This design comes from an exercise in tuning for small area and a short achievable clock period on the open sky130 flow, not from production work. Where RTL was checked, it was by simulation tests only, not by an equivalence proof against the original. Not every run is shown, and edits may drop behaviour that the tests do not exercise. Function not checked in runs 2 to 9: the RTL went through the layout flow alone. Power and IR drop assume default switching activity.

<file path="flow/run.sh">
#!/bin/bash
# synth_recipe.tcl (not shown) runs the flow's synth.tcl, then flattens the netlist and writes it again
# the make line also repeats each setting of config.mk as NAME=value (left out here)
make -C /OpenROAD-flow-scripts/flow DESIGN_CONFIG=/design/flow/config.mk WORK_HOME=/design/flow/orfs CLKGATE_MAP_FILE= SYNTH_SCRIPT=/design/flow/synth_recipe.tcl finish
</file>
<file path="flow/constraint.sdc">
create_clock -name core_clock -period 13.0 [get_ports {clk}]
set_input_delay 2.6000 -clock core_clock [delete_from_list [all_inputs] [get_ports {clk}]]
set_output_delay 2.6000 -clock core_clock [all_outputs]
set_load 0.01 [all_outputs]
</file>
<file path="flow/config.mk">
export PLATFORM = sky130hd
export DESIGN_NAME = lab4
export DESIGN_NICKNAME = lab4
export VERILOG_FILES = /design/flow/design.v
export SDC_FILE = /design/flow/constraint.sdc
export NUM_CORES = 4
export LEC_CHECK = 0
export CAP_MARGIN = 20
export CORE_MARGIN = 2
export CORE_UTILIZATION = 40
export SLEW_MARGIN = 20
</file>
<file path="flow/design.v">
module lab4(Dout, Din, clk, reset);
parameter b0=7, b1=17, b2=32, b3=46, b4=52, b5=61, b6=73, b7=61, b8=52, b9=46, b10=32, b11=17, b12=7;
output	[17:0]	Dout;
input 	[7:0] 	Din;
input 		clk, reset;
reg [7:0] r0, r1, r2, r3, r4, r5, r6, r7, r8, r9, r10, r11;
always @(posedge clk) begin
    if (!reset) begin
        r0 <= 0; r1 <= 0; r2 <= 0; r3 <= 0; r4 <= 0; r5 <= 0; 
        r6 <= 0; r7 <= 0; r8 <= 0; r9 <= 0; r10 <= 0; r11 <= 0;
    end else begin
        r0  <= Din;
        r1  <= r0;
        r2  <= r1;
        r3  <= r2;
        r4  <= r3;
        r5  <= r4;
        r6  <= r5;
        r7  <= r6;
        r8  <= r7;
        r9  <= r8;
        r10 <= r9;
        r11 <= r10;
    end
end
assign Dout = (Din * b0) + (r0 * b1) + (r1 * b2) + (r2 * b3) + 
              (r3 * b4) + (r4 * b5) + (r5 * b6) + (r6 * b7) + 
              (r7 * b8) + (r8 * b9) + (r9 * b10) + (r10 * b11) + (r11 * b12);
endmodule
</file>
==> flow_metrics.env, run 1 <==
export IMPL_htree_levels=3
export IMPL_r2r_slack_ns=12.10
export IMPL_nonClkBufAreaFrac_pct=1.97
export IMPL_synthSimpleGateAreaFrac_pct=7.88
export IMPL_synth_flop_cell="dfxtp_1"
export IMPL_taps=442
export IMPL_async_flop_share_pct=0
export IMPL_endpoint_kind="primary output"
export IMPL_grt_ovfl_total=0
export IMPL_crit_required_ns=10.40
export IMPL_routed_wl_met2_mm=13.9
export IMPL_hold_buffers=0
export IMPL_clockBufferDepth=2
export IMPL_synth_area_leaders="fa_1, ha_1, dfxtp_1"
export IMPL_cts_tree="yes"
export IMPL_synth_compound_area_share_pct=4.13
export IMPL_netSwitchingFraction_pct=41.3
export IMPL_finalSetupViolCount=0
export IMPL_die_w_um=186
export IMPL_final_cells=1755
export IMPL_clk_latency_ns=0.36
export IMPL_top_power_group="combinational logic"
export IMPL_diodes=0
export IMPL_cpLargestDelayFamily="adder cells"
export IMPL_powerDensity_mw_per_mm2=105
export IMPL_clockRootBuffer="clkbuf_16"
export IMPL_dr_pass1_iters=4
export IMPL_met1_usage_pct=23.8
export IMPL_cts_repair_resized=0
export IMPL_worst_path_stages=22
export IMPL_hold_path_end="r10[3]"
export IMPL_p_total_uw=1510
export IMPL_grt_pass1_vias=8576
export IMPL_synth_area_leader_cell="fa_1"
export IMPL_die_area_mm2=0.0345
export IMPL_status="finished clean"
export IMPL_synthCells=1278
export IMPL_tightest_slew_ns=0.808
export IMPL_fin_ws_ns=0.650
export IMPL_ys_seq_area_share_pct=14.5
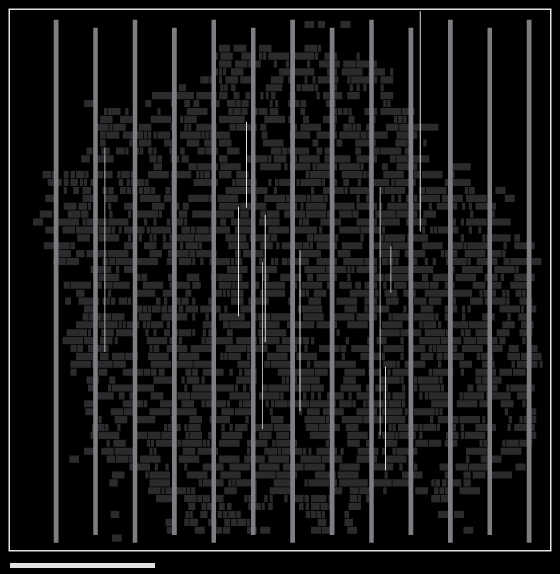
Fig. 1. Metal 4 (run 1).
Scale bar: 50 µm. Supply wires on this layer in grey. Cells faint in the background.
nets with wire on the layer: 8
wire length on this layer: 504 µm
main direction: vertical
longest straight run: 85.0 µm
share of all routed wire: 1.8%
vias post-DR: 8036
final WL: 27.2 mm

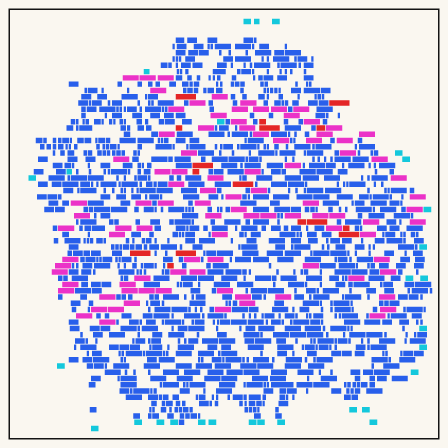
Fig. 2. Cells coloured by class (run 1).
legend:
  remaining logic cells:
    colour: blue
    cells: 1172
    share_of_their_area: 82%
  registers:
    colour: magenta
    cells: 96
    share_of_their_area: 14%
  clock drivers and dummy loads:
    colour: red
    cells: 16
    share_of_their_area: 2.1%
  remaining buffers and delay cells:
    colour: cyan
    cells: 29
    share_of_their_area: 2.1%
Core Footprint: 0.0325 mm²
Final Core Density: 44.0%
Seq/total area: 13.4%
design area: 0.0143 mm²
# rows: 66

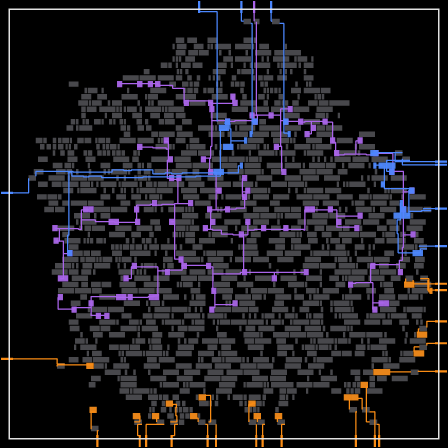
Fig. 3. Port wiring (run 1).
legend:
  Dout:
    colour: orange
    bits: 18
    direction: output
    end_cells: 18
    buffers: 18
    wire: 300 µm
  Din:
    colour: blue
    bits: 8
    direction: input
    end_cells: 22
    buffers: 9
    wire: 598 µm
  reset:
    colour: purple
    bits: 1
    direction: input
    end_cells: 96
    buffers: 1
    wire: 975 µm
count of input and output buffers: 27
io pins: 28

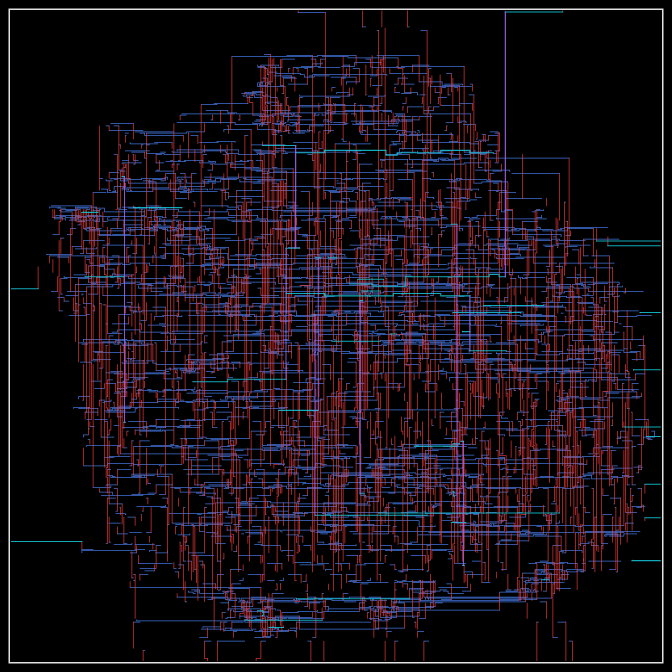
Fig. 4. Metal layers overlaid (run 1).
legend:
  M1:
    colour: blue
    wire_length: 12200 µm
  M2:
    colour: red
    wire_length: 13900 µm
  M4:
    colour: purple
    wire_length: 504 µm
  M3:
    colour: cyan
    wire_length: 620 µm
Total GRT Usage: 17.6%
drt wl/cell: 15.5 µm

--- run 2 (diff from run 1) ---
==> flow/design.v (replaced) <==
module lab4(Dout, Din, clk, reset);
parameter b0=7, b1=17, b2=32, b3=46, b4=52, b5=61, b6=73, b7=61, b8=52, b9=46, b10=32, b11=17, b12=7;
output	[17:0]	Dout;
input 	[7:0] 	Din;
input 		clk, reset;
reg [7:0] r0, r1, r2, r3, r4, r5, r6, r7, r8, r9, r10;
reg [16:0] s;
wire [16:0] s_next = (Din * b1) + (r0 * b2) + (r1 * b3) + (r2 * b4) +
                     (r3 * b5) + (r4 * b6) + (r5 * b7) + (r6 * b8) +
                     (r7 * b9) + (r8 * b10) + (r9 * b11) + (r10 * b12);
always @(posedge clk) begin
    if (!reset) begin
        r0 <= 0; r1 <= 0; r2 <= 0; r3 <= 0; r4 <= 0; r5 <= 0;
        r6 <= 0; r7 <= 0; r8 <= 0; r9 <= 0; r10 <= 0;
        s  <= 0;
    end else begin
        r0  <= Din;
        r1  <= r0;
        r2  <= r1;
        r3  <= r2;
        r4  <= r3;
        r5  <= r4;
        r6  <= r5;
        r7  <= r6;
        r8  <= r7;
        r9  <= r8;
        r10 <= r9;
        s   <= s_next;
    end
end
assign Dout = (Din * b0) + s;
endmodule
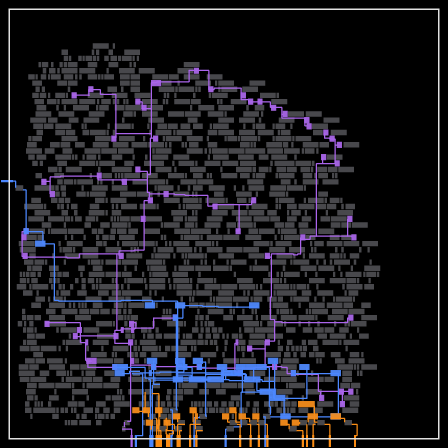
Fig. 5. Port wiring (run 2).
legend:
  reset:
    colour: purple
    bits: 1
    direction: input
    end_cells: 68
    buffers: 2
    wire: 1000 µm
  Dout:
    colour: orange
    bits: 18
    direction: output
    end_cells: 18
    buffers: 18
    wire: 220 µm
  Din:
    colour: blue
    bits: 8
    direction: input
    end_cells: 34
    buffers: 8
    wire: 838 µm

==> run 2 against run 1 <==
  * Non-clock buffer count unchanged
  * Global-route usage up 0.40 points
  * Clock power up 5%
  * First-iteration DRC count up 12%
  * Wire length up 8.4%
  * Die area up 3.0%
  * Largest cell class unchanged
==> flow_metrics.env, run 2 <==
export IMPL_tightest_slew_ns=0.844
export IMPL_hold_buffers=0
export IMPL_powerDensity_mw_per_mm2=109
export IMPL_fin_setup_tns_ns=0
export IMPL_fin_skew_ns=0.0117
export IMPL_netSwitchingFraction_pct=42.1
export IMPL_die_area_mm2=0.0356
export IMPL_gp_congestion=0.845
export IMPL_cpMostUsedCell="fa_1"
export IMPL_ys_seq_elements=105
export IMPL_drtIter0Drc=287
export IMPL_pin_count=28
export IMPL_core_area_mm2=0.0335
export IMPL_post_route_util_pct=43.9
export IMPL_routed_via_density=4.66
export IMPL_critPathSlowestCell="fa_1"
export IMPL_p_seq_uw=361
export IMPL_grt_ovfl_total=0
export IMPL_clkPwrFrac_pct=17.6
export IMPL_fin_ws_ns=3.80
export IMPL_ys_seq_area_share_pct=15.4
export IMPL_synth_compound_area_share_pct=5.09
export IMPL_worst_path_stages=13
export IMPL_taps=448
export IMPL_synth_area_leaders="fa_1, ha_1, dfxtp_1"
export IMPL_nonClkBufAreaFrac_pct=1.90
export IMPL_synthSimpleGateAreaFrac_pct=7.77
export IMPL_p_total_uw=1600
export IMPL_synth_edf_count=0
export IMPL_placed_area_mm2=0.0144
export IMPL_port_buffers=27
export IMPL_endpoint_kind="primary output"
export IMPL_grt_pass1_vias=9385
export IMPL_top_power_group="combinational logic"
export IMPL_max_freq_ghz=0.109
export IMPL_finalSetupViolCount=0
export IMPL_synthCells=1331
export IMPL_diodes=0
export IMPL_regMostFlops="s"
export IMPL_rows=67
export IMPL_synth_flop_cell="dfxtp_1"
export IMPL_endpoint="Dout[11]"
export IMPL_track_usage_pct=18.1
export IMPL_hold_slack_ns=0.505
export IMPL_seq_share_pct=14.3
export IMPL_r2r_slack_ns=4.22
export IMPL_power_frac_comb_pct=59.9
export IMPL_status="finished clean"
export IMPL_htree_levels=3
export IMPL_synth_area_leader_cell="fa_1"
export IMPL_dr_pass1_iters=5
export IMPL_die_w_um=189
export IMPL_multi_input_area_mm2=0.0101
export IMPL_worst_setup_path_start_kind="input pin"
export IMPL_cpLargestDelayFamily="adder cells"
export IMPL_cts_tree="yes"
export IMPL_async_flop_share_pct=0
export IMPL_grt_max_degree=69
export IMPL_fin_area_mm2=0.0147
export IMPL_final_cells=1813
export IMPL_clk_latency_ns=0.36
export IMPL_met1_usage_pct=23.6
export IMPL_crit_required_ns=10.40
export IMPL_syn_area_mm2=0.0136
export IMPL_cts_repair_resized=0
export IMPL_routed_wl_met2_mm=14.9
export IMPL_hold_path_end="r9[0]"
export IMPL_clockBufferDepth=2
export IMPL_fill_cells=3285
export IMPL_avgRoutedWirePerCell_um=16.3
export IMPL_clockRootBuffer="clkbuf_16"
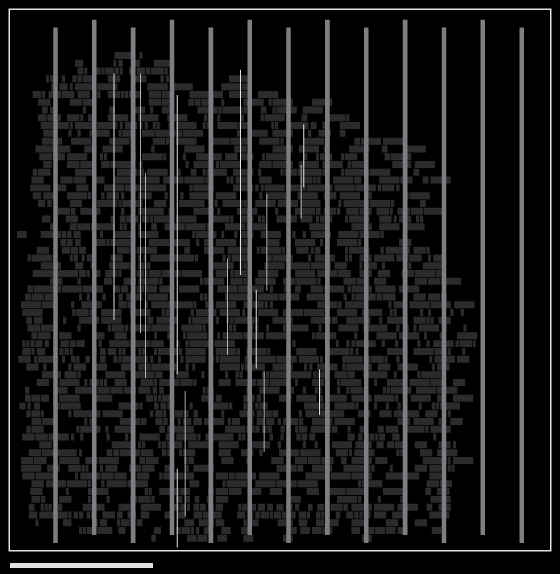
Fig. 6. Metal 4 (run 2).
Scale bar: 50 µm. Supply wires on this layer in grey. Cells faint in the background.
main direction: vertical
nets with wire on the layer: 12
final WL: 29.5 mm
vias post-DR: 8442

Fig. 7: run 2, cells coloured by class
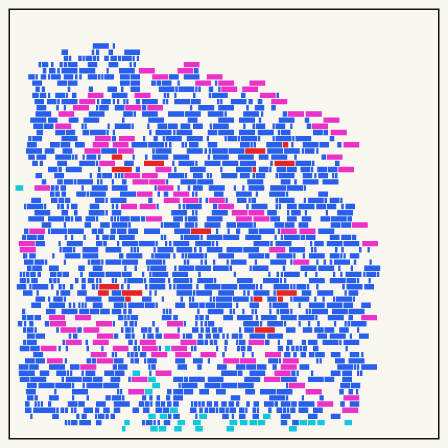

==> run 3: a larger rewrite; changed files in full <==
==> flow/design.v <==
module lab4(Dout, Din, clk, reset);
output  [17:0]  Dout;
input   [7:0]   Din;
input           clk, reset;
reg [7:0] r0, r1, r2, r3, r4, r5, r6, r7, r8, r9, r10;
reg [16:0] s;
wire pas1 = r1[0] ^ r7[0];
wire pac2 = r1[0] & r7[0];
wire pas3 = r1[1] ^ r7[1] ^ pac2;
wire pac4 = (r1[1] & r7[1]) | (pac2 & (r1[1] ^ r7[1]));
wire pas5 = r1[2] ^ r7[2] ^ pac4;
wire pac6 = (r1[2] & r7[2]) | (pac4 & (r1[2] ^ r7[2]));
wire pas7 = r1[3] ^ r7[3] ^ pac6;
wire pac8 = (r1[3] & r7[3]) | (pac6 & (r1[3] ^ r7[3]));
wire pas9 = r1[4] ^ r7[4] ^ pac8;
wire pac10 = (r1[4] & r7[4]) | (pac8 & (r1[4] ^ r7[4]));
wire pas11 = r1[5] ^ r7[5] ^ pac10;
wire pac12 = (r1[5] & r7[5]) | (pac10 & (r1[5] ^ r7[5]));
wire pas13 = r1[6] ^ r7[6] ^ pac12;
wire pac14 = (r1[6] & r7[6]) | (pac12 & (r1[6] ^ r7[6]));
wire pas15 = r1[7] ^ r7[7] ^ pac14;
wire pac16 = (r1[7] & r7[7]) | (pac14 & (r1[7] ^ r7[7]));
wire n17 = ~pas1;
wire n18 = ~pas3;
wire n19 = ~pas5;
wire n20 = ~pas7;
wire n21 = ~pas9;
wire n22 = ~pas11;
wire n23 = ~pas13;
wire n24 = ~pas15;
wire n25 = ~pac16;
wire pbs26 = r2[0] ^ r6[0];
wire pbc27 = r2[0] & r6[0];
wire pbs28 = r2[1] ^ r6[1] ^ pbc27;
wire pbc29 = (r2[1] & r6[1]) | (pbc27 & (r2[1] ^ r6[1]));
wire pbs30 = r2[2] ^ r6[2] ^ pbc29;
wire pbc31 = (r2[2] & r6[2]) | (pbc29 & (r2[2] ^ r6[2]));
wire pbs32 = r2[3] ^ r6[3] ^ pbc31;
wire pbc33 = (r2[3] & r6[3]) | (pbc31 & (r2[3] ^ r6[3]));
wire pbs34 = r2[4] ^ r6[4] ^ pbc33;
wire pbc35 = (r2[4] & r6[4]) | (pbc33 & (r2[4] ^ r6[4]));
wire pbs36 = r2[5] ^ r6[5] ^ pbc35;
wire pbc37 = (r2[5] & r6[5]) | (pbc35 & (r2[5] ^ r6[5]));
wire pbs38 = r2[6] ^ r6[6] ^ pbc37;
wire pbc39 = (r2[6] & r6[6]) | (pbc37 & (r2[6] ^ r6[6]));
wire pbs40 = r2[7] ^ r6[7] ^ pbc39;
wire pbc41 = (r2[7] & r6[7]) | (pbc39 & (r2[7] ^ r6[7]));
wire pcs42 = r3[0] ^ r5[0];
wire pcc43 = r3[0] & r5[0];
wire pcs44 = r3[1] ^ r5[1] ^ pcc43;
wire pcc45 = (r3[1] & r5[1]) | (pcc43 & (r3[1] ^ r5[1]));
wire pcs46 = r3[2] ^ r5[2] ^ pcc45;
wire pcc47 = (r3[2] & r5[2]) | (pcc45 & (r3[2] ^ r5[2]));
wire pcs48 = r3[3] ^ r5[3] ^ pcc47;
wire pcc49 = (r3[3] & r5[3]) | (pcc47 & (r3[3] ^ r5[3]));
wire pcs50 = r3[4] ^ r5[4] ^ pcc49;
wire pcc51 = (r3[4] & r5[4]) | (pcc49 & (r3[4] ^ r5[4]));
wire pcs52 = r3[5] ^ r5[5] ^ pcc51;
wire pcc53 = (r3[5] & r5[5]) | (pcc51 & (r3[5] ^ r5[5]));
wire pcs54 = r3[6] ^ r5[6] ^ pcc53;
wire pcc55 = (r3[6] & r5[6]) | (pcc53 & (r3[6] ^ r5[6]));
wire pcs56 = r3[7] ^ r5[7] ^ pcc55;
wire pcc57 = (r3[7] & r5[7]) | (pcc55 & (r3[7] ^ r5[7]));
wire n58 = ~pcs42;
wire n59 = ~pcs44;
wire n60 = ~pcs46;
wire n61 = ~pcs48;
wire n62 = ~pcs50;
wire n63 = ~pcs52;
wire n64 = ~pcs54;
wire n65 = ~pcs56;
wire n66 = ~pcc57;
wire n67 = ~r10[0];
wire n68 = ~r10[1];
wire n69 = ~r10[2];
wire n70 = ~r10[3];
wire n71 = ~r10[4];
wire n72 = ~r10[5];
wire n73 = ~r10[6];
wire n74 = ~r10[7];
wire ts75 = r4[0] ^ r9[0] ^ n67;
wire tc76 = (r4[0] & r9[0]) | (n67 & (r4[0] ^ r9[0]));
wire ts77 = pcs42 ^ ts75 ^ Din[0];
wire tc78 = (pcs42 & ts75) | (Din[0] & (pcs42 ^ ts75));
wire ts79 = r4[1] ^ r9[1] ^ n68;
wire tc80 = (r4[1] & r9[1]) | (n68 & (r4[1] ^ r9[1]));
wire ts81 = n17 ^ tc76 ^ ts79;
wire tc82 = (n17 & tc76) | (ts79 & (n17 ^ tc76));
wire ts83 = pcs44 ^ ts81 ^ Din[1];
wire tc84 = (pcs44 & ts81) | (Din[1] & (pcs44 ^ ts81));
wire ts85 = r4[2] ^ r9[2] ^ n69;
wire tc86 = (r4[2] & r9[2]) | (n69 & (r4[2] ^ r9[2]));
wire ts87 = pbs26 ^ n58 ^ tc80;
wire tc88 = (pbs26 & n58) | (tc80 & (pbs26 ^ n58));
wire ts89 = ts85 ^ n18 ^ tc82;
wire tc90 = (ts85 & n18) | (tc82 & (ts85 ^ n18));
wire ts91 = ts87 ^ pcs46 ^ ts89;
wire tc92 = (ts87 & pcs46) | (ts89 & (ts87 ^ pcs46));
wire ts93 = ts91 ^ Din[2] ^ tc84;
wire tc94 = (ts91 & Din[2]) | (tc84 & (ts91 ^ Din[2]));
wire ts95 = ~(r4[0] ^ r4[3]);
wire tc96 = r4[0] | r4[3];
wire ts97 = r9[3] ^ r10[0] ^ n70;
wire tc98 = (r9[3] & r10[0]) | (n70 & (r9[3] ^ r10[0]));
wire ts99 = ts95 ^ tc86 ^ ts97;
wire tc100 = (ts95 & tc86) | (ts97 & (ts95 ^ tc86));
wire ts101 = pbs28 ^ n59 ^ tc88;
wire tc102 = (pbs28 & n59) | (tc88 & (pbs28 ^ n59));
wire ts103 = ts99 ^ n19 ^ tc90;
wire tc104 = (ts99 & n19) | (tc90 & (ts99 ^ n19));
wire ts105 = ts101 ^ pcs48 ^ ts103;
wire tc106 = (ts101 & pcs48) | (ts103 & (ts101 ^ pcs48));
wire ts107 = tc92 ^ ts105 ^ Din[3];
wire tc108 = (tc92 & ts105) | (Din[3] & (tc92 ^ ts105));
wire ts109 = r4[1] ^ r4[4] ^ r9[0];
wire tc110 = (r4[1] & r4[4]) | (r9[0] & (r4[1] ^ r4[4]));
wire ts111 = r9[4] ^ r10[1] ^ n71;
wire tc112 = (r9[4] & r10[1]) | (n71 & (r9[4] ^ r10[1]));
wire ts113 = tc96 ^ pas1 ^ pbs26;
wire tc114 = (tc96 & pas1) | (pbs26 & (tc96 ^ pas1));
wire ts115 = tc98 ^ ts109 ^ ts111;
wire tc116 = (tc98 & ts109) | (ts111 & (tc98 ^ ts109));
wire ts117 = ts113 ^ tc100 ^ ts115;
wire tc118 = (ts113 & tc100) | (ts115 & (ts113 ^ tc100));
wire ts119 = pbs30 ^ n60 ^ tc102;
wire tc120 = (pbs30 & n60) | (tc102 & (pbs30 ^ n60));
wire ts121 = ts117 ^ n20 ^ ts119;
wire tc122 = (ts117 & n20) | (ts119 & (ts117 ^ n20));
wire ts123 = tc104 ^ pcs50 ^ tc106;
wire tc124 = (tc104 & pcs50) | (tc106 & (tc104 ^ pcs50));
wire ts125 = ts121 ^ Din[4] ^ Din[0];
wire tc126 = (ts121 & Din[4]) | (Din[0] & (ts121 ^ Din[4]));
wire ts127 = ts123 ^ tc108 ^ ts125;
wire tc128 = (ts123 & tc108) | (ts125 & (ts123 ^ tc108));
wire ts129 = r0[0] ^ r8[0] ^ r4[2];
wire tc130 = (r0[0] & r8[0]) | (r4[2] & (r0[0] ^ r8[0]));
wire ts131 = r4[5] ^ r9[1] ^ r9[5];
wire tc132 = (r4[5] & r9[1]) | (r9[5] & (r4[5] ^ r9[1]));
wire ts133 = r10[2] ^ n72 ^ pas1;
wire tc134 = (r10[2] & n72) | (pas1 & (r10[2] ^ n72));
wire ts135 = pbs26 ^ tc110 ^ tc112;
wire tc136 = (pbs26 & tc110) | (tc112 & (pbs26 ^ tc110));
wire ts137 = ts129 ^ ts131 ^ pas3;
wire tc138 = (ts129 & ts131) | (pas3 & (ts129 ^ ts131));
wire ts139 = pbs28 ^ tc114 ^ ts133;
wire tc140 = (pbs28 & tc114) | (ts133 & (pbs28 ^ tc114));
wire ts141 = tc116 ^ ts135 ^ ts137;
wire tc142 = (tc116 & ts135) | (ts137 & (tc116 ^ ts135));
wire ts143 = ts139 ^ tc118 ^ pbs32;
wire tc144 = (ts139 & tc118) | (pbs32 & (ts139 ^ tc118));
wire ts145 = n61 ^ ts141 ^ tc120;
wire tc146 = (n61 & ts141) | (tc120 & (n61 ^ ts141));
wire ts147 = n21 ^ ts143 ^ tc122;
wire tc148 = (n21 & ts143) | (tc122 & (n21 ^ ts143));
wire ts149 = ts145 ^ pcs52 ^ Din[5];
wire tc150 = (ts145 & pcs52) | (Din[5] & (ts145 ^ pcs52));
wire ts151 = Din[1] ^ tc124 ^ ts147;
wire tc152 = (Din[1] & tc124) | (ts147 & (Din[1] ^ tc124));
wire ts153 = tc126 ^ ts149 ^ ts151;
wire tc154 = (tc126 & ts149) | (ts151 & (tc126 ^ ts149));
wire ts155 = r0[1] ^ r8[1] ^ r4[0];
wire tc156 = (r0[1] & r8[1]) | (r4[0] & (r0[1] ^ r8[1]));
wire ts157 = r4[3] ^ r4[6] ^ r9[2];
wire tc158 = (r4[3] & r4[6]) | (r9[2] & (r4[3] ^ r4[6]));
wire ts159 = r9[6] ^ r10[3] ^ n73;
wire tc160 = (r9[6] & r10[3]) | (n73 & (r9[6] ^ r10[3]));
wire ts161 = pcs42 ^ tc130 ^ tc132;
wire tc162 = (pcs42 & tc130) | (tc132 & (pcs42 ^ tc130));
wire ts163 = ts155 ^ ts157 ^ ts159;
wire tc164 = (ts155 & ts157) | (ts159 & (ts155 ^ ts157));
wire ts165 = pas3 ^ pbs28 ^ tc134;
wire tc166 = (pas3 & pbs28) | (tc134 & (pas3 ^ pbs28));
wire ts167 = tc136 ^ ts161 ^ ts163;
wire tc168 = (tc136 & ts161) | (ts163 & (tc136 ^ ts161));
wire ts169 = tc138 ^ pas5 ^ pbs30;
wire tc170 = (tc138 & pas5) | (pbs30 & (tc138 ^ pas5));
wire ts171 = tc140 ^ ts165 ^ ts167;
wire tc172 = (tc140 & ts165) | (ts167 & (tc140 ^ ts165));
wire ts173 = tc142 ^ ts169 ^ pbs34;
wire tc174 = (tc142 & ts169) | (pbs34 & (tc142 ^ ts169));
wire ts175 = tc144 ^ n62 ^ ts171;
wire tc176 = (tc144 & n62) | (ts171 & (tc144 ^ n62));
wire ts177 = tc146 ^ Din[6] ^ Din[2];
wire tc178 = (tc146 & Din[6]) | (Din[2] & (tc146 ^ Din[6]));
wire ts179 = n22 ^ ts173 ^ ts175;
wire tc180 = (n22 & ts173) | (ts175 & (n22 ^ ts173));
wire ts181 = tc148 ^ pcs54 ^ tc150;
wire tc182 = (tc148 & pcs54) | (tc150 & (tc148 ^ pcs54));
wire ts183 = ts177 ^ ts179 ^ tc152;
wire tc184 = (ts177 & ts179) | (tc152 & (ts177 ^ ts179));
wire ts185 = ts181 ^ tc154 ^ ts183;
wire tc186 = (ts181 & tc154) | (ts183 & (ts181 ^ tc154));
wire ts187 = r0[2] ^ r8[2] ^ r4[1];
wire tc188 = (r0[2] & r8[2]) | (r4[1] & (r0[2] ^ r8[2]));
wire ts189 = r4[4] ^ r4[7] ^ r9[3];
wire tc190 = (r4[4] & r4[7]) | (r9[3] & (r4[4] ^ r4[7]));
wire ts191 = r9[7] ^ r10[4] ^ n74;
wire tc192 = (r9[7] & r10[4]) | (n74 & (r9[7] ^ r10[4]));
wire ts193 = tc156 ^ tc158 ^ tc160;
wire tc194 = (tc156 & tc158) | (tc160 & (tc156 ^ tc158));
wire ts195 = ts187 ^ ts189 ^ ts191;
wire tc196 = (ts187 & ts189) | (ts191 & (ts187 ^ ts189));
wire ts197 = pcs44 ^ tc162 ^ tc164;
wire tc198 = (pcs44 & tc162) | (tc164 & (pcs44 ^ tc162));
wire ts199 = ts193 ^ ts195 ^ tc166;
wire tc200 = (ts193 & ts195) | (tc166 & (ts193 ^ ts195));
wire ts201 = pas5 ^ pbs30 ^ tc168;
wire tc202 = (pas5 & pbs30) | (tc168 & (pas5 ^ pbs30));
wire ts203 = ts197 ^ pas7 ^ pbs32;
wire tc204 = (ts197 & pas7) | (pbs32 & (ts197 ^ pas7));
wire ts205 = tc170 ^ ts199 ^ tc172;
wire tc206 = (tc170 & ts199) | (tc172 & (tc170 ^ ts199));
wire ts207 = ts201 ^ ts203 ^ tc174;
wire tc208 = (ts201 & ts203) | (tc174 & (ts201 ^ ts203));
wire ts209 = pbs36 ^ Din[7] ^ Din[3];
wire tc210 = (pbs36 & Din[7]) | (Din[3] & (pbs36 ^ Din[7]));
wire ts211 = n63 ^ tc176 ^ ts205;
wire tc212 = (n63 & tc176) | (ts205 & (n63 ^ tc176));
wire ts213 = tc178 ^ n23 ^ ts207;
wire tc214 = (tc178 & n23) | (ts207 & (tc178 ^ n23));
wire ts215 = ts209 ^ tc180 ^ ts211;
wire tc216 = (ts209 & tc180) | (ts211 & (ts209 ^ tc180));
wire ts217 = pcs56 ^ tc182 ^ ts213;
wire tc218 = (pcs56 & tc182) | (ts213 & (pcs56 ^ tc182));
wire ts219 = ts215 ^ tc184 ^ ts217;
wire tc220 = (ts215 & tc184) | (ts217 & (ts215 ^ tc184));
wire ts221 = r0[3] ^ r8[3] ^ r4[2];
wire tc222 = (r0[3] & r8[3]) | (r4[2] & (r0[3] ^ r8[3]));
wire ts223 = r4[5] ^ r9[4] ^ r10[5];
wire tc224 = (r4[5] & r9[4]) | (r10[5] & (r4[5] ^ r9[4]));
wire ts225 = tc188 ^ tc190 ^ tc192;
wire tc226 = (tc188 & tc190) | (tc192 & (tc188 ^ tc190));
wire ts227 = ts221 ^ ts223 ^ tc194;
wire tc228 = (ts221 & ts223) | (tc194 & (ts221 ^ ts223));
wire ts229 = tc196 ^ ts225 ^ pcs46;
wire tc230 = (tc196 & ts225) | (pcs46 & (tc196 ^ ts225));
wire ts231 = tc198 ^ ts227 ^ pas7;
wire tc232 = (tc198 & ts227) | (pas7 & (tc198 ^ ts227));
wire ts233 = pbs32 ^ tc200 ^ ts229;
wire tc234 = (pbs32 & tc200) | (ts229 & (pbs32 ^ tc200));
wire ts235 = tc202 ^ pas9 ^ pbs34;
wire tc236 = (tc202 & pas9) | (pbs34 & (tc202 ^ pas9));
wire ts237 = tc204 ^ ts231 ^ ts233;
wire tc238 = (tc204 & ts231) | (ts233 & (tc204 ^ ts231));
wire ts239 = tc206 ^ Din[4] ^ ts235;
wire tc240 = (tc206 & Din[4]) | (ts235 & (tc206 ^ Din[4]));
wire ts241 = ts237 ^ tc208 ^ pbs38;
wire tc242 = (ts237 & tc208) | (pbs38 & (ts237 ^ tc208));
wire ts243 = tc210 ^ n64 ^ tc212;
wire tc244 = (tc210 & n64) | (tc212 & (tc210 ^ n64));
wire ts245 = ts239 ^ pcc57 ^ n24;
wire tc246 = (ts239 & pcc57) | (n24 & (ts239 ^ pcc57));
wire ts247 = tc214 ^ ts241 ^ tc216;
wire tc248 = (tc214 & ts241) | (tc216 & (tc214 ^ ts241));
wire ts249 = ts243 ^ ts245 ^ tc218;
wire tc250 = (ts243 & ts245) | (tc218 & (ts243 ^ ts245));
wire ts251 = ts247 ^ tc220 ^ ts249;
wire tc252 = (ts247 & tc220) | (ts249 & (ts247 ^ tc220));
wire ts253 = ~(r0[4] ^ r8[4]);
wire tc254 = r0[4] | r8[4];
wire ts255 = r4[3] ^ r4[6] ^ r9[5];
wire tc256 = (r4[3] & r4[6]) | (r9[5] & (r4[3] ^ r4[6]));
wire ts257 = r10[6] ^ ts253 ^ tc222;
wire tc258 = (r10[6] & ts253) | (tc222 & (r10[6] ^ ts253));
wire ts259 = tc224 ^ ts255 ^ tc226;
wire tc260 = (tc224 & ts255) | (tc226 & (tc224 ^ ts255));
wire ts261 = ts257 ^ tc228 ^ ts259;
wire tc262 = (ts257 & tc228) | (ts259 & (ts257 ^ tc228));
wire ts263 = pcs48 ^ tc230 ^ ts261;
wire tc264 = (pcs48 & tc230) | (ts261 & (pcs48 ^ tc230));
wire ts265 = pas9 ^ pbs34 ^ tc232;
wire tc266 = (pas9 & pbs34) | (tc232 & (pas9 ^ pbs34));
wire ts267 = tc234 ^ tc236 ^ ts263;
wire tc268 = (tc234 & tc236) | (ts263 & (tc234 ^ tc236));
wire ts269 = pas11 ^ pbs36 ^ Din[5];
wire tc270 = (pas11 & pbs36) | (Din[5] & (pas11 ^ pbs36));
wire ts271 = ts265 ^ tc238 ^ tc240;
wire tc272 = (ts265 & tc238) | (tc240 & (ts265 ^ tc238));
wire ts273 = ts267 ^ ts269 ^ n25;
wire tc274 = (ts267 & ts269) | (n25 & (ts267 ^ ts269));
wire ts275 = pbs40 ^ tc242 ^ n65;
wire tc276 = (pbs40 & tc242) | (n65 & (pbs40 ^ tc242));
wire ts277 = tc244 ^ ts271 ^ tc246;
wire tc278 = (tc244 & ts271) | (tc246 & (tc244 ^ ts271));
wire ts279 = ts273 ^ ts275 ^ tc248;
wire tc280 = (ts273 & ts275) | (tc248 & (ts273 ^ ts275));
wire ts281 = ts277 ^ tc250 ^ ts279;
wire tc282 = (ts277 & tc250) | (ts279 & (ts277 ^ tc250));
wire ts283 = r0[5] ^ r8[5] ^ r4[4];
wire tc284 = (r0[5] & r8[5]) | (r4[4] & (r0[5] ^ r8[5]));
wire ts285 = r4[7] ^ r9[6] ^ r10[7];
wire tc286 = (r4[7] & r9[6]) | (r10[7] & (r4[7] ^ r9[6]));
wire ts287 = tc254 ^ tc256 ^ ts283;
wire tc288 = (tc254 & tc256) | (ts283 & (tc254 ^ tc256));
wire ts289 = ts285 ^ tc258 ^ ts287;
wire tc290 = (ts285 & tc258) | (ts287 & (ts285 ^ tc258));
wire ts291 = tc260 ^ ts289 ^ tc262;
wire tc292 = (tc260 & ts289) | (tc262 & (tc260 ^ ts289));
wire ts293 = pcs50 ^ tc264 ^ ts291;
wire tc294 = (pcs50 & tc264) | (ts291 & (pcs50 ^ tc264));
wire ts295 = tc266 ^ pas11 ^ pbs36;
wire tc296 = (tc266 & pas11) | (pbs36 & (tc266 ^ pas11));
wire ts297 = Din[6] ^ tc268 ^ pas13;
wire tc298 = (Din[6] & tc268) | (pas13 & (Din[6] ^ tc268));
wire ts299 = pbs38 ^ tc270 ^ ts293;
wire tc300 = (pbs38 & tc270) | (ts293 & (pbs38 ^ tc270));
wire ts301 = ts295 ^ pbc41 ^ n66;
wire tc302 = (ts295 & pbc41) | (n66 & (ts295 ^ pbc41));
wire ts303 = tc272 ^ ts297 ^ ts299;
wire tc304 = (tc272 & ts297) | (ts299 & (tc272 ^ ts297));
wire ts305 = tc274 ^ tc276 ^ ts301;
wire tc306 = (tc274 & tc276) | (ts301 & (tc274 ^ tc276));
wire ts307 = ts303 ^ tc278 ^ ts305;
wire tc308 = (ts303 & tc278) | (ts305 & (ts303 ^ tc278));
wire ts309 = tc280 ^ ts307 ^ tc282;
wire tc310 = (tc280 & ts307) | (tc282 & (tc280 ^ ts307));
wire ts311 = r0[6] ^ r8[6] ^ r4[5];
wire tc312 = (r0[6] & r8[6]) | (r4[5] & (r0[6] ^ r8[6]));
wire ts313 = r9[7] ^ tc284 ^ tc286;
wire tc314 = (r9[7] & tc284) | (tc286 & (r9[7] ^ tc284));
wire ts315 = ts311 ^ tc288 ^ ts313;
wire tc316 = (ts311 & tc288) | (ts313 & (ts311 ^ tc288));
wire ts317 = tc290 ^ ts315 ^ tc292;
wire tc318 = (tc290 & ts315) | (tc292 & (tc290 ^ ts315));
wire ts319 = pcs52 ^ Din[7] ^ tc294;
wire tc320 = (pcs52 & Din[7]) | (tc294 & (pcs52 ^ Din[7]));
wire ts321 = ts317 ^ pas13 ^ pbs38;
wire tc322 = (ts317 & pas13) | (pbs38 & (ts317 ^ pas13));
wire ts323 = tc296 ^ pas15 ^ pbs40;
wire tc324 = (tc296 & pas15) | (pbs40 & (tc296 ^ pas15));
wire ts325 = tc298 ^ tc300 ^ ts319;
wire tc326 = (tc298 & tc300) | (ts319 & (tc298 ^ tc300));
wire ts327 = ts321 ^ tc302 ^ ts323;
wire tc328 = (ts321 & tc302) | (ts323 & (ts321 ^ tc302));
wire ts329 = ts325 ^ tc304 ^ tc306;
wire tc330 = (ts325 & tc304) | (tc306 & (ts325 ^ tc304));
wire ts331 = ts327 ^ tc308 ^ ts329;
wire tc332 = (ts327 & tc308) | (ts329 & (ts327 ^ tc308));
wire ts333 = ~(r0[7] ^ r8[7]);
wire tc334 = r0[7] | r8[7];
wire ts335 = r4[6] ^ ts333 ^ tc312;
wire tc336 = (r4[6] & ts333) | (tc312 & (r4[6] ^ ts333));
wire ts337 = tc314 ^ ts335 ^ tc316;
wire tc338 = (tc314 & ts335) | (tc316 & (tc314 ^ ts335));
wire ts339 = ts337 ^ tc318 ^ pcs54;
wire tc340 = (ts337 & tc318) | (pcs54 & (ts337 ^ tc318));
wire ts341 = pac16 ^ pbc41 ^ tc320;
wire tc342 = (pac16 & pbc41) | (tc320 & (pac16 ^ pbc41));
wire ts343 = pas15 ^ pbs40 ^ tc322;
wire tc344 = (pas15 & pbs40) | (tc322 & (pas15 ^ pbs40));
wire ts345 = ts339 ^ ts341 ^ tc324;
wire tc346 = (ts339 & ts341) | (tc324 & (ts339 ^ ts341));
wire ts347 = tc326 ^ ts343 ^ tc328;
wire tc348 = (tc326 & ts343) | (tc328 & (tc326 ^ ts343));
wire ts349 = ts345 ^ tc330 ^ ts347;
wire tc350 = (ts345 & tc330) | (ts347 & (ts345 ^ tc330));
wire ts351 = ~(r4[7] ^ tc334);
wire tc352 = r4[7] | tc334;
wire ts353 = ts351 ^ tc336 ^ tc338;
wire tc354 = (ts351 & tc336) | (tc338 & (ts351 ^ tc336));
wire ts355 = ts353 ^ pac16 ^ pbc41;
wire tc356 = (ts353 & pac16) | (pbc41 & (ts353 ^ pac16));
wire ts357 = pcs56 ^ tc340 ^ tc342;
wire tc358 = (pcs56 & tc340) | (tc342 & (pcs56 ^ tc340));
wire ts359 = ts355 ^ tc344 ^ tc346;
wire tc360 = (ts355 & tc344) | (tc346 & (ts355 ^ tc344));
wire ts361 = ts357 ^ tc348 ^ ts359;
wire tc362 = (ts357 & tc348) | (ts359 & (ts357 ^ tc348));
wire ts363 = ~(tc352 ^ tc354);
wire tc364 = tc352 | tc354;
wire ts365 = ts363 ^ pcc57 ^ tc356;
wire tc366 = (ts363 & pcc57) | (tc356 & (ts363 ^ pcc57));
wire ts367 = tc358 ^ ts365 ^ tc360;
wire tc368 = (tc358 & ts365) | (tc360 & (tc358 ^ ts365));
wire ts369 = ~(tc364 ^ tc366);
wire tc370 = tc364 | tc366;
wire n371 = ~tc370;
wire [16:0] s_next = {n371, tc368, tc362, tc350, tc332, tc310, ts309, tc252, ts251, tc186, ts185, tc128, ts127, tc94, ts93, tc78, ts77} + {1'b0, ts369, ts367, ts361, ts349, ts331, 1'b0, ts281, 1'b0, ts219, 1'b0, ts153, 1'b0, ts107, 1'b0, ts83, 1'b0};
always @(posedge clk) begin
    if (!reset) begin
        r0 <= 0; r1 <= 0; r2 <= 0; r3 <= 0; r4 <= 0; r5 <= 0;
        r6 <= 0; r7 <= 0; r8 <= 0; r9 <= 0; r10 <= 0;
        s  <= 17'd130817;
    end else begin
        r0 <= Din; r1 <= r0; r2 <= r1; r3 <= r2; r4 <= r3; r5 <= r4;
        r6 <= r5; r7 <= r6; r8 <= r7; r9 <= r8; r10 <= r9;
        s  <= s_next;
    end
end
wire n372 = ~Din[0];
wire n373 = ~Din[1];
wire n374 = ~Din[2];
wire n375 = ~Din[3];
wire n376 = ~Din[4];
wire n377 = ~Din[5];
wire n378 = ~Din[6];
wire n379 = ~Din[7];
wire os380 = s[3] ^ Din[0] ^ n375;
wire oc381 = (s[3] & Din[0]) | (n375 & (s[3] ^ Din[0]));
wire os382 = s[4] ^ Din[1] ^ n376;
wire oc383 = (s[4] & Din[1]) | (n376 & (s[4] ^ Din[1]));
wire os384 = s[5] ^ Din[2] ^ n377;
wire oc385 = (s[5] & Din[2]) | (n377 & (s[5] ^ Din[2]));
wire os386 = s[6] ^ Din[3] ^ n378;
wire oc387 = (s[6] & Din[3]) | (n378 & (s[6] ^ Din[3]));
wire os388 = s[7] ^ Din[4] ^ n379;
wire oc389 = (s[7] & Din[4]) | (n379 & (s[7] ^ Din[4]));
wire os390 = s[8] ^ Din[5] ^ oc389;
wire oc391 = (s[8] & Din[5]) | (oc389 & (s[8] ^ Din[5]));
wire os392 = s[9] ^ Din[6] ^ oc391;
wire oc393 = (s[9] & Din[6]) | (oc391 & (s[9] ^ Din[6]));
wire os394 = s[10] ^ Din[7] ^ oc393;
wire oc395 = (s[10] & Din[7]) | (oc393 & (s[10] ^ Din[7]));
wire [11:0] lo = {oc395, os394, os392, os390, oc387, oc385, oc383, oc381, os380, s[2], s[1], s[0]} + {1'b0, 1'b0, 1'b0, 1'b0, os388, os386, os384, os382, 1'b0, n374, n373, n372};
wire [5:0] hi0 = s[16:11];
wire [5:0] hi1 = s[16:11] + 6'd1;
assign Dout = {1'b0, lo[11] ? hi1 : hi0, lo[10:0]};
endmodule
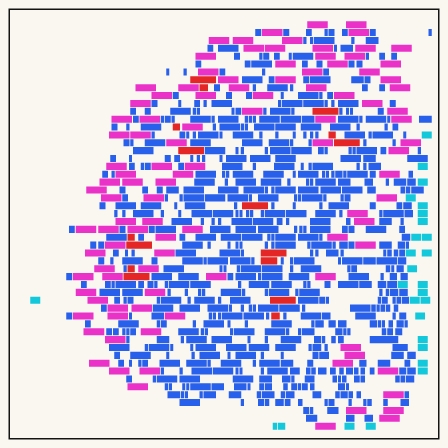
Fig. 8. Cells coloured by class (run 3).
legend:
  remaining logic cells:
    colour: blue
    cells: 658
    share_of_their_area: 70%
  registers:
    colour: magenta
    cells: 105
    share_of_their_area: 24%
  clock drivers and dummy loads:
    colour: red
    cells: 16
    share_of_their_area: 3.3%
  remaining buffers and delay cells:
    colour: cyan
    cells: 27
    share_of_their_area: 3.0%
design area: 0.00912 mm²
Core Footprint: 0.0203 mm²
Seq/total area: 23.0%
# rows: 52
Final Core Density: 44.9%

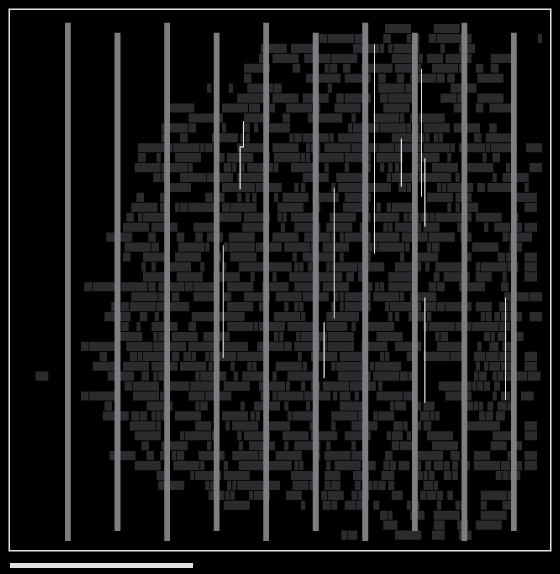
Fig. 9. Metal 4 (run 3).
Scale bar: 50 µm. Supply wires on this layer in grey. Cells faint in the background.
longest straight run: 57.1 µm
main direction: vertical
vias post-DR: 4824
final WL: 15.8 mm

==> run 3 against run 2 <==
  * Still clean on timing, DRC and antenna
  * Setup slack got worse by 0.17 ns
  * Critical path depth fell by 1
  * Die area decreased by 39%
  * Area after synthesis fell by 39%
  * Maximum frequency shrank 1.8%
  * Global-route usage down 2.3 points
  * Combinational power down 1%
  * Clock skew grew 0.00074 ns
  * First-iteration DRC count down 31%
  * Total power fell by 1.5%
  * Sequential power up 1%
  * Critical path type unchanged
  * Critical endpoint is now Dout[12]
  * Highest routed layer unchanged
==> flow_metrics.env, run 3 <==
export IMPL_status="finished clean"
export IMPL_drtIter0Drc=197
export IMPL_async_flop_share_pct=0
export IMPL_critPathSlowestCell="clkdlybuf4s50_1"
export IMPL_cts_repair_resized=0
export IMPL_synthSimpleGateAreaFrac_pct=11.1
export IMPL_finalSetupViolCount=0
export IMPL_hold_buffers=0
export IMPL_taps=270
export IMPL_fill_cells=1945
export IMPL_regMostFlops="s"
export IMPL_nonClkBufAreaFrac_pct=2.88
export IMPL_avgRoutedWirePerCell_um=14.7
export IMPL_grt_pass1_vias=5197
export IMPL_ys_seq_area_share_pct=25.4
export IMPL_syn_area_mm2=0.00828
export IMPL_placed_area_mm2=0.00883
export IMPL_routed_via_density=4.48
export IMPL_synth_edf_count=0
export IMPL_port_buffers=26
export IMPL_p_seq_uw=365
export IMPL_slowest_delay_ns=0.65
export IMPL_track_usage_pct=15.8
export IMPL_netSwitchingFraction_pct=40.4
export IMPL_die_w_um=148
export IMPL_cpMostUsedCell="fa_1"
export IMPL_die_area_mm2=0.0219
export IMPL_fin_setup_tns_ns=0
export IMPL_synth_area_leader_cell="fa_1"
export IMPL_routed_wl_met2_mm=7.79
export IMPL_powerDensity_mw_per_mm2=173
export IMPL_met1_usage_pct=21.4
export IMPL_r2r_slack_ns=6.00
export IMPL_pin_count=28
export IMPL_gp_congestion=0.844
export IMPL_tightest_slew_ns=0.871
export IMPL_cpLargestDelayFamily="adder cells"
export IMPL_clk_latency_ns=0.36
export IMPL_top_power_group="combinational logic"
export IMPL_crit_required_ns=10.40
export IMPL_htree_levels=3
export IMPL_clkPwrFrac_pct=16.8
export IMPL_diodes=0
export IMPL_clockRootBuffer="clkbuf_16"
export IMPL_worst_path_stages=12
export IMPL_power_frac_comb_pct=60.0
export IMPL_hold_slack_ns=0.447
export IMPL_fin_skew_ns=0.0124
export IMPL_synth_flop_cell="dfxtp_1"
export IMPL_fin_ws_ns=3.63
export IMPL_cts_tree="yes"
export IMPL_hold_path_end="r3[2]"
export IMPL_ys_seq_elements=105
Fig. 10: run 3, port wiring
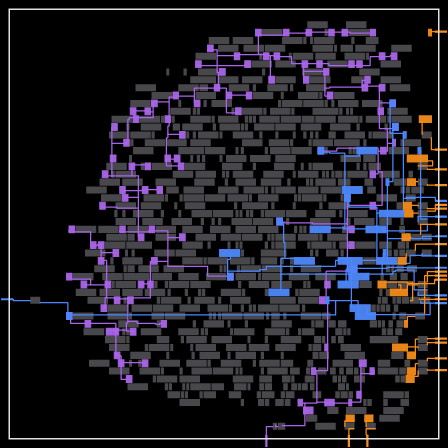

--- run 4 (changed files replaced; the others as in run 3) ---
==> flow/design.v <==
module lab4(Dout, Din, clk, reset);
output  [17:0]  Dout;
input   [7:0]   Din;
input           clk, reset;
reg [7:0] r0, r1, r2, r3, r4, r5, r6, r7, r8, r9, r10;
reg [16:0] s;
wire pas1 = r1[0] ^ r7[0];
wire pac2 = r1[0] & r7[0];
wire pas3 = r1[1] ^ r7[1] ^ pac2;
wire pac4 = (r1[1] & r7[1]) | (pac2 & (r1[1] ^ r7[1]));
wire pas5 = r1[2] ^ r7[2] ^ pac4;
wire pac6 = (r1[2] & r7[2]) | (pac4 & (r1[2] ^ r7[2]));
wire pas7 = r1[3] ^ r7[3] ^ pac6;
wire pac8 = (r1[3] & r7[3]) | (pac6 & (r1[3] ^ r7[3]));
wire pas9 = r1[4] ^ r7[4] ^ pac8;
wire pac10 = (r1[4] & r7[4]) | (pac8 & (r1[4] ^ r7[4]));
wire pas11 = r1[5] ^ r7[5] ^ pac10;
wire pac12 = (r1[5] & r7[5]) | (pac10 & (r1[5] ^ r7[5]));
wire pas13 = r1[6] ^ r7[6] ^ pac12;
wire pac14 = (r1[6] & r7[6]) | (pac12 & (r1[6] ^ r7[6]));
wire pas15 = r1[7] ^ r7[7] ^ pac14;
wire pac16 = (r1[7] & r7[7]) | (pac14 & (r1[7] ^ r7[7]));
wire n17 = ~pas1;
wire n18 = ~pas3;
wire n19 = ~pas5;
wire n20 = ~pas7;
wire n21 = ~pas9;
wire n22 = ~pas11;
wire n23 = ~pas13;
wire n24 = ~pas15;
wire n25 = ~pac16;
wire pbs26 = r2[0] ^ r6[0];
wire pbc27 = r2[0] & r6[0];
wire pbs28 = r2[1] ^ r6[1] ^ pbc27;
wire pbc29 = (r2[1] & r6[1]) | (pbc27 & (r2[1] ^ r6[1]));
wire pbs30 = r2[2] ^ r6[2] ^ pbc29;
wire pbc31 = (r2[2] & r6[2]) | (pbc29 & (r2[2] ^ r6[2]));
wire pbs32 = r2[3] ^ r6[3] ^ pbc31;
wire pbc33 = (r2[3] & r6[3]) | (pbc31 & (r2[3] ^ r6[3]));
wire pbs34 = r2[4] ^ r6[4] ^ pbc33;
wire pbc35 = (r2[4] & r6[4]) | (pbc33 & (r2[4] ^ r6[4]));
wire pbs36 = r2[5] ^ r6[5] ^ pbc35;
wire pbc37 = (r2[5] & r6[5]) | (pbc35 & (r2[5] ^ r6[5]));
wire pbs38 = r2[6] ^ r6[6] ^ pbc37;
wire pbc39 = (r2[6] & r6[6]) | (pbc37 & (r2[6] ^ r6[6]));
wire pbs40 = r2[7] ^ r6[7] ^ pbc39;
wire pbc41 = (r2[7] & r6[7]) | (pbc39 & (r2[7] ^ r6[7]));
wire pcs42 = r3[0] ^ r5[0];
wire pcc43 = r3[0] & r5[0];
wire pcs44 = r3[1] ^ r5[1] ^ pcc43;
wire pcc45 = (r3[1] & r5[1]) | (pcc43 & (r3[1] ^ r5[1]));
wire pcs46 = r3[2] ^ r5[2] ^ pcc45;
wire pcc47 = (r3[2] & r5[2]) | (pcc45 & (r3[2] ^ r5[2]));
wire pcs48 = r3[3] ^ r5[3] ^ pcc47;
wire pcc49 = (r3[3] & r5[3]) | (pcc47 & (r3[3] ^ r5[3]));
wire pcs50 = r3[4] ^ r5[4] ^ pcc49;
wire pcc51 = (r3[4] & r5[4]) | (pcc49 & (r3[4] ^ r5[4]));
wire pcs52 = r3[5] ^ r5[5] ^ pcc51;
wire pcc53 = (r3[5] & r5[5]) | (pcc51 & (r3[5] ^ r5[5]));
wire pcs54 = r3[6] ^ r5[6] ^ pcc53;
wire pcc55 = (r3[6] & r5[6]) | (pcc53 & (r3[6] ^ r5[6]));
wire pcs56 = r3[7] ^ r5[7] ^ pcc55;
wire pcc57 = (r3[7] & r5[7]) | (pcc55 & (r3[7] ^ r5[7]));
wire n58 = ~pcs42;
wire n59 = ~pcs44;
wire n60 = ~pcs46;
wire n61 = ~pcs48;
wire n62 = ~pcs50;
wire n63 = ~pcs52;
wire n64 = ~pcs54;
wire n65 = ~pcs56;
wire n66 = ~pcc57;
wire n67 = ~r10[0];
wire n68 = ~r10[1];
wire n69 = ~r10[2];
wire n70 = ~r10[3];
wire n71 = ~r10[4];
wire n72 = ~r10[5];
wire n73 = ~r10[6];
wire n74 = ~r10[7];
wire ts75 = r4[0] ^ r9[0] ^ n67;
wire tc76 = (r4[0] & r9[0]) | (n67 & (r4[0] ^ r9[0]));
wire ts77 = pcs42 ^ ts75 ^ Din[0];
wire tc78 = (pcs42 & ts75) | (Din[0] & (pcs42 ^ ts75));
wire ts79 = r4[1] ^ r9[1] ^ n68;
wire tc80 = (r4[1] & r9[1]) | (n68 & (r4[1] ^ r9[1]));
wire ts81 = n17 ^ tc76 ^ ts79;
wire tc82 = (n17 & tc76) | (ts79 & (n17 ^ tc76));
wire ts83 = pcs44 ^ ts81 ^ Din[1];
wire tc84 = (pcs44 & ts81) | (Din[1] & (pcs44 ^ ts81));
wire ts85 = tc78 ^ ts83;
wire tc86 = tc78 & ts83;
wire ts87 = r4[2] ^ r9[2] ^ n69;
wire tc88 = (r4[2] & r9[2]) | (n69 & (r4[2] ^ r9[2]));
wire ts89 = pbs26 ^ n58 ^ tc80;
wire tc90 = (pbs26 & n58) | (tc80 & (pbs26 ^ n58));
wire ts91 = ts87 ^ n18 ^ tc82;
wire tc92 = (ts87 & n18) | (tc82 & (ts87 ^ n18));
wire ts93 = ts89 ^ pcs46 ^ ts91;
wire tc94 = (ts89 & pcs46) | (ts91 & (ts89 ^ pcs46));
wire ts95 = ts93 ^ Din[2] ^ tc84;
wire tc96 = (ts93 & Din[2]) | (tc84 & (ts93 ^ Din[2]));
wire ts97 = tc86 ^ ts95;
wire tc98 = tc86 & ts95;
wire ts99 = ~(r4[0] ^ r4[3]);
wire tc100 = r4[0] | r4[3];
wire ts101 = r9[3] ^ r10[0] ^ n70;
wire tc102 = (r9[3] & r10[0]) | (n70 & (r9[3] ^ r10[0]));
wire ts103 = ts99 ^ tc88 ^ ts101;
wire tc104 = (ts99 & tc88) | (ts101 & (ts99 ^ tc88));
wire ts105 = pbs28 ^ n59 ^ tc90;
wire tc106 = (pbs28 & n59) | (tc90 & (pbs28 ^ n59));
wire ts107 = ts103 ^ n19 ^ tc92;
wire tc108 = (ts103 & n19) | (tc92 & (ts103 ^ n19));
wire ts109 = ts105 ^ pcs48 ^ ts107;
wire tc110 = (ts105 & pcs48) | (ts107 & (ts105 ^ pcs48));
wire ts111 = tc94 ^ ts109 ^ Din[3];
wire tc112 = (tc94 & ts109) | (Din[3] & (tc94 ^ ts109));
wire ts113 = ts111 ^ tc96 ^ tc98;
wire tc114 = (ts111 & tc96) | (tc98 & (ts111 ^ tc96));
wire ts115 = r4[1] ^ r4[4] ^ r9[0];
wire tc116 = (r4[1] & r4[4]) | (r9[0] & (r4[1] ^ r4[4]));
wire ts117 = r9[4] ^ r10[1] ^ n71;
wire tc118 = (r9[4] & r10[1]) | (n71 & (r9[4] ^ r10[1]));
wire ts119 = tc100 ^ pas1 ^ pbs26;
wire tc120 = (tc100 & pas1) | (pbs26 & (tc100 ^ pas1));
wire ts121 = tc102 ^ ts115 ^ ts117;
wire tc122 = (tc102 & ts115) | (ts117 & (tc102 ^ ts115));
wire ts123 = ts119 ^ tc104 ^ ts121;
wire tc124 = (ts119 & tc104) | (ts121 & (ts119 ^ tc104));
wire ts125 = pbs30 ^ n60 ^ tc106;
wire tc126 = (pbs30 & n60) | (tc106 & (pbs30 ^ n60));
wire ts127 = ts123 ^ n20 ^ ts125;
wire tc128 = (ts123 & n20) | (ts125 & (ts123 ^ n20));
wire ts129 = tc108 ^ pcs50 ^ tc110;
wire tc130 = (tc108 & pcs50) | (tc110 & (tc108 ^ pcs50));
wire ts131 = ts127 ^ Din[4] ^ Din[0];
wire tc132 = (ts127 & Din[4]) | (Din[0] & (ts127 ^ Din[4]));
wire ts133 = ts129 ^ tc112 ^ ts131;
wire tc134 = (ts129 & tc112) | (ts131 & (ts129 ^ tc112));
wire ts135 = ts133 ^ tc114;
wire tc136 = ts133 & tc114;
wire ts137 = r0[0] ^ r8[0] ^ r4[2];
wire tc138 = (r0[0] & r8[0]) | (r4[2] & (r0[0] ^ r8[0]));
wire ts139 = r4[5] ^ r9[1] ^ r9[5];
wire tc140 = (r4[5] & r9[1]) | (r9[5] & (r4[5] ^ r9[1]));
wire ts141 = r10[2] ^ n72 ^ pas1;
wire tc142 = (r10[2] & n72) | (pas1 & (r10[2] ^ n72));
wire ts143 = pbs26 ^ tc116 ^ tc118;
wire tc144 = (pbs26 & tc116) | (tc118 & (pbs26 ^ tc116));
wire ts145 = ts137 ^ ts139 ^ pas3;
wire tc146 = (ts137 & ts139) | (pas3 & (ts137 ^ ts139));
wire ts147 = pbs28 ^ tc120 ^ ts141;
wire tc148 = (pbs28 & tc120) | (ts141 & (pbs28 ^ tc120));
wire ts149 = tc122 ^ ts143 ^ ts145;
wire tc150 = (tc122 & ts143) | (ts145 & (tc122 ^ ts143));
wire ts151 = ts147 ^ tc124 ^ pbs32;
wire tc152 = (ts147 & tc124) | (pbs32 & (ts147 ^ tc124));
wire ts153 = n61 ^ ts149 ^ tc126;
wire tc154 = (n61 & ts149) | (tc126 & (n61 ^ ts149));
wire ts155 = n21 ^ ts151 ^ tc128;
wire tc156 = (n21 & ts151) | (tc128 & (n21 ^ ts151));
wire ts157 = ts153 ^ pcs52 ^ Din[5];
wire tc158 = (ts153 & pcs52) | (Din[5] & (ts153 ^ pcs52));
wire ts159 = Din[1] ^ tc130 ^ ts155;
wire tc160 = (Din[1] & tc130) | (ts155 & (Din[1] ^ tc130));
wire ts161 = tc132 ^ ts157 ^ ts159;
wire tc162 = (tc132 & ts157) | (ts159 & (tc132 ^ ts157));
wire ts163 = tc134 ^ ts161 ^ tc136;
wire tc164 = (tc134 & ts161) | (tc136 & (tc134 ^ ts161));
wire ts165 = r0[1] ^ r8[1] ^ r4[0];
wire tc166 = (r0[1] & r8[1]) | (r4[0] & (r0[1] ^ r8[1]));
wire ts167 = r4[3] ^ r4[6] ^ r9[2];
wire tc168 = (r4[3] & r4[6]) | (r9[2] & (r4[3] ^ r4[6]));
wire ts169 = r9[6] ^ r10[3] ^ n73;
wire tc170 = (r9[6] & r10[3]) | (n73 & (r9[6] ^ r10[3]));
wire ts171 = pcs42 ^ tc138 ^ tc140;
wire tc172 = (pcs42 & tc138) | (tc140 & (pcs42 ^ tc138));
wire ts173 = ts165 ^ ts167 ^ ts169;
wire tc174 = (ts165 & ts167) | (ts169 & (ts165 ^ ts167));
wire ts175 = pas3 ^ pbs28 ^ tc142;
wire tc176 = (pas3 & pbs28) | (tc142 & (pas3 ^ pbs28));
wire ts177 = tc144 ^ ts171 ^ ts173;
wire tc178 = (tc144 & ts171) | (ts173 & (tc144 ^ ts171));
wire ts179 = tc146 ^ pas5 ^ pbs30;
wire tc180 = (tc146 & pas5) | (pbs30 & (tc146 ^ pas5));
wire ts181 = tc148 ^ ts175 ^ ts177;
wire tc182 = (tc148 & ts175) | (ts177 & (tc148 ^ ts175));
wire ts183 = tc150 ^ ts179 ^ pbs34;
wire tc184 = (tc150 & ts179) | (pbs34 & (tc150 ^ ts179));
wire ts185 = tc152 ^ n62 ^ ts181;
wire tc186 = (tc152 & n62) | (ts181 & (tc152 ^ n62));
wire ts187 = tc154 ^ Din[6] ^ Din[2];
wire tc188 = (tc154 & Din[6]) | (Din[2] & (tc154 ^ Din[6]));
wire ts189 = n22 ^ ts183 ^ ts185;
wire tc190 = (n22 & ts183) | (ts185 & (n22 ^ ts183));
wire ts191 = tc156 ^ pcs54 ^ tc158;
wire tc192 = (tc156 & pcs54) | (tc158 & (tc156 ^ pcs54));
wire ts193 = ts187 ^ ts189 ^ tc160;
wire tc194 = (ts187 & ts189) | (tc160 & (ts187 ^ ts189));
wire ts195 = ts191 ^ tc162 ^ ts193;
wire tc196 = (ts191 & tc162) | (ts193 & (ts191 ^ tc162));
wire ts197 = ts195 ^ tc164;
wire tc198 = ts195 & tc164;
wire ts199 = r0[2] ^ r8[2] ^ r4[1];
wire tc200 = (r0[2] & r8[2]) | (r4[1] & (r0[2] ^ r8[2]));
wire ts201 = r4[4] ^ r4[7] ^ r9[3];
wire tc202 = (r4[4] & r4[7]) | (r9[3] & (r4[4] ^ r4[7]));
wire ts203 = r9[7] ^ r10[4] ^ n74;
wire tc204 = (r9[7] & r10[4]) | (n74 & (r9[7] ^ r10[4]));
wire ts205 = tc166 ^ tc168 ^ tc170;
wire tc206 = (tc166 & tc168) | (tc170 & (tc166 ^ tc168));
wire ts207 = ts199 ^ ts201 ^ ts203;
wire tc208 = (ts199 & ts201) | (ts203 & (ts199 ^ ts201));
wire ts209 = pcs44 ^ tc172 ^ tc174;
wire tc210 = (pcs44 & tc172) | (tc174 & (pcs44 ^ tc172));
wire ts211 = ts205 ^ ts207 ^ tc176;
wire tc212 = (ts205 & ts207) | (tc176 & (ts205 ^ ts207));
wire ts213 = pas5 ^ pbs30 ^ tc178;
wire tc214 = (pas5 & pbs30) | (tc178 & (pas5 ^ pbs30));
wire ts215 = ts209 ^ pas7 ^ pbs32;
wire tc216 = (ts209 & pas7) | (pbs32 & (ts209 ^ pas7));
wire ts217 = tc180 ^ ts211 ^ tc182;
wire tc218 = (tc180 & ts211) | (tc182 & (tc180 ^ ts211));
wire ts219 = ts213 ^ ts215 ^ tc184;
wire tc220 = (ts213 & ts215) | (tc184 & (ts213 ^ ts215));
wire ts221 = pbs36 ^ Din[7] ^ Din[3];
wire tc222 = (pbs36 & Din[7]) | (Din[3] & (pbs36 ^ Din[7]));
wire ts223 = n63 ^ tc186 ^ ts217;
wire tc224 = (n63 & tc186) | (ts217 & (n63 ^ tc186));
wire ts225 = tc188 ^ n23 ^ ts219;
wire tc226 = (tc188 & n23) | (ts219 & (tc188 ^ n23));
wire ts227 = ts221 ^ tc190 ^ ts223;
wire tc228 = (ts221 & tc190) | (ts223 & (ts221 ^ tc190));
wire ts229 = pcs56 ^ tc192 ^ ts225;
wire tc230 = (pcs56 & tc192) | (ts225 & (pcs56 ^ tc192));
wire ts231 = ts227 ^ tc194 ^ ts229;
wire tc232 = (ts227 & tc194) | (ts229 & (ts227 ^ tc194));
wire ts233 = tc196 ^ ts231 ^ tc198;
wire tc234 = (tc196 & ts231) | (tc198 & (tc196 ^ ts231));
wire ts235 = r0[3] ^ r8[3] ^ r4[2];
wire tc236 = (r0[3] & r8[3]) | (r4[2] & (r0[3] ^ r8[3]));
wire ts237 = r4[5] ^ r9[4] ^ r10[5];
wire tc238 = (r4[5] & r9[4]) | (r10[5] & (r4[5] ^ r9[4]));
wire ts239 = tc200 ^ tc202 ^ tc204;
wire tc240 = (tc200 & tc202) | (tc204 & (tc200 ^ tc202));
wire ts241 = ts235 ^ ts237 ^ tc206;
wire tc242 = (ts235 & ts237) | (tc206 & (ts235 ^ ts237));
wire ts243 = tc208 ^ ts239 ^ pcs46;
wire tc244 = (tc208 & ts239) | (pcs46 & (tc208 ^ ts239));
wire ts245 = tc210 ^ ts241 ^ pas7;
wire tc246 = (tc210 & ts241) | (pas7 & (tc210 ^ ts241));
wire ts247 = pbs32 ^ tc212 ^ ts243;
wire tc248 = (pbs32 & tc212) | (ts243 & (pbs32 ^ tc212));
wire ts249 = tc214 ^ pas9 ^ pbs34;
wire tc250 = (tc214 & pas9) | (pbs34 & (tc214 ^ pas9));
wire ts251 = tc216 ^ ts245 ^ ts247;
wire tc252 = (tc216 & ts245) | (ts247 & (tc216 ^ ts245));
wire ts253 = tc218 ^ Din[4] ^ ts249;
wire tc254 = (tc218 & Din[4]) | (ts249 & (tc218 ^ Din[4]));
wire ts255 = ts251 ^ tc220 ^ pbs38;
wire tc256 = (ts251 & tc220) | (pbs38 & (ts251 ^ tc220));
wire ts257 = tc222 ^ n64 ^ tc224;
wire tc258 = (tc222 & n64) | (tc224 & (tc222 ^ n64));
wire ts259 = ts253 ^ pcc57 ^ n24;
wire tc260 = (ts253 & pcc57) | (n24 & (ts253 ^ pcc57));
wire ts261 = tc226 ^ ts255 ^ tc228;
wire tc262 = (tc226 & ts255) | (tc228 & (tc226 ^ ts255));
wire ts263 = ts257 ^ ts259 ^ tc230;
wire tc264 = (ts257 & ts259) | (tc230 & (ts257 ^ ts259));
wire ts265 = ts261 ^ tc232 ^ ts263;
wire tc266 = (ts261 & tc232) | (ts263 & (ts261 ^ tc232));
wire ts267 = ts265 ^ tc234;
wire tc268 = ts265 & tc234;
wire ts269 = ~(r0[4] ^ r8[4]);
wire tc270 = r0[4] | r8[4];
wire ts271 = r4[3] ^ r4[6] ^ r9[5];
wire tc272 = (r4[3] & r4[6]) | (r9[5] & (r4[3] ^ r4[6]));
wire ts273 = r10[6] ^ ts269 ^ tc236;
wire tc274 = (r10[6] & ts269) | (tc236 & (r10[6] ^ ts269));
wire ts275 = tc238 ^ ts271 ^ tc240;
wire tc276 = (tc238 & ts271) | (tc240 & (tc238 ^ ts271));
wire ts277 = ts273 ^ tc242 ^ ts275;
wire tc278 = (ts273 & tc242) | (ts275 & (ts273 ^ tc242));
wire ts279 = pcs48 ^ tc244 ^ ts277;
wire tc280 = (pcs48 & tc244) | (ts277 & (pcs48 ^ tc244));
wire ts281 = pas9 ^ pbs34 ^ tc246;
wire tc282 = (pas9 & pbs34) | (tc246 & (pas9 ^ pbs34));
wire ts283 = tc248 ^ tc250 ^ ts279;
wire tc284 = (tc248 & tc250) | (ts279 & (tc248 ^ tc250));
wire ts285 = pas11 ^ pbs36 ^ Din[5];
wire tc286 = (pas11 & pbs36) | (Din[5] & (pas11 ^ pbs36));
wire ts287 = ts281 ^ tc252 ^ tc254;
wire tc288 = (ts281 & tc252) | (tc254 & (ts281 ^ tc252));
wire ts289 = ts283 ^ ts285 ^ n25;
wire tc290 = (ts283 & ts285) | (n25 & (ts283 ^ ts285));
wire ts291 = pbs40 ^ tc256 ^ n65;
wire tc292 = (pbs40 & tc256) | (n65 & (pbs40 ^ tc256));
wire ts293 = tc258 ^ ts287 ^ tc260;
wire tc294 = (tc258 & ts287) | (tc260 & (tc258 ^ ts287));
wire ts295 = ts289 ^ ts291 ^ tc262;
wire tc296 = (ts289 & ts291) | (tc262 & (ts289 ^ ts291));
wire ts297 = ts293 ^ tc264 ^ ts295;
wire tc298 = (ts293 & tc264) | (ts295 & (ts293 ^ tc264));
wire ts299 = tc266 ^ ts297 ^ tc268;
wire tc300 = (tc266 & ts297) | (tc268 & (tc266 ^ ts297));
wire ts301 = r0[5] ^ r8[5] ^ r4[4];
wire tc302 = (r0[5] & r8[5]) | (r4[4] & (r0[5] ^ r8[5]));
wire ts303 = r4[7] ^ r9[6] ^ r10[7];
wire tc304 = (r4[7] & r9[6]) | (r10[7] & (r4[7] ^ r9[6]));
wire ts305 = tc270 ^ tc272 ^ ts301;
wire tc306 = (tc270 & tc272) | (ts301 & (tc270 ^ tc272));
wire ts307 = ts303 ^ tc274 ^ ts305;
wire tc308 = (ts303 & tc274) | (ts305 & (ts303 ^ tc274));
wire ts309 = tc276 ^ ts307 ^ tc278;
wire tc310 = (tc276 & ts307) | (tc278 & (tc276 ^ ts307));
wire ts311 = pcs50 ^ tc280 ^ ts309;
wire tc312 = (pcs50 & tc280) | (ts309 & (pcs50 ^ tc280));
wire ts313 = tc282 ^ pas11 ^ pbs36;
wire tc314 = (tc282 & pas11) | (pbs36 & (tc282 ^ pas11));
wire ts315 = Din[6] ^ tc284 ^ pas13;
wire tc316 = (Din[6] & tc284) | (pas13 & (Din[6] ^ tc284));
wire ts317 = pbs38 ^ tc286 ^ ts311;
wire tc318 = (pbs38 & tc286) | (ts311 & (pbs38 ^ tc286));
wire ts319 = ts313 ^ pbc41 ^ n66;
wire tc320 = (ts313 & pbc41) | (n66 & (ts313 ^ pbc41));
wire ts321 = tc288 ^ ts315 ^ ts317;
wire tc322 = (tc288 & ts315) | (ts317 & (tc288 ^ ts315));
wire ts323 = tc290 ^ tc292 ^ ts319;
wire tc324 = (tc290 & tc292) | (ts319 & (tc290 ^ tc292));
wire ts325 = ts321 ^ tc294 ^ ts323;
wire tc326 = (ts321 & tc294) | (ts323 & (ts321 ^ tc294));
wire ts327 = tc296 ^ ts325 ^ tc298;
wire tc328 = (tc296 & ts325) | (tc298 & (tc296 ^ ts325));
wire ts329 = ts327 ^ tc300;
wire tc330 = ts327 & tc300;
wire ts331 = r0[6] ^ r8[6] ^ r4[5];
wire tc332 = (r0[6] & r8[6]) | (r4[5] & (r0[6] ^ r8[6]));
wire ts333 = r9[7] ^ tc302 ^ tc304;
wire tc334 = (r9[7] & tc302) | (tc304 & (r9[7] ^ tc302));
wire ts335 = ts331 ^ tc306 ^ ts333;
wire tc336 = (ts331 & tc306) | (ts333 & (ts331 ^ tc306));
wire ts337 = tc308 ^ ts335 ^ tc310;
wire tc338 = (tc308 & ts335) | (tc310 & (tc308 ^ ts335));
wire ts339 = pcs52 ^ Din[7] ^ tc312;
wire tc340 = (pcs52 & Din[7]) | (tc312 & (pcs52 ^ Din[7]));
wire ts341 = ts337 ^ pas13 ^ pbs38;
wire tc342 = (ts337 & pas13) | (pbs38 & (ts337 ^ pas13));
wire ts343 = tc314 ^ pas15 ^ pbs40;
wire tc344 = (tc314 & pas15) | (pbs40 & (tc314 ^ pas15));
wire ts345 = tc316 ^ tc318 ^ ts339;
wire tc346 = (tc316 & tc318) | (ts339 & (tc316 ^ tc318));
wire ts347 = ts341 ^ tc320 ^ ts343;
wire tc348 = (ts341 & tc320) | (ts343 & (ts341 ^ tc320));
wire ts349 = ts345 ^ tc322 ^ tc324;
wire tc350 = (ts345 & tc322) | (tc324 & (ts345 ^ tc322));
wire ts351 = ts347 ^ tc326 ^ ts349;
wire tc352 = (ts347 & tc326) | (ts349 & (ts347 ^ tc326));
wire ts353 = ts351 ^ tc328 ^ tc330;
wire tc354 = (ts351 & tc328) | (tc330 & (ts351 ^ tc328));
wire ts355 = ~(r0[7] ^ r8[7]);
wire tc356 = r0[7] | r8[7];
wire ts357 = r4[6] ^ ts355 ^ tc332;
wire tc358 = (r4[6] & ts355) | (tc332 & (r4[6] ^ ts355));
wire ts359 = tc334 ^ ts357 ^ tc336;
wire tc360 = (tc334 & ts357) | (tc336 & (tc334 ^ ts357));
wire ts361 = ts359 ^ tc338 ^ pcs54;
wire tc362 = (ts359 & tc338) | (pcs54 & (ts359 ^ tc338));
wire ts363 = pac16 ^ pbc41 ^ tc340;
wire tc364 = (pac16 & pbc41) | (tc340 & (pac16 ^ pbc41));
wire ts365 = pas15 ^ pbs40 ^ tc342;
wire tc366 = (pas15 & pbs40) | (tc342 & (pas15 ^ pbs40));
wire ts367 = ts361 ^ ts363 ^ tc344;
wire tc368 = (ts361 & ts363) | (tc344 & (ts361 ^ ts363));
wire ts369 = tc346 ^ ts365 ^ tc348;
wire tc370 = (tc346 & ts365) | (tc348 & (tc346 ^ ts365));
wire ts371 = ts367 ^ tc350 ^ ts369;
wire tc372 = (ts367 & tc350) | (ts369 & (ts367 ^ tc350));
wire ts373 = tc352 ^ ts371 ^ tc354;
wire tc374 = (tc352 & ts371) | (tc354 & (tc352 ^ ts371));
wire ts375 = ~(r4[7] ^ tc356);
wire tc376 = r4[7] | tc356;
wire ts377 = ts375 ^ tc358 ^ tc360;
wire tc378 = (ts375 & tc358) | (tc360 & (ts375 ^ tc358));
wire ts379 = ts377 ^ pac16 ^ pbc41;
wire tc380 = (ts377 & pac16) | (pbc41 & (ts377 ^ pac16));
wire ts381 = pcs56 ^ tc362 ^ tc364;
wire tc382 = (pcs56 & tc362) | (tc364 & (pcs56 ^ tc362));
wire ts383 = ts379 ^ tc366 ^ tc368;
wire tc384 = (ts379 & tc366) | (tc368 & (ts379 ^ tc366));
wire ts385 = ts381 ^ tc370 ^ ts383;
wire tc386 = (ts381 & tc370) | (ts383 & (ts381 ^ tc370));
wire ts387 = tc372 ^ ts385 ^ tc374;
wire tc388 = (tc372 & ts385) | (tc374 & (tc372 ^ ts385));
wire ts389 = ~(tc376 ^ tc378);
wire tc390 = tc376 | tc378;
wire ts391 = ts389 ^ pcc57 ^ tc380;
wire tc392 = (ts389 & pcc57) | (tc380 & (ts389 ^ pcc57));
wire ts393 = tc382 ^ ts391 ^ tc384;
wire tc394 = (tc382 & ts391) | (tc384 & (tc382 ^ ts391));
wire ts395 = tc386 ^ ts393 ^ tc388;
wire tc396 = (tc386 & ts393) | (tc388 & (tc386 ^ ts393));
wire ts397 = ~(tc390 ^ tc392);
wire tc398 = tc390 | tc392;
wire ts399 = ts397 ^ tc394 ^ tc396;
wire tc400 = (ts397 & tc394) | (tc396 & (ts397 ^ tc394));
wire ts401 = ~(tc398 ^ tc400);
wire tc402 = tc398 | tc400;
wire [16:0] s_next = {ts401, ts399, ts395, ts387, ts373, ts353, ts329, ts299, ts267, ts233, ts197, ts163, ts135, ts113, ts97, ts85, ts77};
always @(posedge clk) begin
    if (!reset) begin
        r0 <= 0; r1 <= 0; r2 <= 0; r3 <= 0; r4 <= 0; r5 <= 0;
        r6 <= 0; r7 <= 0; r8 <= 0; r9 <= 0; r10 <= 0;
        s  <= 17'd130817;
    end else begin
        r0 <= Din; r1 <= r0; r2 <= r1; r3 <= r2; r4 <= r3; r5 <= r4;
        r6 <= r5; r7 <= r6; r8 <= r7; r9 <= r8; r10 <= r9;
        s  <= s_next;
    end
end
wire n403 = ~Din[0];
wire n404 = ~Din[1];
wire n405 = ~Din[2];
wire n406 = ~Din[3];
wire n407 = ~Din[4];
wire n408 = ~Din[5];
wire n409 = ~Din[6];
wire n410 = ~Din[7];
wire os411 = s[3] ^ Din[0] ^ n406;
wire oc412 = (s[3] & Din[0]) | (n406 & (s[3] ^ Din[0]));
wire os413 = s[4] ^ Din[1] ^ n407;
wire oc414 = (s[4] & Din[1]) | (n407 & (s[4] ^ Din[1]));
wire os415 = s[5] ^ Din[2] ^ n408;
wire oc416 = (s[5] & Din[2]) | (n408 & (s[5] ^ Din[2]));
wire os417 = s[6] ^ Din[3] ^ n409;
wire oc418 = (s[6] & Din[3]) | (n409 & (s[6] ^ Din[3]));
wire os419 = s[7] ^ Din[4] ^ n410;
wire oc420 = (s[7] & Din[4]) | (n410 & (s[7] ^ Din[4]));
wire os421 = s[8] ^ Din[5] ^ oc420;
wire oc422 = (s[8] & Din[5]) | (oc420 & (s[8] ^ Din[5]));
wire os423 = s[9] ^ Din[6] ^ oc422;
wire oc424 = (s[9] & Din[6]) | (oc422 & (s[9] ^ Din[6]));
wire os425 = s[10] ^ Din[7] ^ oc424;
wire oc426 = (s[10] & Din[7]) | (oc424 & (s[10] ^ Din[7]));
wire [11:0] lo = {oc426, os425, os423, os421, oc418, oc416, oc414, oc412, os411, s[2], s[1], s[0]} + {1'b0, 1'b0, 1'b0, 1'b0, os419, os417, os415, os413, 1'b0, n405, n404, n403};
wire [5:0] hi0 = s[16:11];
wire [5:0] hi1 = s[16:11] + 6'd1;
assign Dout = {1'b0, lo[11] ? hi1 : hi0, lo[10:0]};
endmodule
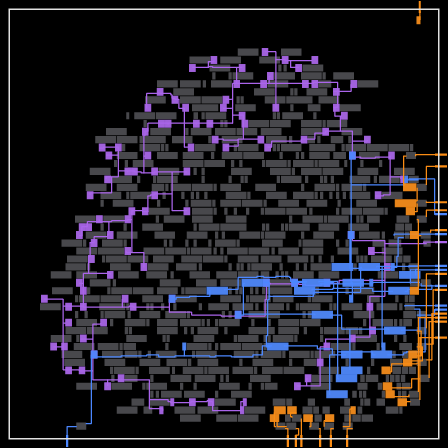
Fig. 11. Port wiring (run 4).
legend:
  Dout:
    colour: orange
    bits: 18
    direction: output
    end_cells: 18
    buffers: 17
    wire: 333 µm
  reset:
    colour: purple
    bits: 1
    direction: input
    end_cells: 105
    buffers: 1
    wire: 965 µm
  Din:
    colour: blue
    bits: 8
    direction: input
    end_cells: 31
    buffers: 8
    wire: 769 µm
count of input and output buffers: 26

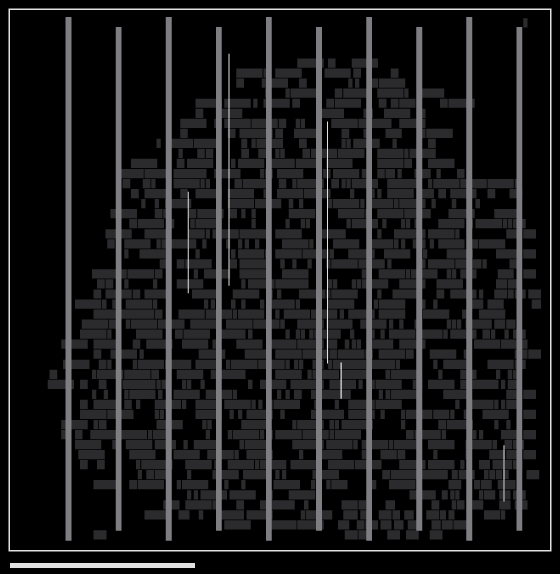
Fig. 12. Metal 4 (run 4).
Scale bar: 50 µm. Supply wires on this layer in grey. Cells faint in the background.
main direction: vertical
share of all routed wire: 1.2%
wire length on this layer: 180 µm
final WL: 14.5 mm
vias post-DR: 4471

==> run 4 against run 3 <==
  * Still clean
  * Clock skew shrank 0.0056 ns
  * Sequential cell count is the same
  * Clock power grew 2%
  * Via count shrank 7.3%
  * Hold slack gained 0.0054 ns
  * Total power shrank 16%
  * Count of clock-buffer cells in the layout grew 3
  * Synthesized cell count shrank 4.3%
  * Register-to-register slack lost 0.90 ns
  * Utilization shrank 0.37 points
  * Highest routed layer unchanged
==> flow_metrics.env, run 4 <==
export IMPL_status="finished clean"
export IMPL_max_freq_ghz=0.109
export IMPL_routed_wl_met3_um=634
export IMPL_crit_required_ns=10.40
export IMPL_regMostFlops="s"
export IMPL_taps=270
export IMPL_cpLargestDelayFamily="adder cells"
export IMPL_finalSetupViolCount=0
export IMPL_muxShareOfSynthArea_pct=0.139
export IMPL_wl_met1_mm=6.36
export IMPL_hold_slack_ns=0.452
export IMPL_fin_ws_ns=3.80
export IMPL_place_ws_ns=3.81
export IMPL_netSwitchingFraction_pct=35.9
export IMPL_die_area_mm2=0.0214
export IMPL_fin_area_mm2=0.00893
export IMPL_clkPwrFrac_pct=20.3
export IMPL_dominant_cells="multi-input gates"
export IMPL_ys_seq_area_share_pct=25.9
export IMPL_endpoint_kind="primary output"
export IMPL_seq_share_pct=23.5
export IMPL_final_cells=1041
export IMPL_synthTopCellsByCount="inv_1, fa_1, dfxtp_1"
export IMPL_worst_path_stages=12
export IMPL_async_flop_share_pct=0
export IMPL_fill_cells=1953
export IMPL_tightest_slew_ns=0.861
export IMPL_slowest_delay_ns=0.72
export IMPL_die_w_um=146
export IMPL_n_clock_buffer=12
export IMPL_synthSimpleGateAreaFrac_pct=9.95
export IMPL_route_detailed_drc=0
export IMPL_drive_above_1_share_pct=2.72
export IMPL_routed_wl_met2_mm=7.30
export IMPL_power_frac_comb_pct=52.2
export IMPL_top_power_group="combinational logic"
export IMPL_clockBufferDepth=2
export IMPL_slew_headroom_pct=42.6
export IMPL_cts_tree="yes"
export IMPL_cpMostUsedCell="fa_1"
export IMPL_busiest_layer="met2"
export IMPL_rows=52
export IMPL_die_h_um=146
export IMPL_p_total_uw=1330
export IMPL_synthCells=742
export IMPL_placed_area_mm2=0.00864
export IMPL_diodes=0
export IMPL_hold_buffers=0
export IMPL_avgRoutedWirePerCell_um=13.9
export IMPL_grt_ovfl_total=0
export IMPL_dr_pass1_iters=5
export IMPL_synth_edf_count=0
export IMPL_cts_repair_resized=0
export IMPL_post_route_util_pct=44.6
export IMPL_synth_compound_area_share_pct=1.70
export IMPL_clk_latency_ns=0.36
export IMPL_top_layer="met4"
export IMPL_p_int_uw=855
export IMPL_routed_via_density=4.29
export IMPL_core_area_mm2=0.0200
export IMPL_multi_input_area_mm2=0.00499
export IMPL_clockRootBuffer="clkbuf_16"
export IMPL_synthXorXnorAreaFrac_pct=1.51
export IMPL_signal_buffers=26
export IMPL_regToRegEndpoint="s[15]"
export IMPL_fin_skew_ns=0.00678
export IMPL_pin_count=28
export IMPL_grt_max_degree=106
export IMPL_fin_crit_sh_pct=70.8
export IMPL_endpoint="Dout[12]"
export IMPL_met1_usage_pct=20.0
export IMPL_p_seq_uw=366
export IMPL_r2r_slack_ns=5.10
export IMPL_critPathSlowestCell="clkdlybuf4s50_1"
export IMPL_grt_pass1_vias=4675
export IMPL_hold_path_end="r4[4]"
export IMPL_cp_buffers_inverters=3
export IMPL_ant_nets=0
export IMPL_cts_made_buffers=9
export IMPL_met3_usage_pct=3.13
export IMPL_drtIter0Drc=159
export IMPL_layout_common_cells="inv_1, fa_1, dfxtp_1"
export IMPL_fin_setup_tns_ns=0
export IMPL_synth_flop_cell="dfxtp_1"
export IMPL_synth_area_leaders="fa_1, dfxtp_1, inv_1"
export IMPL_htree_levels=3
export IMPL_whs_path_depth=1
export IMPL_gp_congestion=0.839
export IMPL_track_usage_pct=14.8
export IMPL_nonClkBufAreaFrac_pct=2.89
export IMPL_largest_register_ffs=17
export IMPL_synth_fa_ha_area_share_pct=48.3
export IMPL_worst_setup_path_start_kind="input pin"
export IMPL_ys_seq_elements=105
export IMPL_yosysWarnings=1
export IMPL_synth_area_leader_cell="fa_1"
export IMPL_syn_area_mm2=0.00810
export IMPL_cp_cell_sequence="clkdlybuf4s50_1 > fa_1 > inv_1 > fa_1 > fa_1 > fa_1 > and4b_1 > nand2_1 > o21ai_1 > nor3_2 > mux2_1 > clkdlybuf4s50_1"
export IMPL_powerDensity_mw_per_mm2=149
Fig. 13: run 4, metal layers overlaid
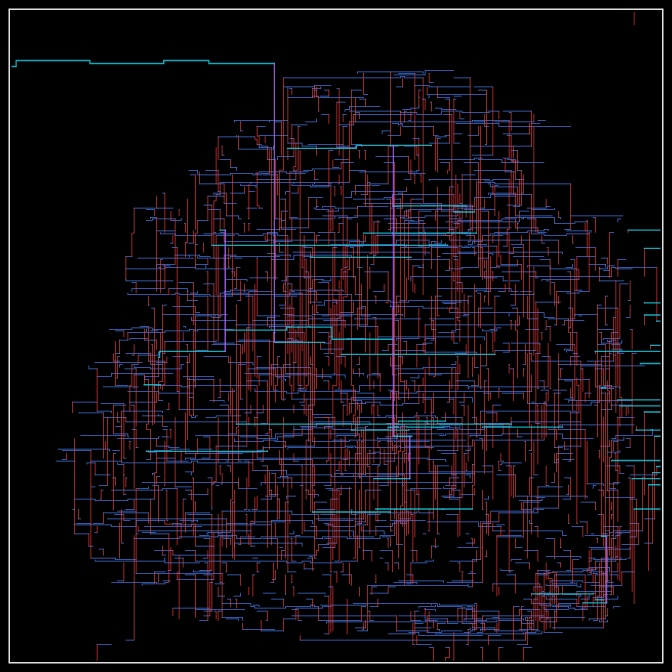

==> run 5: too many edits to list; what changed since run 4 <==
flow/design.v: 449 -> 461 lines; modules unchanged: 0
  lab4: edited, 449 -> 449 lines
  fa: new, 6 lines
  ha: new, 6 lines
==> module fa as of run 5 <==
module fa(a, b, c, s, co);
input a, b, c;
output s, co;
assign s = a ^ b ^ c;
assign co = (a & b) | (c & (a ^ b));
endmodule
==> module ha as of run 5 <==
module ha(a, b, s, co);
input a, b;
output s, co;
assign s = a ^ b;
assign co = a & b;
endmodule
--- a/flow/config.mk
+++ b/flow/config.mk
@@ -10,2 +10,4 @@
 export CORE_UTILIZATION = 40
 export SLEW_MARGIN = 20
+export SYNTH_HIERARCHICAL = 1
+export SYNTH_MINIMUM_KEEP_SIZE = 0
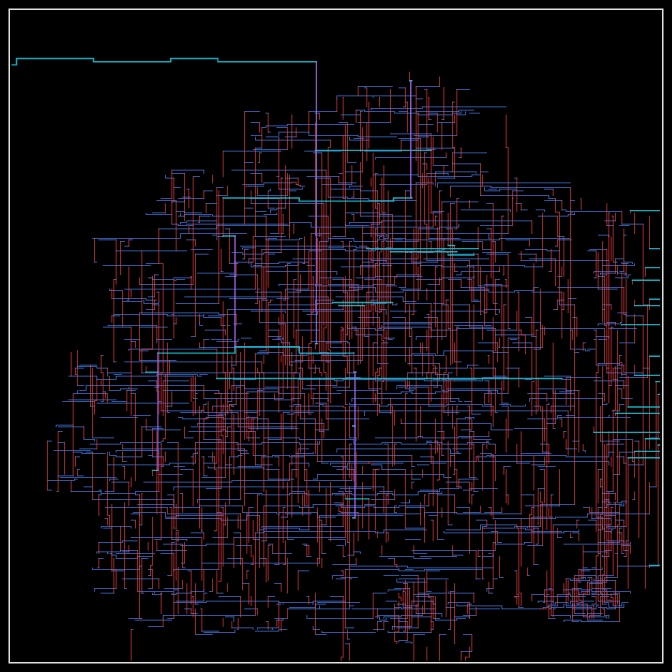
Fig. 14. Metal layers overlaid (run 5).
legend:
  M1:
    colour: blue
    wire_length: 6260 µm
  M2:
    colour: red
    wire_length: 6760 µm
  M3:
    colour: cyan
    wire_length: 418 µm
  M4:
    colour: purple
    wire_length: 166 µm
final WL: 13.6 mm
Total GRT Usage: 15.4%
vias post-DR: 3761

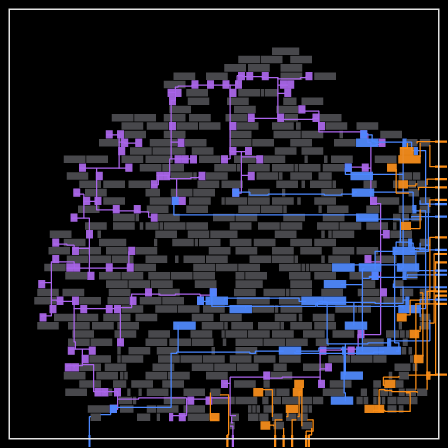
Fig. 15. Port wiring (run 5).
legend:
  Dout:
    colour: orange
    bits: 18
    direction: output
    end_cells: 18
    buffers: 17
    wire: 413 µm
  reset:
    colour: purple
    bits: 1
    direction: input
    end_cells: 105
    buffers: 2
    wire: 799 µm
  Din:
    colour: blue
    bits: 8
    direction: input
    end_cells: 37
    buffers: 8
    wire: 911 µm

==> run 5 against run 4 <==
  * Still clean
  * Cell area fell by 8.1%
  * Via count fell by 16%
  * Non-clock buffer count grew 1
  * Clock skew increased by 0.0061 ns
  * Critical path depth is 1 lower
  * Area after synthesis decreased by 8.7%
  * Maximum frequency down 2.3%
  * Register-to-register slack worse by 0.24 ns
  * Count of clock-buffer cells in the layout is the same
  * Sequential power is essentially flat
  * Largest power group unchanged
  * Highest routed layer unchanged
==> flow_metrics.env, run 5 <==
export IMPL_status="finished clean"
export IMPL_endpoint_kind="primary output"
export IMPL_taps=229
export IMPL_diodes=0
export IMPL_routed_wl_met2_mm=6.76
export IMPL_top_power_group="combinational logic"
export IMPL_busiest_layer="met2"
export IMPL_fill_cells=1627
export IMPL_top_layer="met4"
export IMPL_rows=49
export IMPL_fin_skew_ns=0.0129
export IMPL_powerDensity_mw_per_mm2=165
export IMPL_yosysWarnings=7
export IMPL_whs_path_depth=1
export IMPL_die_w_um=140
export IMPL_drive_above_1_share_pct=3.66
export IMPL_cpLargestDelayFamily="adder cells"
export IMPL_max_freq_ghz=0.106
export IMPL_hold_buffers=0
export IMPL_synth_fa_ha_area_share_pct=52.9
export IMPL_cp_arrival_ns=6.82
export IMPL_netSwitchingFraction_pct=33.9
export IMPL_met3_usage_pct=2.60
export IMPL_pin_count=28
export IMPL_muxShareOfSynthArea_pct=0.694
export IMPL_multi_input_area_share_pct=61.4
export IMPL_slew_headroom_pct=48.9
export IMPL_cp_buffers_inverters=3
export IMPL_slowest_delay_ns=0.70
export IMPL_routed_wl_met3_um=418
export IMPL_finalSetupViolCount=0
export IMPL_synth_compound_area_share_pct=1.79
export IMPL_core_area_mm2=0.0180
export IMPL_cts_repair_resized=0
export IMPL_grt_max_degree=106
export IMPL_die_area_mm2=0.0196
export IMPL_multi_input_area_mm2=0.00504
export IMPL_placed_area_mm2=0.00788
export IMPL_cp_cell_sequence="clkdlybuf4s50_1 > inv_1 > fa_1 > fa_1 > fa_1 > fa_1 > and3_1 > and3_1 > mux2i_1 > xor2_1 > clkdlybuf4s50_1"
export IMPL_synthTopCellsByCount="fa_1, dfxtp_1, and2_1"
export IMPL_layout_common_cells="fa_1, dfxtp_1, and2_1"
export IMPL_avgRoutedWirePerCell_um=17.0
export IMPL_met1_usage_pct=21.0
export IMPL_synthSimpleGateAreaFrac_pct=10.7
export IMPL_die_h_um=140
export IMPL_p_seq_uw=367
export IMPL_route_detailed_drc=0
export IMPL_clkPwrFrac_pct=22.0
export IMPL_synth_edf_count=0
export IMPL_tightest_slew_ns=0.767
export IMPL_crit_required_ns=10.40
export IMPL_n_clock_buffer=12
export IMPL_synth_area_leaders="fa_1, dfxtp_1, and2_1"
export IMPL_cts_tree="yes"
export IMPL_fin_crit_sh_pct=72.5
export IMPL_hold_slack_ns=0.456
export IMPL_clockRootBuffer="clkbuf_16"
export IMPL_routed_via_density=4.69
export IMPL_gp_congestion=0.835
export IMPL_largest_register_ffs=17
export IMPL_seq_share_pct=25.6
export IMPL_final_cells=802
export IMPL_clk_latency_ns=0.35
export IMPL_synth_area_leader_cell="fa_1"
export IMPL_synthCells=543
export IMPL_fin_area_mm2=0.00820
export IMPL_grt_ovfl_total=0
export IMPL_endpoint="Dout[15]"
export IMPL_async_flop_share_pct=0
export IMPL_ys_seq_elements=105
export IMPL_power_frac_comb_pct=50.8
export IMPL_nonClkBufAreaFrac_pct=3.20
export IMPL_hold_path_end="r9[4]"
export IMPL_p_int_uw=893
export IMPL_r2r_slack_ns=4.86
export IMPL_grt_pass1_vias=4474
export IMPL_regToRegEndpoint="s[16]"
export IMPL_signal_buffers=27
export IMPL_drtIter0Drc=130
export IMPL_ant_nets=0
export IMPL_synth_top_family_by_area="adder cells"
export IMPL_post_route_util_pct=45.5
export IMPL_synth_flop_cell="dfxtp_1"
export IMPL_worst_path_stages=11
export IMPL_regMostFlops="s"
export IMPL_fin_ws_ns=3.58
export IMPL_ys_seq_area_share_pct=28.4
export IMPL_r2r_start="r1[0]"
export IMPL_cts_made_buffers=9
Fig. 16: run 5, cells coloured by class
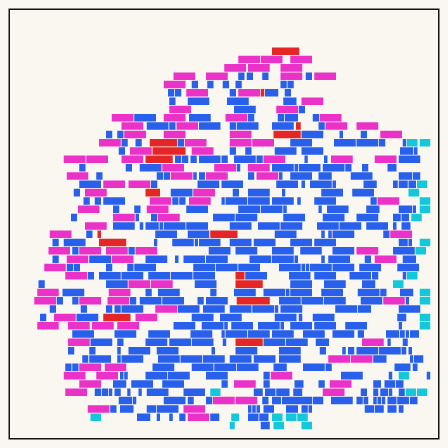

--- run 6 (diff from run 5) ---
--- a/flow/config.mk
+++ b/flow/config.mk
@@ -8,6 +8,7 @@
 export CAP_MARGIN = 20
 export CORE_MARGIN = 2
 export CORE_UTILIZATION = 40
+export SETUP_SLACK_MARGIN = 5
 export SLEW_MARGIN = 20
 export SYNTH_HIERARCHICAL = 1
 export SYNTH_MINIMUM_KEEP_SIZE = 0
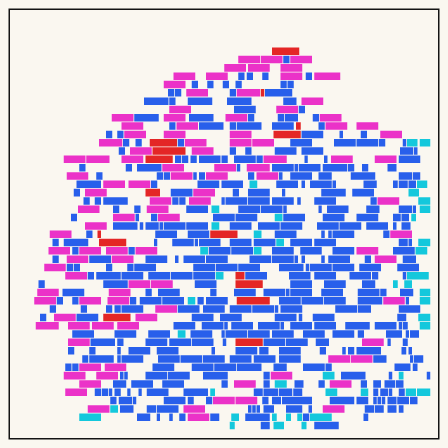
Fig. 17. Cells coloured by class (run 6).
legend:
  registers:
    colour: magenta
    cells: 105
    share_of_their_area: 26%
  clock drivers and dummy loads:
    colour: red
    cells: 16
    share_of_their_area: 3.9%
  remaining logic cells:
    colour: blue
    cells: 425
    share_of_their_area: 65%
  remaining buffers and delay cells:
    colour: cyan
    cells: 45
    share_of_their_area: 5.0%
# rows: 49
design area: 0.00848 mm²
Seq/total area: 24.9%
Core Footprint: 0.0180 mm²
Final Core Density: 47.1%

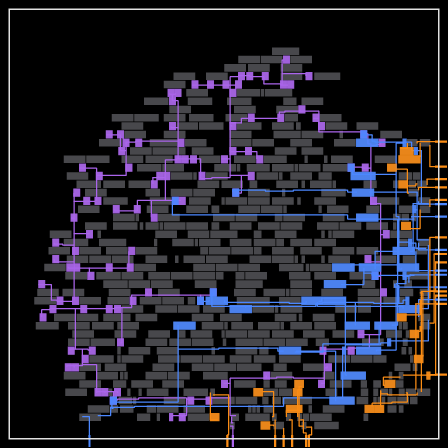
Fig. 18. Port wiring (run 6).
legend:
  reset:
    colour: purple
    bits: 1
    direction: input
    end_cells: 105
    buffers: 2
    wire: 824 µm
  Dout:
    colour: orange
    bits: 18
    direction: output
    end_cells: 18
    buffers: 17
    wire: 418 µm
  Din:
    colour: blue
    bits: 8
    direction: input
    end_cells: 37
    buffers: 10
    wire: 1010 µm

==> run 6 against run 5 <==
  * Still clean on timing, DRC and antenna
  * Clock skew about the same
  * Setup slack better by 1.4 ns
  * Via count up 2.5%
  * First-iteration DRC count up 11%
  * Maximum frequency up 17%
  * Synthesized cell count unchanged
  * Non-clock buffer count up 18
  * Combinational power up 2%
  * Critical endpoint is now Dout[13]
==> flow_metrics.env, run 6 <==
export IMPL_routed_wl_met2_mm=7.04
export IMPL_regMostFlops="s"
export IMPL_via_count=3855
export IMPL_top_layer="met4"
export IMPL_route_detailed_drc=0
export IMPL_grt_ovfl_total=0
export IMPL_wl_met1_mm=6.54
export IMPL_hold_slack_ns=0.454
export IMPL_ys_seq_elements=105
export IMPL_synthXorXnorAreaFrac_pct=2.03
export IMPL_regToRegEndpoint="s[16]"
export IMPL_routed_via_density=4.70
export IMPL_endpoint_kind="primary output"
export IMPL_wl_mm=14.1
export IMPL_avgRoutedWirePerCell_um=17.2
export IMPL_slew_headroom_pct=47.4
export IMPL_cpLargestDelayFamily="adder cells"
export IMPL_nonClkBufAreaFrac_pct=4.82
export IMPL_endpoint="Dout[13]"
export IMPL_critPathSlowestCell="fa_2"
export IMPL_drive_above_1_share_pct=16.2
export IMPL_cp_buffers_inverters=4
export IMPL_cp_cell_sequence="buf_12 > fa_2 > fa_2 > fa_2 > fa_2 > and3_1 > and3_4 > buf_6 > buf_6 > mux2i_4 > xor2_1 > buf_2"
export IMPL_grt_pass1_vias=4568
export IMPL_max_freq_ghz=0.124
export IMPL_p_int_uw=898
export IMPL_diodes=0
export IMPL_multi_input_area_share_pct=60.9
export IMPL_synth_top_family_by_area="adder cells"
export IMPL_clockBufferDepth=2
export IMPL_netSwitchingFraction_pct=34.4
export IMPL_synthTopCellsByCount="fa_1, dfxtp_1, and2_1"
export IMPL_fin_skew_ns=0.0125
export IMPL_whs_path_depth=1
export IMPL_die_w_um=140
export IMPL_synthSimpleGateAreaFrac_pct=10.7
export IMPL_htree_levels=3
export IMPL_tightest_slew_ns=0.789
export IMPL_cpMostUsedCell="fa_2"
export IMPL_layout_common_cells="fa_1, dfxtp_1, and2_1"
export IMPL_final_cells=820
export IMPL_p_seq_uw=368
export IMPL_synth_flop_cell="dfxtp_1"
export IMPL_synthCells=543
export IMPL_taps=229
export IMPL_place_ws_ns=3.55
export IMPL_powerDensity_mw_per_mm2=161
export IMPL_synth_edf_count=0
export IMPL_fill_cells=1589
export IMPL_fin_setup_tns_ns=0
export IMPL_gp_congestion=0.835
export IMPL_status="finished clean"
export IMPL_fin_ws_ns=4.94
export IMPL_port_buffers=26
export IMPL_hold_buffers=0
export IMPL_met3_usage_pct=2.22
Fig. 19: run 6, metal 4
Scale bar: 50 µm. Supply wires on this layer in grey. Cells faint in the background.
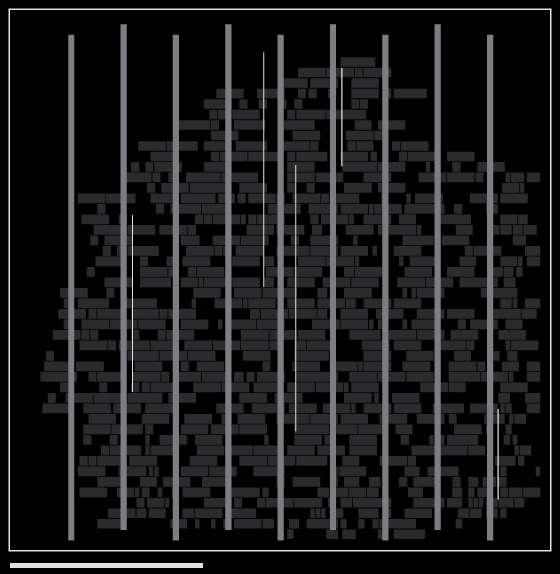

--- run 7 (diff from run 6) ---
==> flow/flow/run.sh (new file) <==
#!/bin/bash
# Standard layout (standard.sh), with a larger setup-slack margin for
# the resizer's repair_timing so that it keeps shortening the critical paths.
set -euo pipefail
MARGIN=7
sed -e "s/\"\${@:-finish}\"/SETUP_SLACK_MARGIN=$MARGIN \"\${@:-finish}\"/" standard.sh > standard_margin.sh
grep -q "SETUP_SLACK_MARGIN=$MARGIN" standard_margin.sh
bash standard_margin.sh > standard.log 2>&1
==> flow/standard.sh (new file) <==
#!/bin/bash
# synth_recipe.tcl (not shown) runs the flow's synth.tcl, then flattens the netlist and writes it again
# the make line also repeats each setting of config.mk as NAME=value (left out here)
make -C /OpenROAD-flow-scripts/flow DESIGN_CONFIG=/design/flow/config.mk WORK_HOME=/design/flow/orfs CLKGATE_MAP_FILE= SYNTH_SCRIPT=/design/flow/synth_recipe.tcl "${@:-finish}"
--- a/flow/config.mk
+++ b/flow/config.mk
@@ -8,7 +8,6 @@
 export CAP_MARGIN = 20
 export CORE_MARGIN = 2
 export CORE_UTILIZATION = 40
-export SETUP_SLACK_MARGIN = 5
 export SLEW_MARGIN = 20
 export SYNTH_HIERARCHICAL = 1
 export SYNTH_MINIMUM_KEEP_SIZE = 0
removed: flow/run.sh
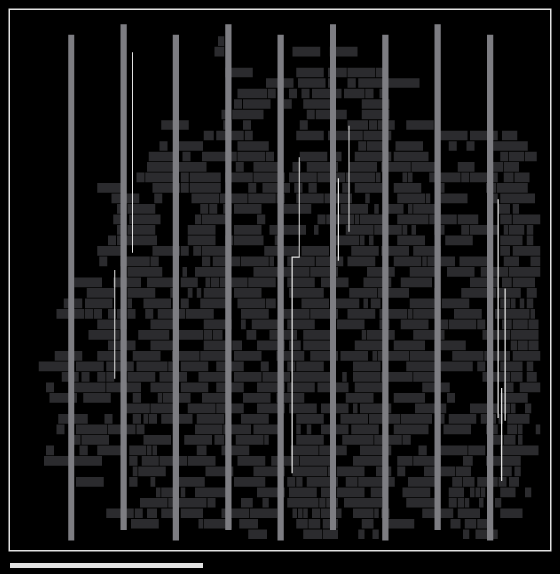
Fig. 20. Metal 4 (run 7).
Scale bar: 50 µm. Supply wires on this layer in grey. Cells faint in the background.
share of all routed wire: 2.2%
main direction: vertical
nets with wire on the layer: 7
wire length on this layer: 326 µm
final WL: 14.5 mm
vias post-DR: 3992

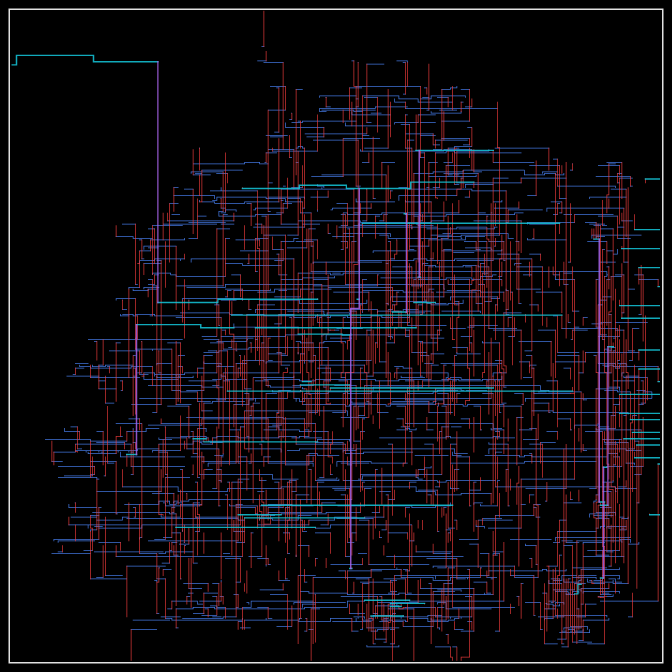
Fig. 21. Metal layers overlaid (run 7).
legend:
  M2:
    colour: red
    wire_length: 7250 µm
  M1:
    colour: blue
    wire_length: 6220 µm
  M4:
    colour: purple
    wire_length: 326 µm
  M3:
    colour: cyan
    wire_length: 716 µm
Total GRT Usage: 16.3%
drt wl/cell: 17.4 µm

==> run 7 against run 6 <==
  * Non-clock buffer count up 16
  * Register-to-register slack gained 0.24 ns
  * Utilization is 2.4 points higher
  * Combinational power increased by 22%
  * Count of clock-buffer cells in the layout unchanged
  * Sequential power about the same
  * Area after synthesis did not move
  * Via count up 3.6%
  * Clock skew up 0.0036 ns
  * Sequential cell count unchanged
  * Critical path type unchanged
  * Largest cell class unchanged
  * Highest routed layer unchanged
==> flow_metrics.env, run 7 <==
export IMPL_fin_ws_ns=4.98
export IMPL_met1_usage_pct=21.8
export IMPL_fill_cells=1579
export IMPL_clkPwrFrac_pct=18.5
export IMPL_n_clock_buffer=12
export IMPL_die_h_um=140
export IMPL_layout_common_cells="fa_1, and2_1, dfxtp_1"
export IMPL_synthTopCellsByCount="fa_1, dfxtp_1, and2_1"
export IMPL_met3_usage_pct=4.34
export IMPL_placed_area_mm2=0.00805
export IMPL_cp_buffers_inverters=3
export IMPL_r2r_slack_ns=5.45
export IMPL_wl_met1_mm=6.22
export IMPL_cpMostUsedCell="fa_2"
export IMPL_drtIter0Drc=158
export IMPL_worst_setup_path_start_kind="input pin"
export IMPL_dr_pass1_iters=4
export IMPL_routed_wl_met3_um=715
export IMPL_clockRootBuffer="clkbuf_16"
export IMPL_syn_area_mm2=0.00739
export IMPL_synth_edf_count=0
export IMPL_max_freq_ghz=0.125
export IMPL_whs_path_depth=1
export IMPL_finalSetupViolCount=0
export IMPL_endpoint_kind="primary output"
export IMPL_muxShareOfSynthArea_pct=0.694
export IMPL_fin_area_mm2=0.00891
export IMPL_synth_fa_ha_area_share_pct=52.9
export IMPL_hold_path_end="r9[7]"
export IMPL_gp_congestion=0.842
export IMPL_cpLargestDelayFamily="adder cells"
export IMPL_top_layer="met4"
export IMPL_grt_max_degree=106
export IMPL_multi_input_area_mm2=0.00545
export IMPL_grt_ovfl_total=0
export IMPL_final_cells=836
export IMPL_grt_pass1_vias=4567
export IMPL_pin_count=28
export IMPL_ant_nets=0
export IMPL_critPathSlowestCell="fa_2"
export IMPL_hold_buffers=0
export IMPL_post_route_util_pct=49.4
export IMPL_port_buffers=26
export IMPL_p_seq_uw=369
export IMPL_endpoint="Dout[12]"
export IMPL_place_ws_ns=3.67
export IMPL_synth_area_leaders="fa_1, dfxtp_1, and2_1"
export IMPL_p_total_uw=1510
export IMPL_netSwitchingFraction_pct=35.4
export IMPL_largest_register_ffs=17
export IMPL_slew_headroom_pct=44.2
export IMPL_clockBufferDepth=2
export IMPL_cts_repair_resized=191
export IMPL_synth_top_family_by_area="adder cells"
export IMPL_top_power_group="combinational logic"
export IMPL_r2r_start="r9[6]"
export IMPL_hold_slack_ns=0.447
export IMPL_powerDensity_mw_per_mm2=169
export IMPL_fin_skew_ns=0.0162
export IMPL_clk_latency_ns=0.36
export IMPL_diodes=0
export IMPL_synth_area_leader_cell="fa_1"
export IMPL_synthXorXnorAreaFrac_pct=2.03
export IMPL_synth_flop_cell="dfxtp_1"
export IMPL_slowest_delay_ns=0.57
export IMPL_status="finished clean"
export IMPL_taps=229
export IMPL_signal_buffers=61
export IMPL_core_area_mm2=0.0180
export IMPL_cts_made_buffers=9
export IMPL_tightest_slew_ns=0.838
export IMPL_fin_setup_tns_ns=0
export IMPL_crit_required_ns=10.40
export IMPL_drive_above_1_share_pct=30.0
export IMPL_busiest_layer="met2"
export IMPL_synthSimpleGateAreaFrac_pct=10.7
export IMPL_route_detailed_drc=0
export IMPL_cp_arrival_ns=5.42
export IMPL_ys_seq_elements=105
export IMPL_power_frac_comb_pct=57.0
export IMPL_cp_cell_sequence="buf_12 > fa_2 > fa_2 > fa_2 > fa_2 > and3_1 > and3_4 > buf_12 > xnor2_4 > mux2_4 > buf_6"
export IMPL_ys_seq_area_share_pct=28.4
Fig. 22: run 7, cells coloured by class
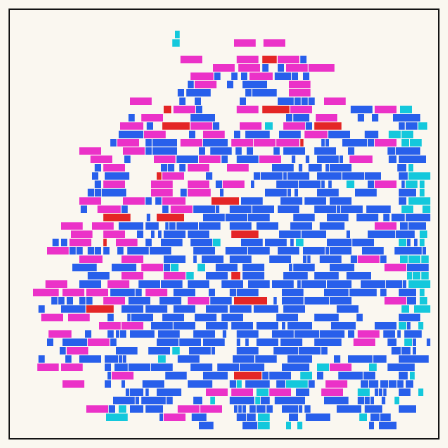

## Run 8: large edit since run 7, in outline
flow/design.v: 461 -> 430 lines; modules unchanged: 2
  lab4: edited, 449 -> 418 lines
==> flow/run.sh (new file) <==
#!/bin/bash
# synth_recipe.tcl (not shown) runs the flow's synth.tcl, then flattens the netlist and writes it again
# the make line also repeats each setting of config.mk as NAME=value (left out here)
make -C /OpenROAD-flow-scripts/flow DESIGN_CONFIG=/design/flow/config.mk WORK_HOME=/design/flow/orfs CLKGATE_MAP_FILE= SYNTH_SCRIPT=/design/flow/synth_recipe.tcl finish
removed: flow/flow/run.sh
removed: flow/standard.sh
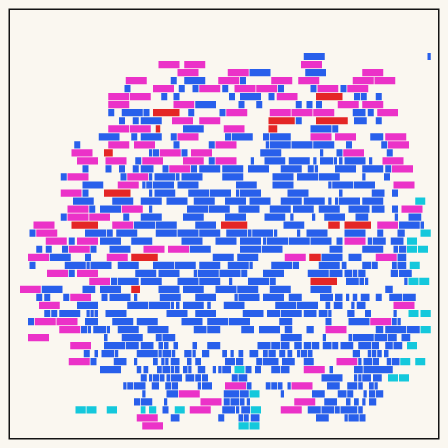
Fig. 23. Cells coloured by class (run 8).
legend:
  registers:
    colour: magenta
    cells: 105
    share_of_their_area: 25%
  remaining buffers and delay cells:
    colour: cyan
    cells: 27
    share_of_their_area: 3.1%
  remaining logic cells:
    colour: blue
    cells: 529
    share_of_their_area: 68%
  clock drivers and dummy loads:
    colour: red
    cells: 16
    share_of_their_area: 3.7%
Seq/total area: 23.9%
Core Footprint: 0.0195 mm²
design area: 0.00879 mm²

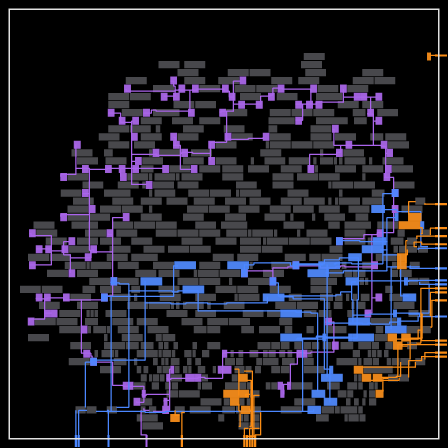
Fig. 24. Port wiring (run 8).
legend:
  reset:
    colour: purple
    bits: 1
    direction: input
    end_cells: 113
    buffers: 2
    wire: 927 µm
  Din:
    colour: blue
    bits: 8
    direction: input
    end_cells: 38
    buffers: 8
    wire: 1060 µm
  Dout:
    colour: orange
    bits: 18
    direction: output
    end_cells: 18
    buffers: 17
    wire: 351 µm

==> run 8 against run 7 <==
  * Still clean
  * Synthesized cell count increased by 20%
  * Clock power increased by 3%
  * Total power increased by 18%
  * Clock skew fell by 0.0066 ns
  * Non-clock buffer count fell by 34
  * Sequential share of layout area grew 0.084 points
  * Die area grew 7.2%
  * Cell count rose by 13%
  * Wire length grew 8.2%
  * Global-route usage barely moved
  * Count of clock-buffer cells in the layout down 3
  * First-iteration DRC count is 1.9% lower
  * Critical path type unchanged
  * Largest power group unchanged
==> flow_metrics.env, run 8 <==
export IMPL_status="finished clean"
export IMPL_place_ws_ns=4.15
export IMPL_clk_pin_slew_ns=0.07
export IMPL_fin_setup_tns_ns=0
export IMPL_p_clk_uw=286
export IMPL_synthTopCellsByCount="fa_1, dfxtp_1, and2_1"
export IMPL_via_count=4561
export IMPL_largest_register_ffs=17
export IMPL_die_h_um=145
export IMPL_clockRootBuffer="clkbuf_16"
export IMPL_port_buffers=26
export IMPL_routed_wl_met2_mm=7.94
export IMPL_regArea_mm2=0.00210
export IMPL_regToRegEndpoint="s[15]"
export IMPL_p_seq_uw=364
export IMPL_final_cells=942
export IMPL_syn_area_mm2=0.00795
export IMPL_cts_tree="yes"
export IMPL_clock_sinks=105
export IMPL_worst_path_stages=10
export IMPL_fin_ws_ns=4.20
export IMPL_power_frac_comb_pct=63.3
export IMPL_synthCells=649
export IMPL_nonClkBufAreaFrac_pct=2.99
export IMPL_routed_wl_met3_um=617
export IMPL_placed_area_mm2=0.00848
export IMPL_grt_pass1_vias=5107
export IMPL_dr_pass1_iters=4
export IMPL_slowest_delay_ns=0.75
export IMPL_dominant_cells="multi-input gates"
export IMPL_clockBufferDepth=2
export IMPL_ant_nets=0
export IMPL_synthSimpleGateAreaFrac_pct=11.8
export IMPL_multi_input_area_mm2=0.00557
export IMPL_finalSetupViolCount=0
export IMPL_grt_ovfl_total=0
export IMPL_synth_area_leaders="fa_1, dfxtp_1, and2_1"
export IMPL_met1_usage_pct=22.0
export IMPL_multi_input_area_share_pct=63.3
export IMPL_fill_cells=1783
export IMPL_yosysWarnings=7
export IMPL_synth_area_leader_cell="fa_1"
export IMPL_synth_compound_area_share_pct=6.42
export IMPL_gp_congestion=0.895
export IMPL_pin_count=28
export IMPL_muxShareOfSynthArea_pct=1.13
export IMPL_routed_via_density=4.84
export IMPL_grt_max_degree=114
export IMPL_tightest_slew_ns=0.892
export IMPL_met3_usage_pct=3.36
export IMPL_synthXorXnorAreaFrac_pct=2.20
export IMPL_async_flop_share_pct=0
export IMPL_fin_crit_sh_pct=67.7
export IMPL_endpoint="Dout[12]"
export IMPL_cts_repair_resized=0
export IMPL_crit_required_ns=10.40
export IMPL_cp_cell_sequence="clkdlybuf4s50_1 > inv_1 > fa_1 > ha_1 > a2111oi_4 > o21ai_2 > a311o_1 > and2_4 > mux2_4 > clkdlybuf4s50_1"
export IMPL_endpoint_kind="primary output"
export IMPL_hold_buffers=0
export IMPL_cp_buffers_inverters=3
export IMPL_cpLargestDelayFamily="buffers and inverters"
export IMPL_htree_levels=3
export IMPL_taps=265
export IMPL_cp_arrival_ns=6.20
export IMPL_regMostFlops="s"
export IMPL_cpMostUsedCell="clkdlybuf4s50_1"
export IMPL_ys_seq_elements=105
export IMPL_clk_latency_ns=0.36
export IMPL_post_route_util_pct=45.2
export IMPL_diodes=0
export IMPL_layout_common_cells="fa_1, dfxtp_1, and2_1"
export IMPL_critPathSlowestCell="clkdlybuf4s50_1"
export IMPL_p_int_uw=1030
export IMPL_cts_made_buffers=9
export IMPL_wl_mm=15.7
export IMPL_antenna_found_initial=0
export IMPL_signal_buffers=27
export IMPL_drtIter0Drc=155
export IMPL_fin_skew_ns=0.00953
export IMPL_busiest_layer="met2"
export IMPL_p_total_uw=1770
export IMPL_wl_met1_mm=6.99
export IMPL_synth_flop_cell="dfxtp_1"
export IMPL_track_usage_pct=16.3
export IMPL_netSwitchingFraction_pct=41.8
export IMPL_die_w_um=145
export IMPL_route_detailed_drc=0
export IMPL_powerDensity_mw_per_mm2=202
export IMPL_synth_fa_ha_area_share_pct=48.5
export IMPL_r2r_start="r3[0]"
export IMPL_top_power_group="combinational logic"
export IMPL_avgRoutedWirePerCell_um=16.7
export IMPL_synth_top_family_by_area="adder cells"
export IMPL_top_layer="met4"
export IMPL_hold_path_end="r9[4]"
export IMPL_seq_cell_count=105
export IMPL_drive_above_1_share_pct=4.43
export IMPL_synth_edf_count=0
export IMPL_clkPwrFrac_pct=16.1
export IMPL_ys_seq_area_share_pct=26.5
export IMPL_worst_setup_path_start_kind="input pin"
export IMPL_n_clock_buffer=9
export IMPL_slew_headroom_pct=40.6
export IMPL_hold_slack_ns=0.449
export IMPL_whs_path_depth=1
export IMPL_r2r_slack_ns=5.73
export IMPL_rows=51
Fig. 25: run 8, cell sizes after repair
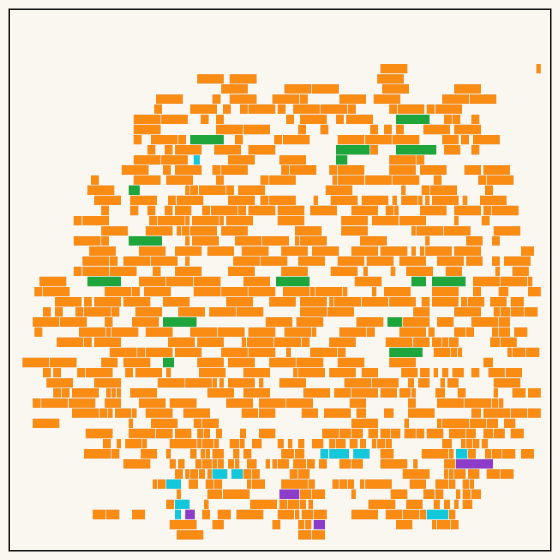

--- run 9 (diff from run 8) ---
--- a/flow/config.mk
+++ b/flow/config.mk
@@ -8,6 +8,7 @@
 export CAP_MARGIN = 20
 export CORE_MARGIN = 2
 export CORE_UTILIZATION = 40
+export SETUP_SLACK_MARGIN = 5
 export SLEW_MARGIN = 20
 export SYNTH_HIERARCHICAL = 1
 export SYNTH_MINIMUM_KEEP_SIZE = 0
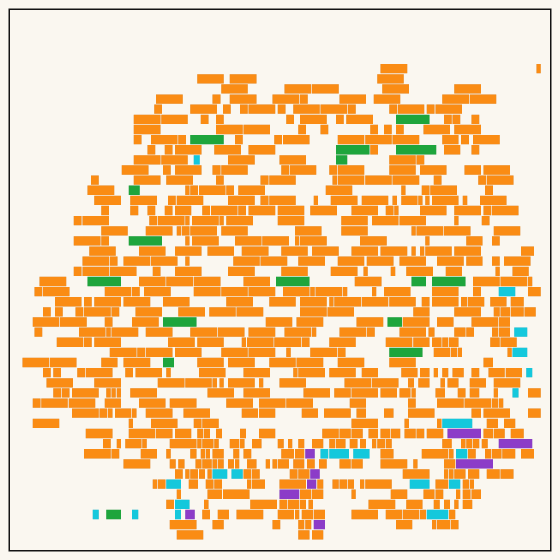
Fig. 26. Cell sizes after repair (run 9).
legend:
  x2:
    colour: cyan
    cells: 21
  x6 and larger:
    colour: green
    cells: 16
  x3 and x4:
    colour: purple
    cells: 9
  x1 and smaller:
    colour: orange
    cells: 634
Final Worst Setup Slack: 5.08 ns
design area: 0.00882 mm²
area added between synthesis and finish: 11.1%
Buffers, non-clock: 30

==> run 9 against run 8 <==
  * Clock power barely moved
  * Cell count rose by 0.32%
  * Still clean
  * Maximum frequency rose by 11%
  * Largest power group unchanged
==> flow_metrics.env, run 9 <==
export IMPL_cp_cell_sequence="clkdlybuf4s15_2 > fa_2 > ha_1 > a2111oi_4 > o21ai_2 > a311o_1 > buf_4 > and2_4 > mux2_4 > dlygate4sd2_1"
export IMPL_fin_setup_tns_ns=0
export IMPL_regToRegEndpoint="s[15]"
export IMPL_worst_setup_path_start_kind="input pin"
export IMPL_r2r_start="r3[0]"
export IMPL_ant_nets=0
export IMPL_clockRootBuffer="clkbuf_16"
export IMPL_drive_above_1_share_pct=6.76
export IMPL_p_int_uw=1040
export IMPL_clk_pin_slew_ns=0.07
export IMPL_slowest_delay_ns=0.47
export IMPL_synth_area_leader_cell="fa_1"
export IMPL_r2r_slack_ns=5.75
export IMPL_hold_path_end="r9[4]"
export IMPL_top_power_group="combinational logic"
export IMPL_cts_repair_resized=37
export IMPL_track_usage_pct=16.3
export IMPL_largest_register_ffs=17
export IMPL_clk_latency_ns=0.36
export IMPL_drtIter0Drc=155
export IMPL_endpoint_kind="primary output"
export IMPL_max_freq_ghz=0.126
export IMPL_busiest_layer="met2"
export IMPL_cts_tree="yes"
export IMPL_whs_path_depth=1
export IMPL_power_frac_comb_pct=63.6
export IMPL_crit_required_ns=10.40
export IMPL_synth_edf_count=0
export IMPL_wl_met1_mm=7.05
export IMPL_fin_skew_ns=0.0101
export IMPL_status="finished clean"
export IMPL_synthSimpleGateAreaFrac_pct=11.8
export IMPL_cpLargestDelayFamily="compound AO/OA/AOI/OAI gates"
export IMPL_layout_common_cells="fa_1, dfxtp_1, and2_1"
export IMPL_fin_crit_sh_pct=60.9
export IMPL_via_count=4604
export IMPL_final_cells=945
export IMPL_pin_count=28
export IMPL_routed_via_density=4.87
export IMPL_clock_sinks=105
export IMPL_synth_area_leaders="fa_1, dfxtp_1, and2_1"
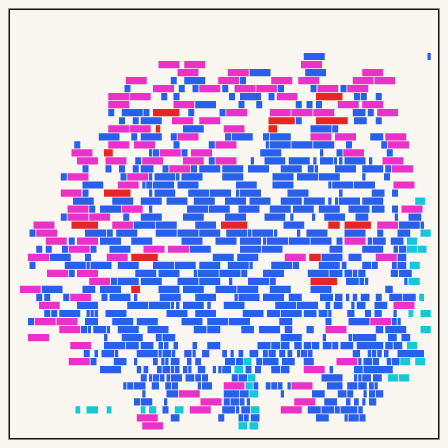
Fig. 27. Cells coloured by class (run 9).
legend:
  registers:
    colour: magenta
    cells: 105
    share_of_their_area: 25%
  remaining buffers and delay cells:
    colour: cyan
    cells: 30
    share_of_their_area: 3.0%
  remaining logic cells:
    colour: blue
    cells: 529
    share_of_their_area: 69%
  clock drivers and dummy loads:
    colour: red
    cells: 16
    share_of_their_area: 3.6%
# rows: 51
Seq/total area: 23.8%
Final Core Density: 45.3%


## Gallery

Metal layers overlaid.
Plate I
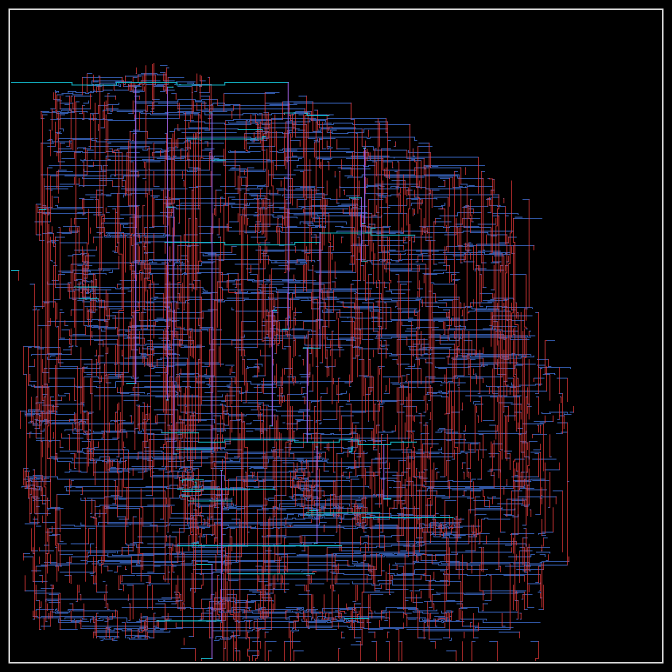
Plate II
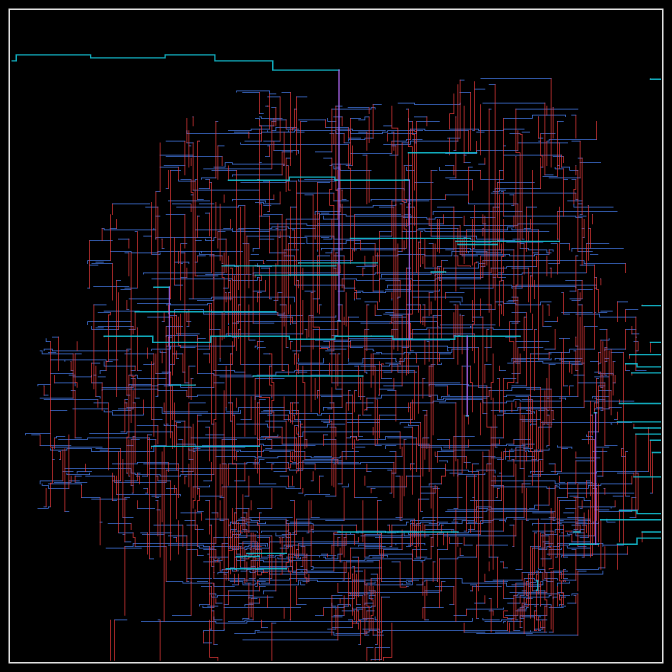
Plate III
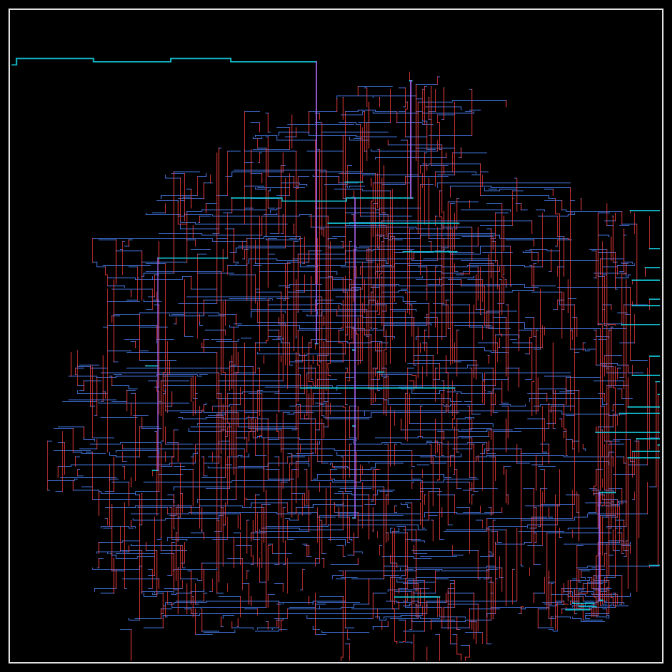
Plate IV
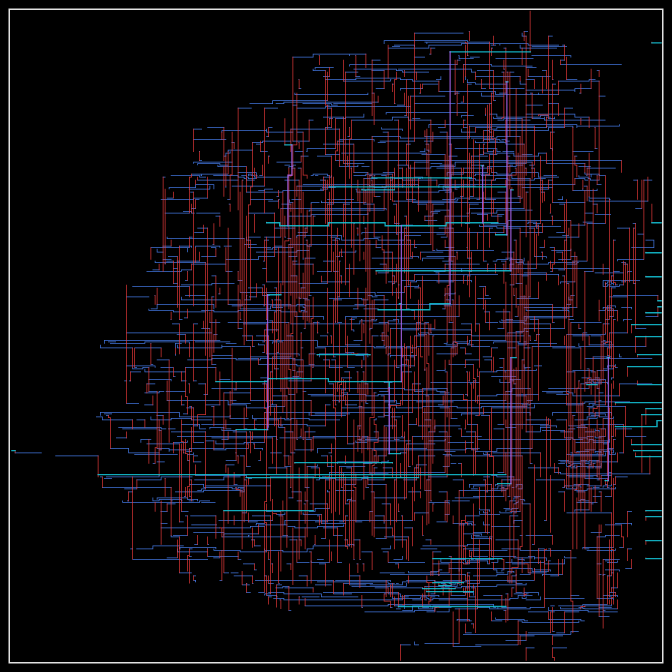
| from | picture |
|---|---|
| run 3 | Plate IV |
| run 6 | Plate III |
| run 8 | Plate II |
| run 2 | Plate I |
The one with the most wire is Plate I.

[separate check: timing with driven ports]
In the flow no input, the clock included, has a driving cell. The finished layouts below were timed again as built, in two steps. Step 1 assumes that a clkbuf_16 drives the clock port and a buf_2 every other input. Step 2 also shifts input and output timing later by t, the mid clock arrival at the registers, as if the neighbouring blocks saw the same clock. a / b / c = ideal / step 1 / step 2; a / b = the first two.
| run | t (ns) | slack for setup (ns) | hold slack, ns | worst data-port slew with drivers (ns) | cell pins on the clock port's net |
|---|---|---|---|---|---|
| run 1 | 0.404 | 0.650 / 0.618 / 0.618 | 0.467 / 0.467 / 0.467 | 0.05 | 1 |
| run 2 | 0.408 | 3.797 / 3.774 / 3.774 | 0.505 / 0.505 / 0.505 | 0.05 | 1 |
| run 3 | 0.391 | 3.626 / 3.602 / 3.602 | 0.447 / 0.447 / 0.447 | 0.03 | 1 |
| run 4 | 0.398 | 3.799 / 3.776 / 3.776 | 0.452 / 0.452 / 0.452 | 0.03 | 1 |
| run 5 | 0.388 | 3.580 / 3.557 / 3.557 | 0.456 / 0.456 / 0.456 | 0.03 | 1 |
| run 6 | 0.387 | 4.943 / 4.884 / 4.784 | 0.454 / 0.454 / 0.454 | 0.06 | 1 |
| run 7 | 0.390 | 4.975 / 4.921 / 4.921 | 0.447 / 0.447 / 0.447 | 0.07 | 1 |
| run 8 | 0.397 | 4.197 / 4.171 / 4.171 | 0.449 / 0.449 / 0.449 | 0.03 | 1 |
| run 9 | 0.397 | 5.077 / 5.050 / 5.050 | 0.449 / 0.449 / 0.449 | 0.04 | 1 |
After both steps setup and hold are still met in every run listed. For run 6, which loses most, drivers alone change the setup slack by -0.059 ns; drivers and shift together by -0.159 ns.
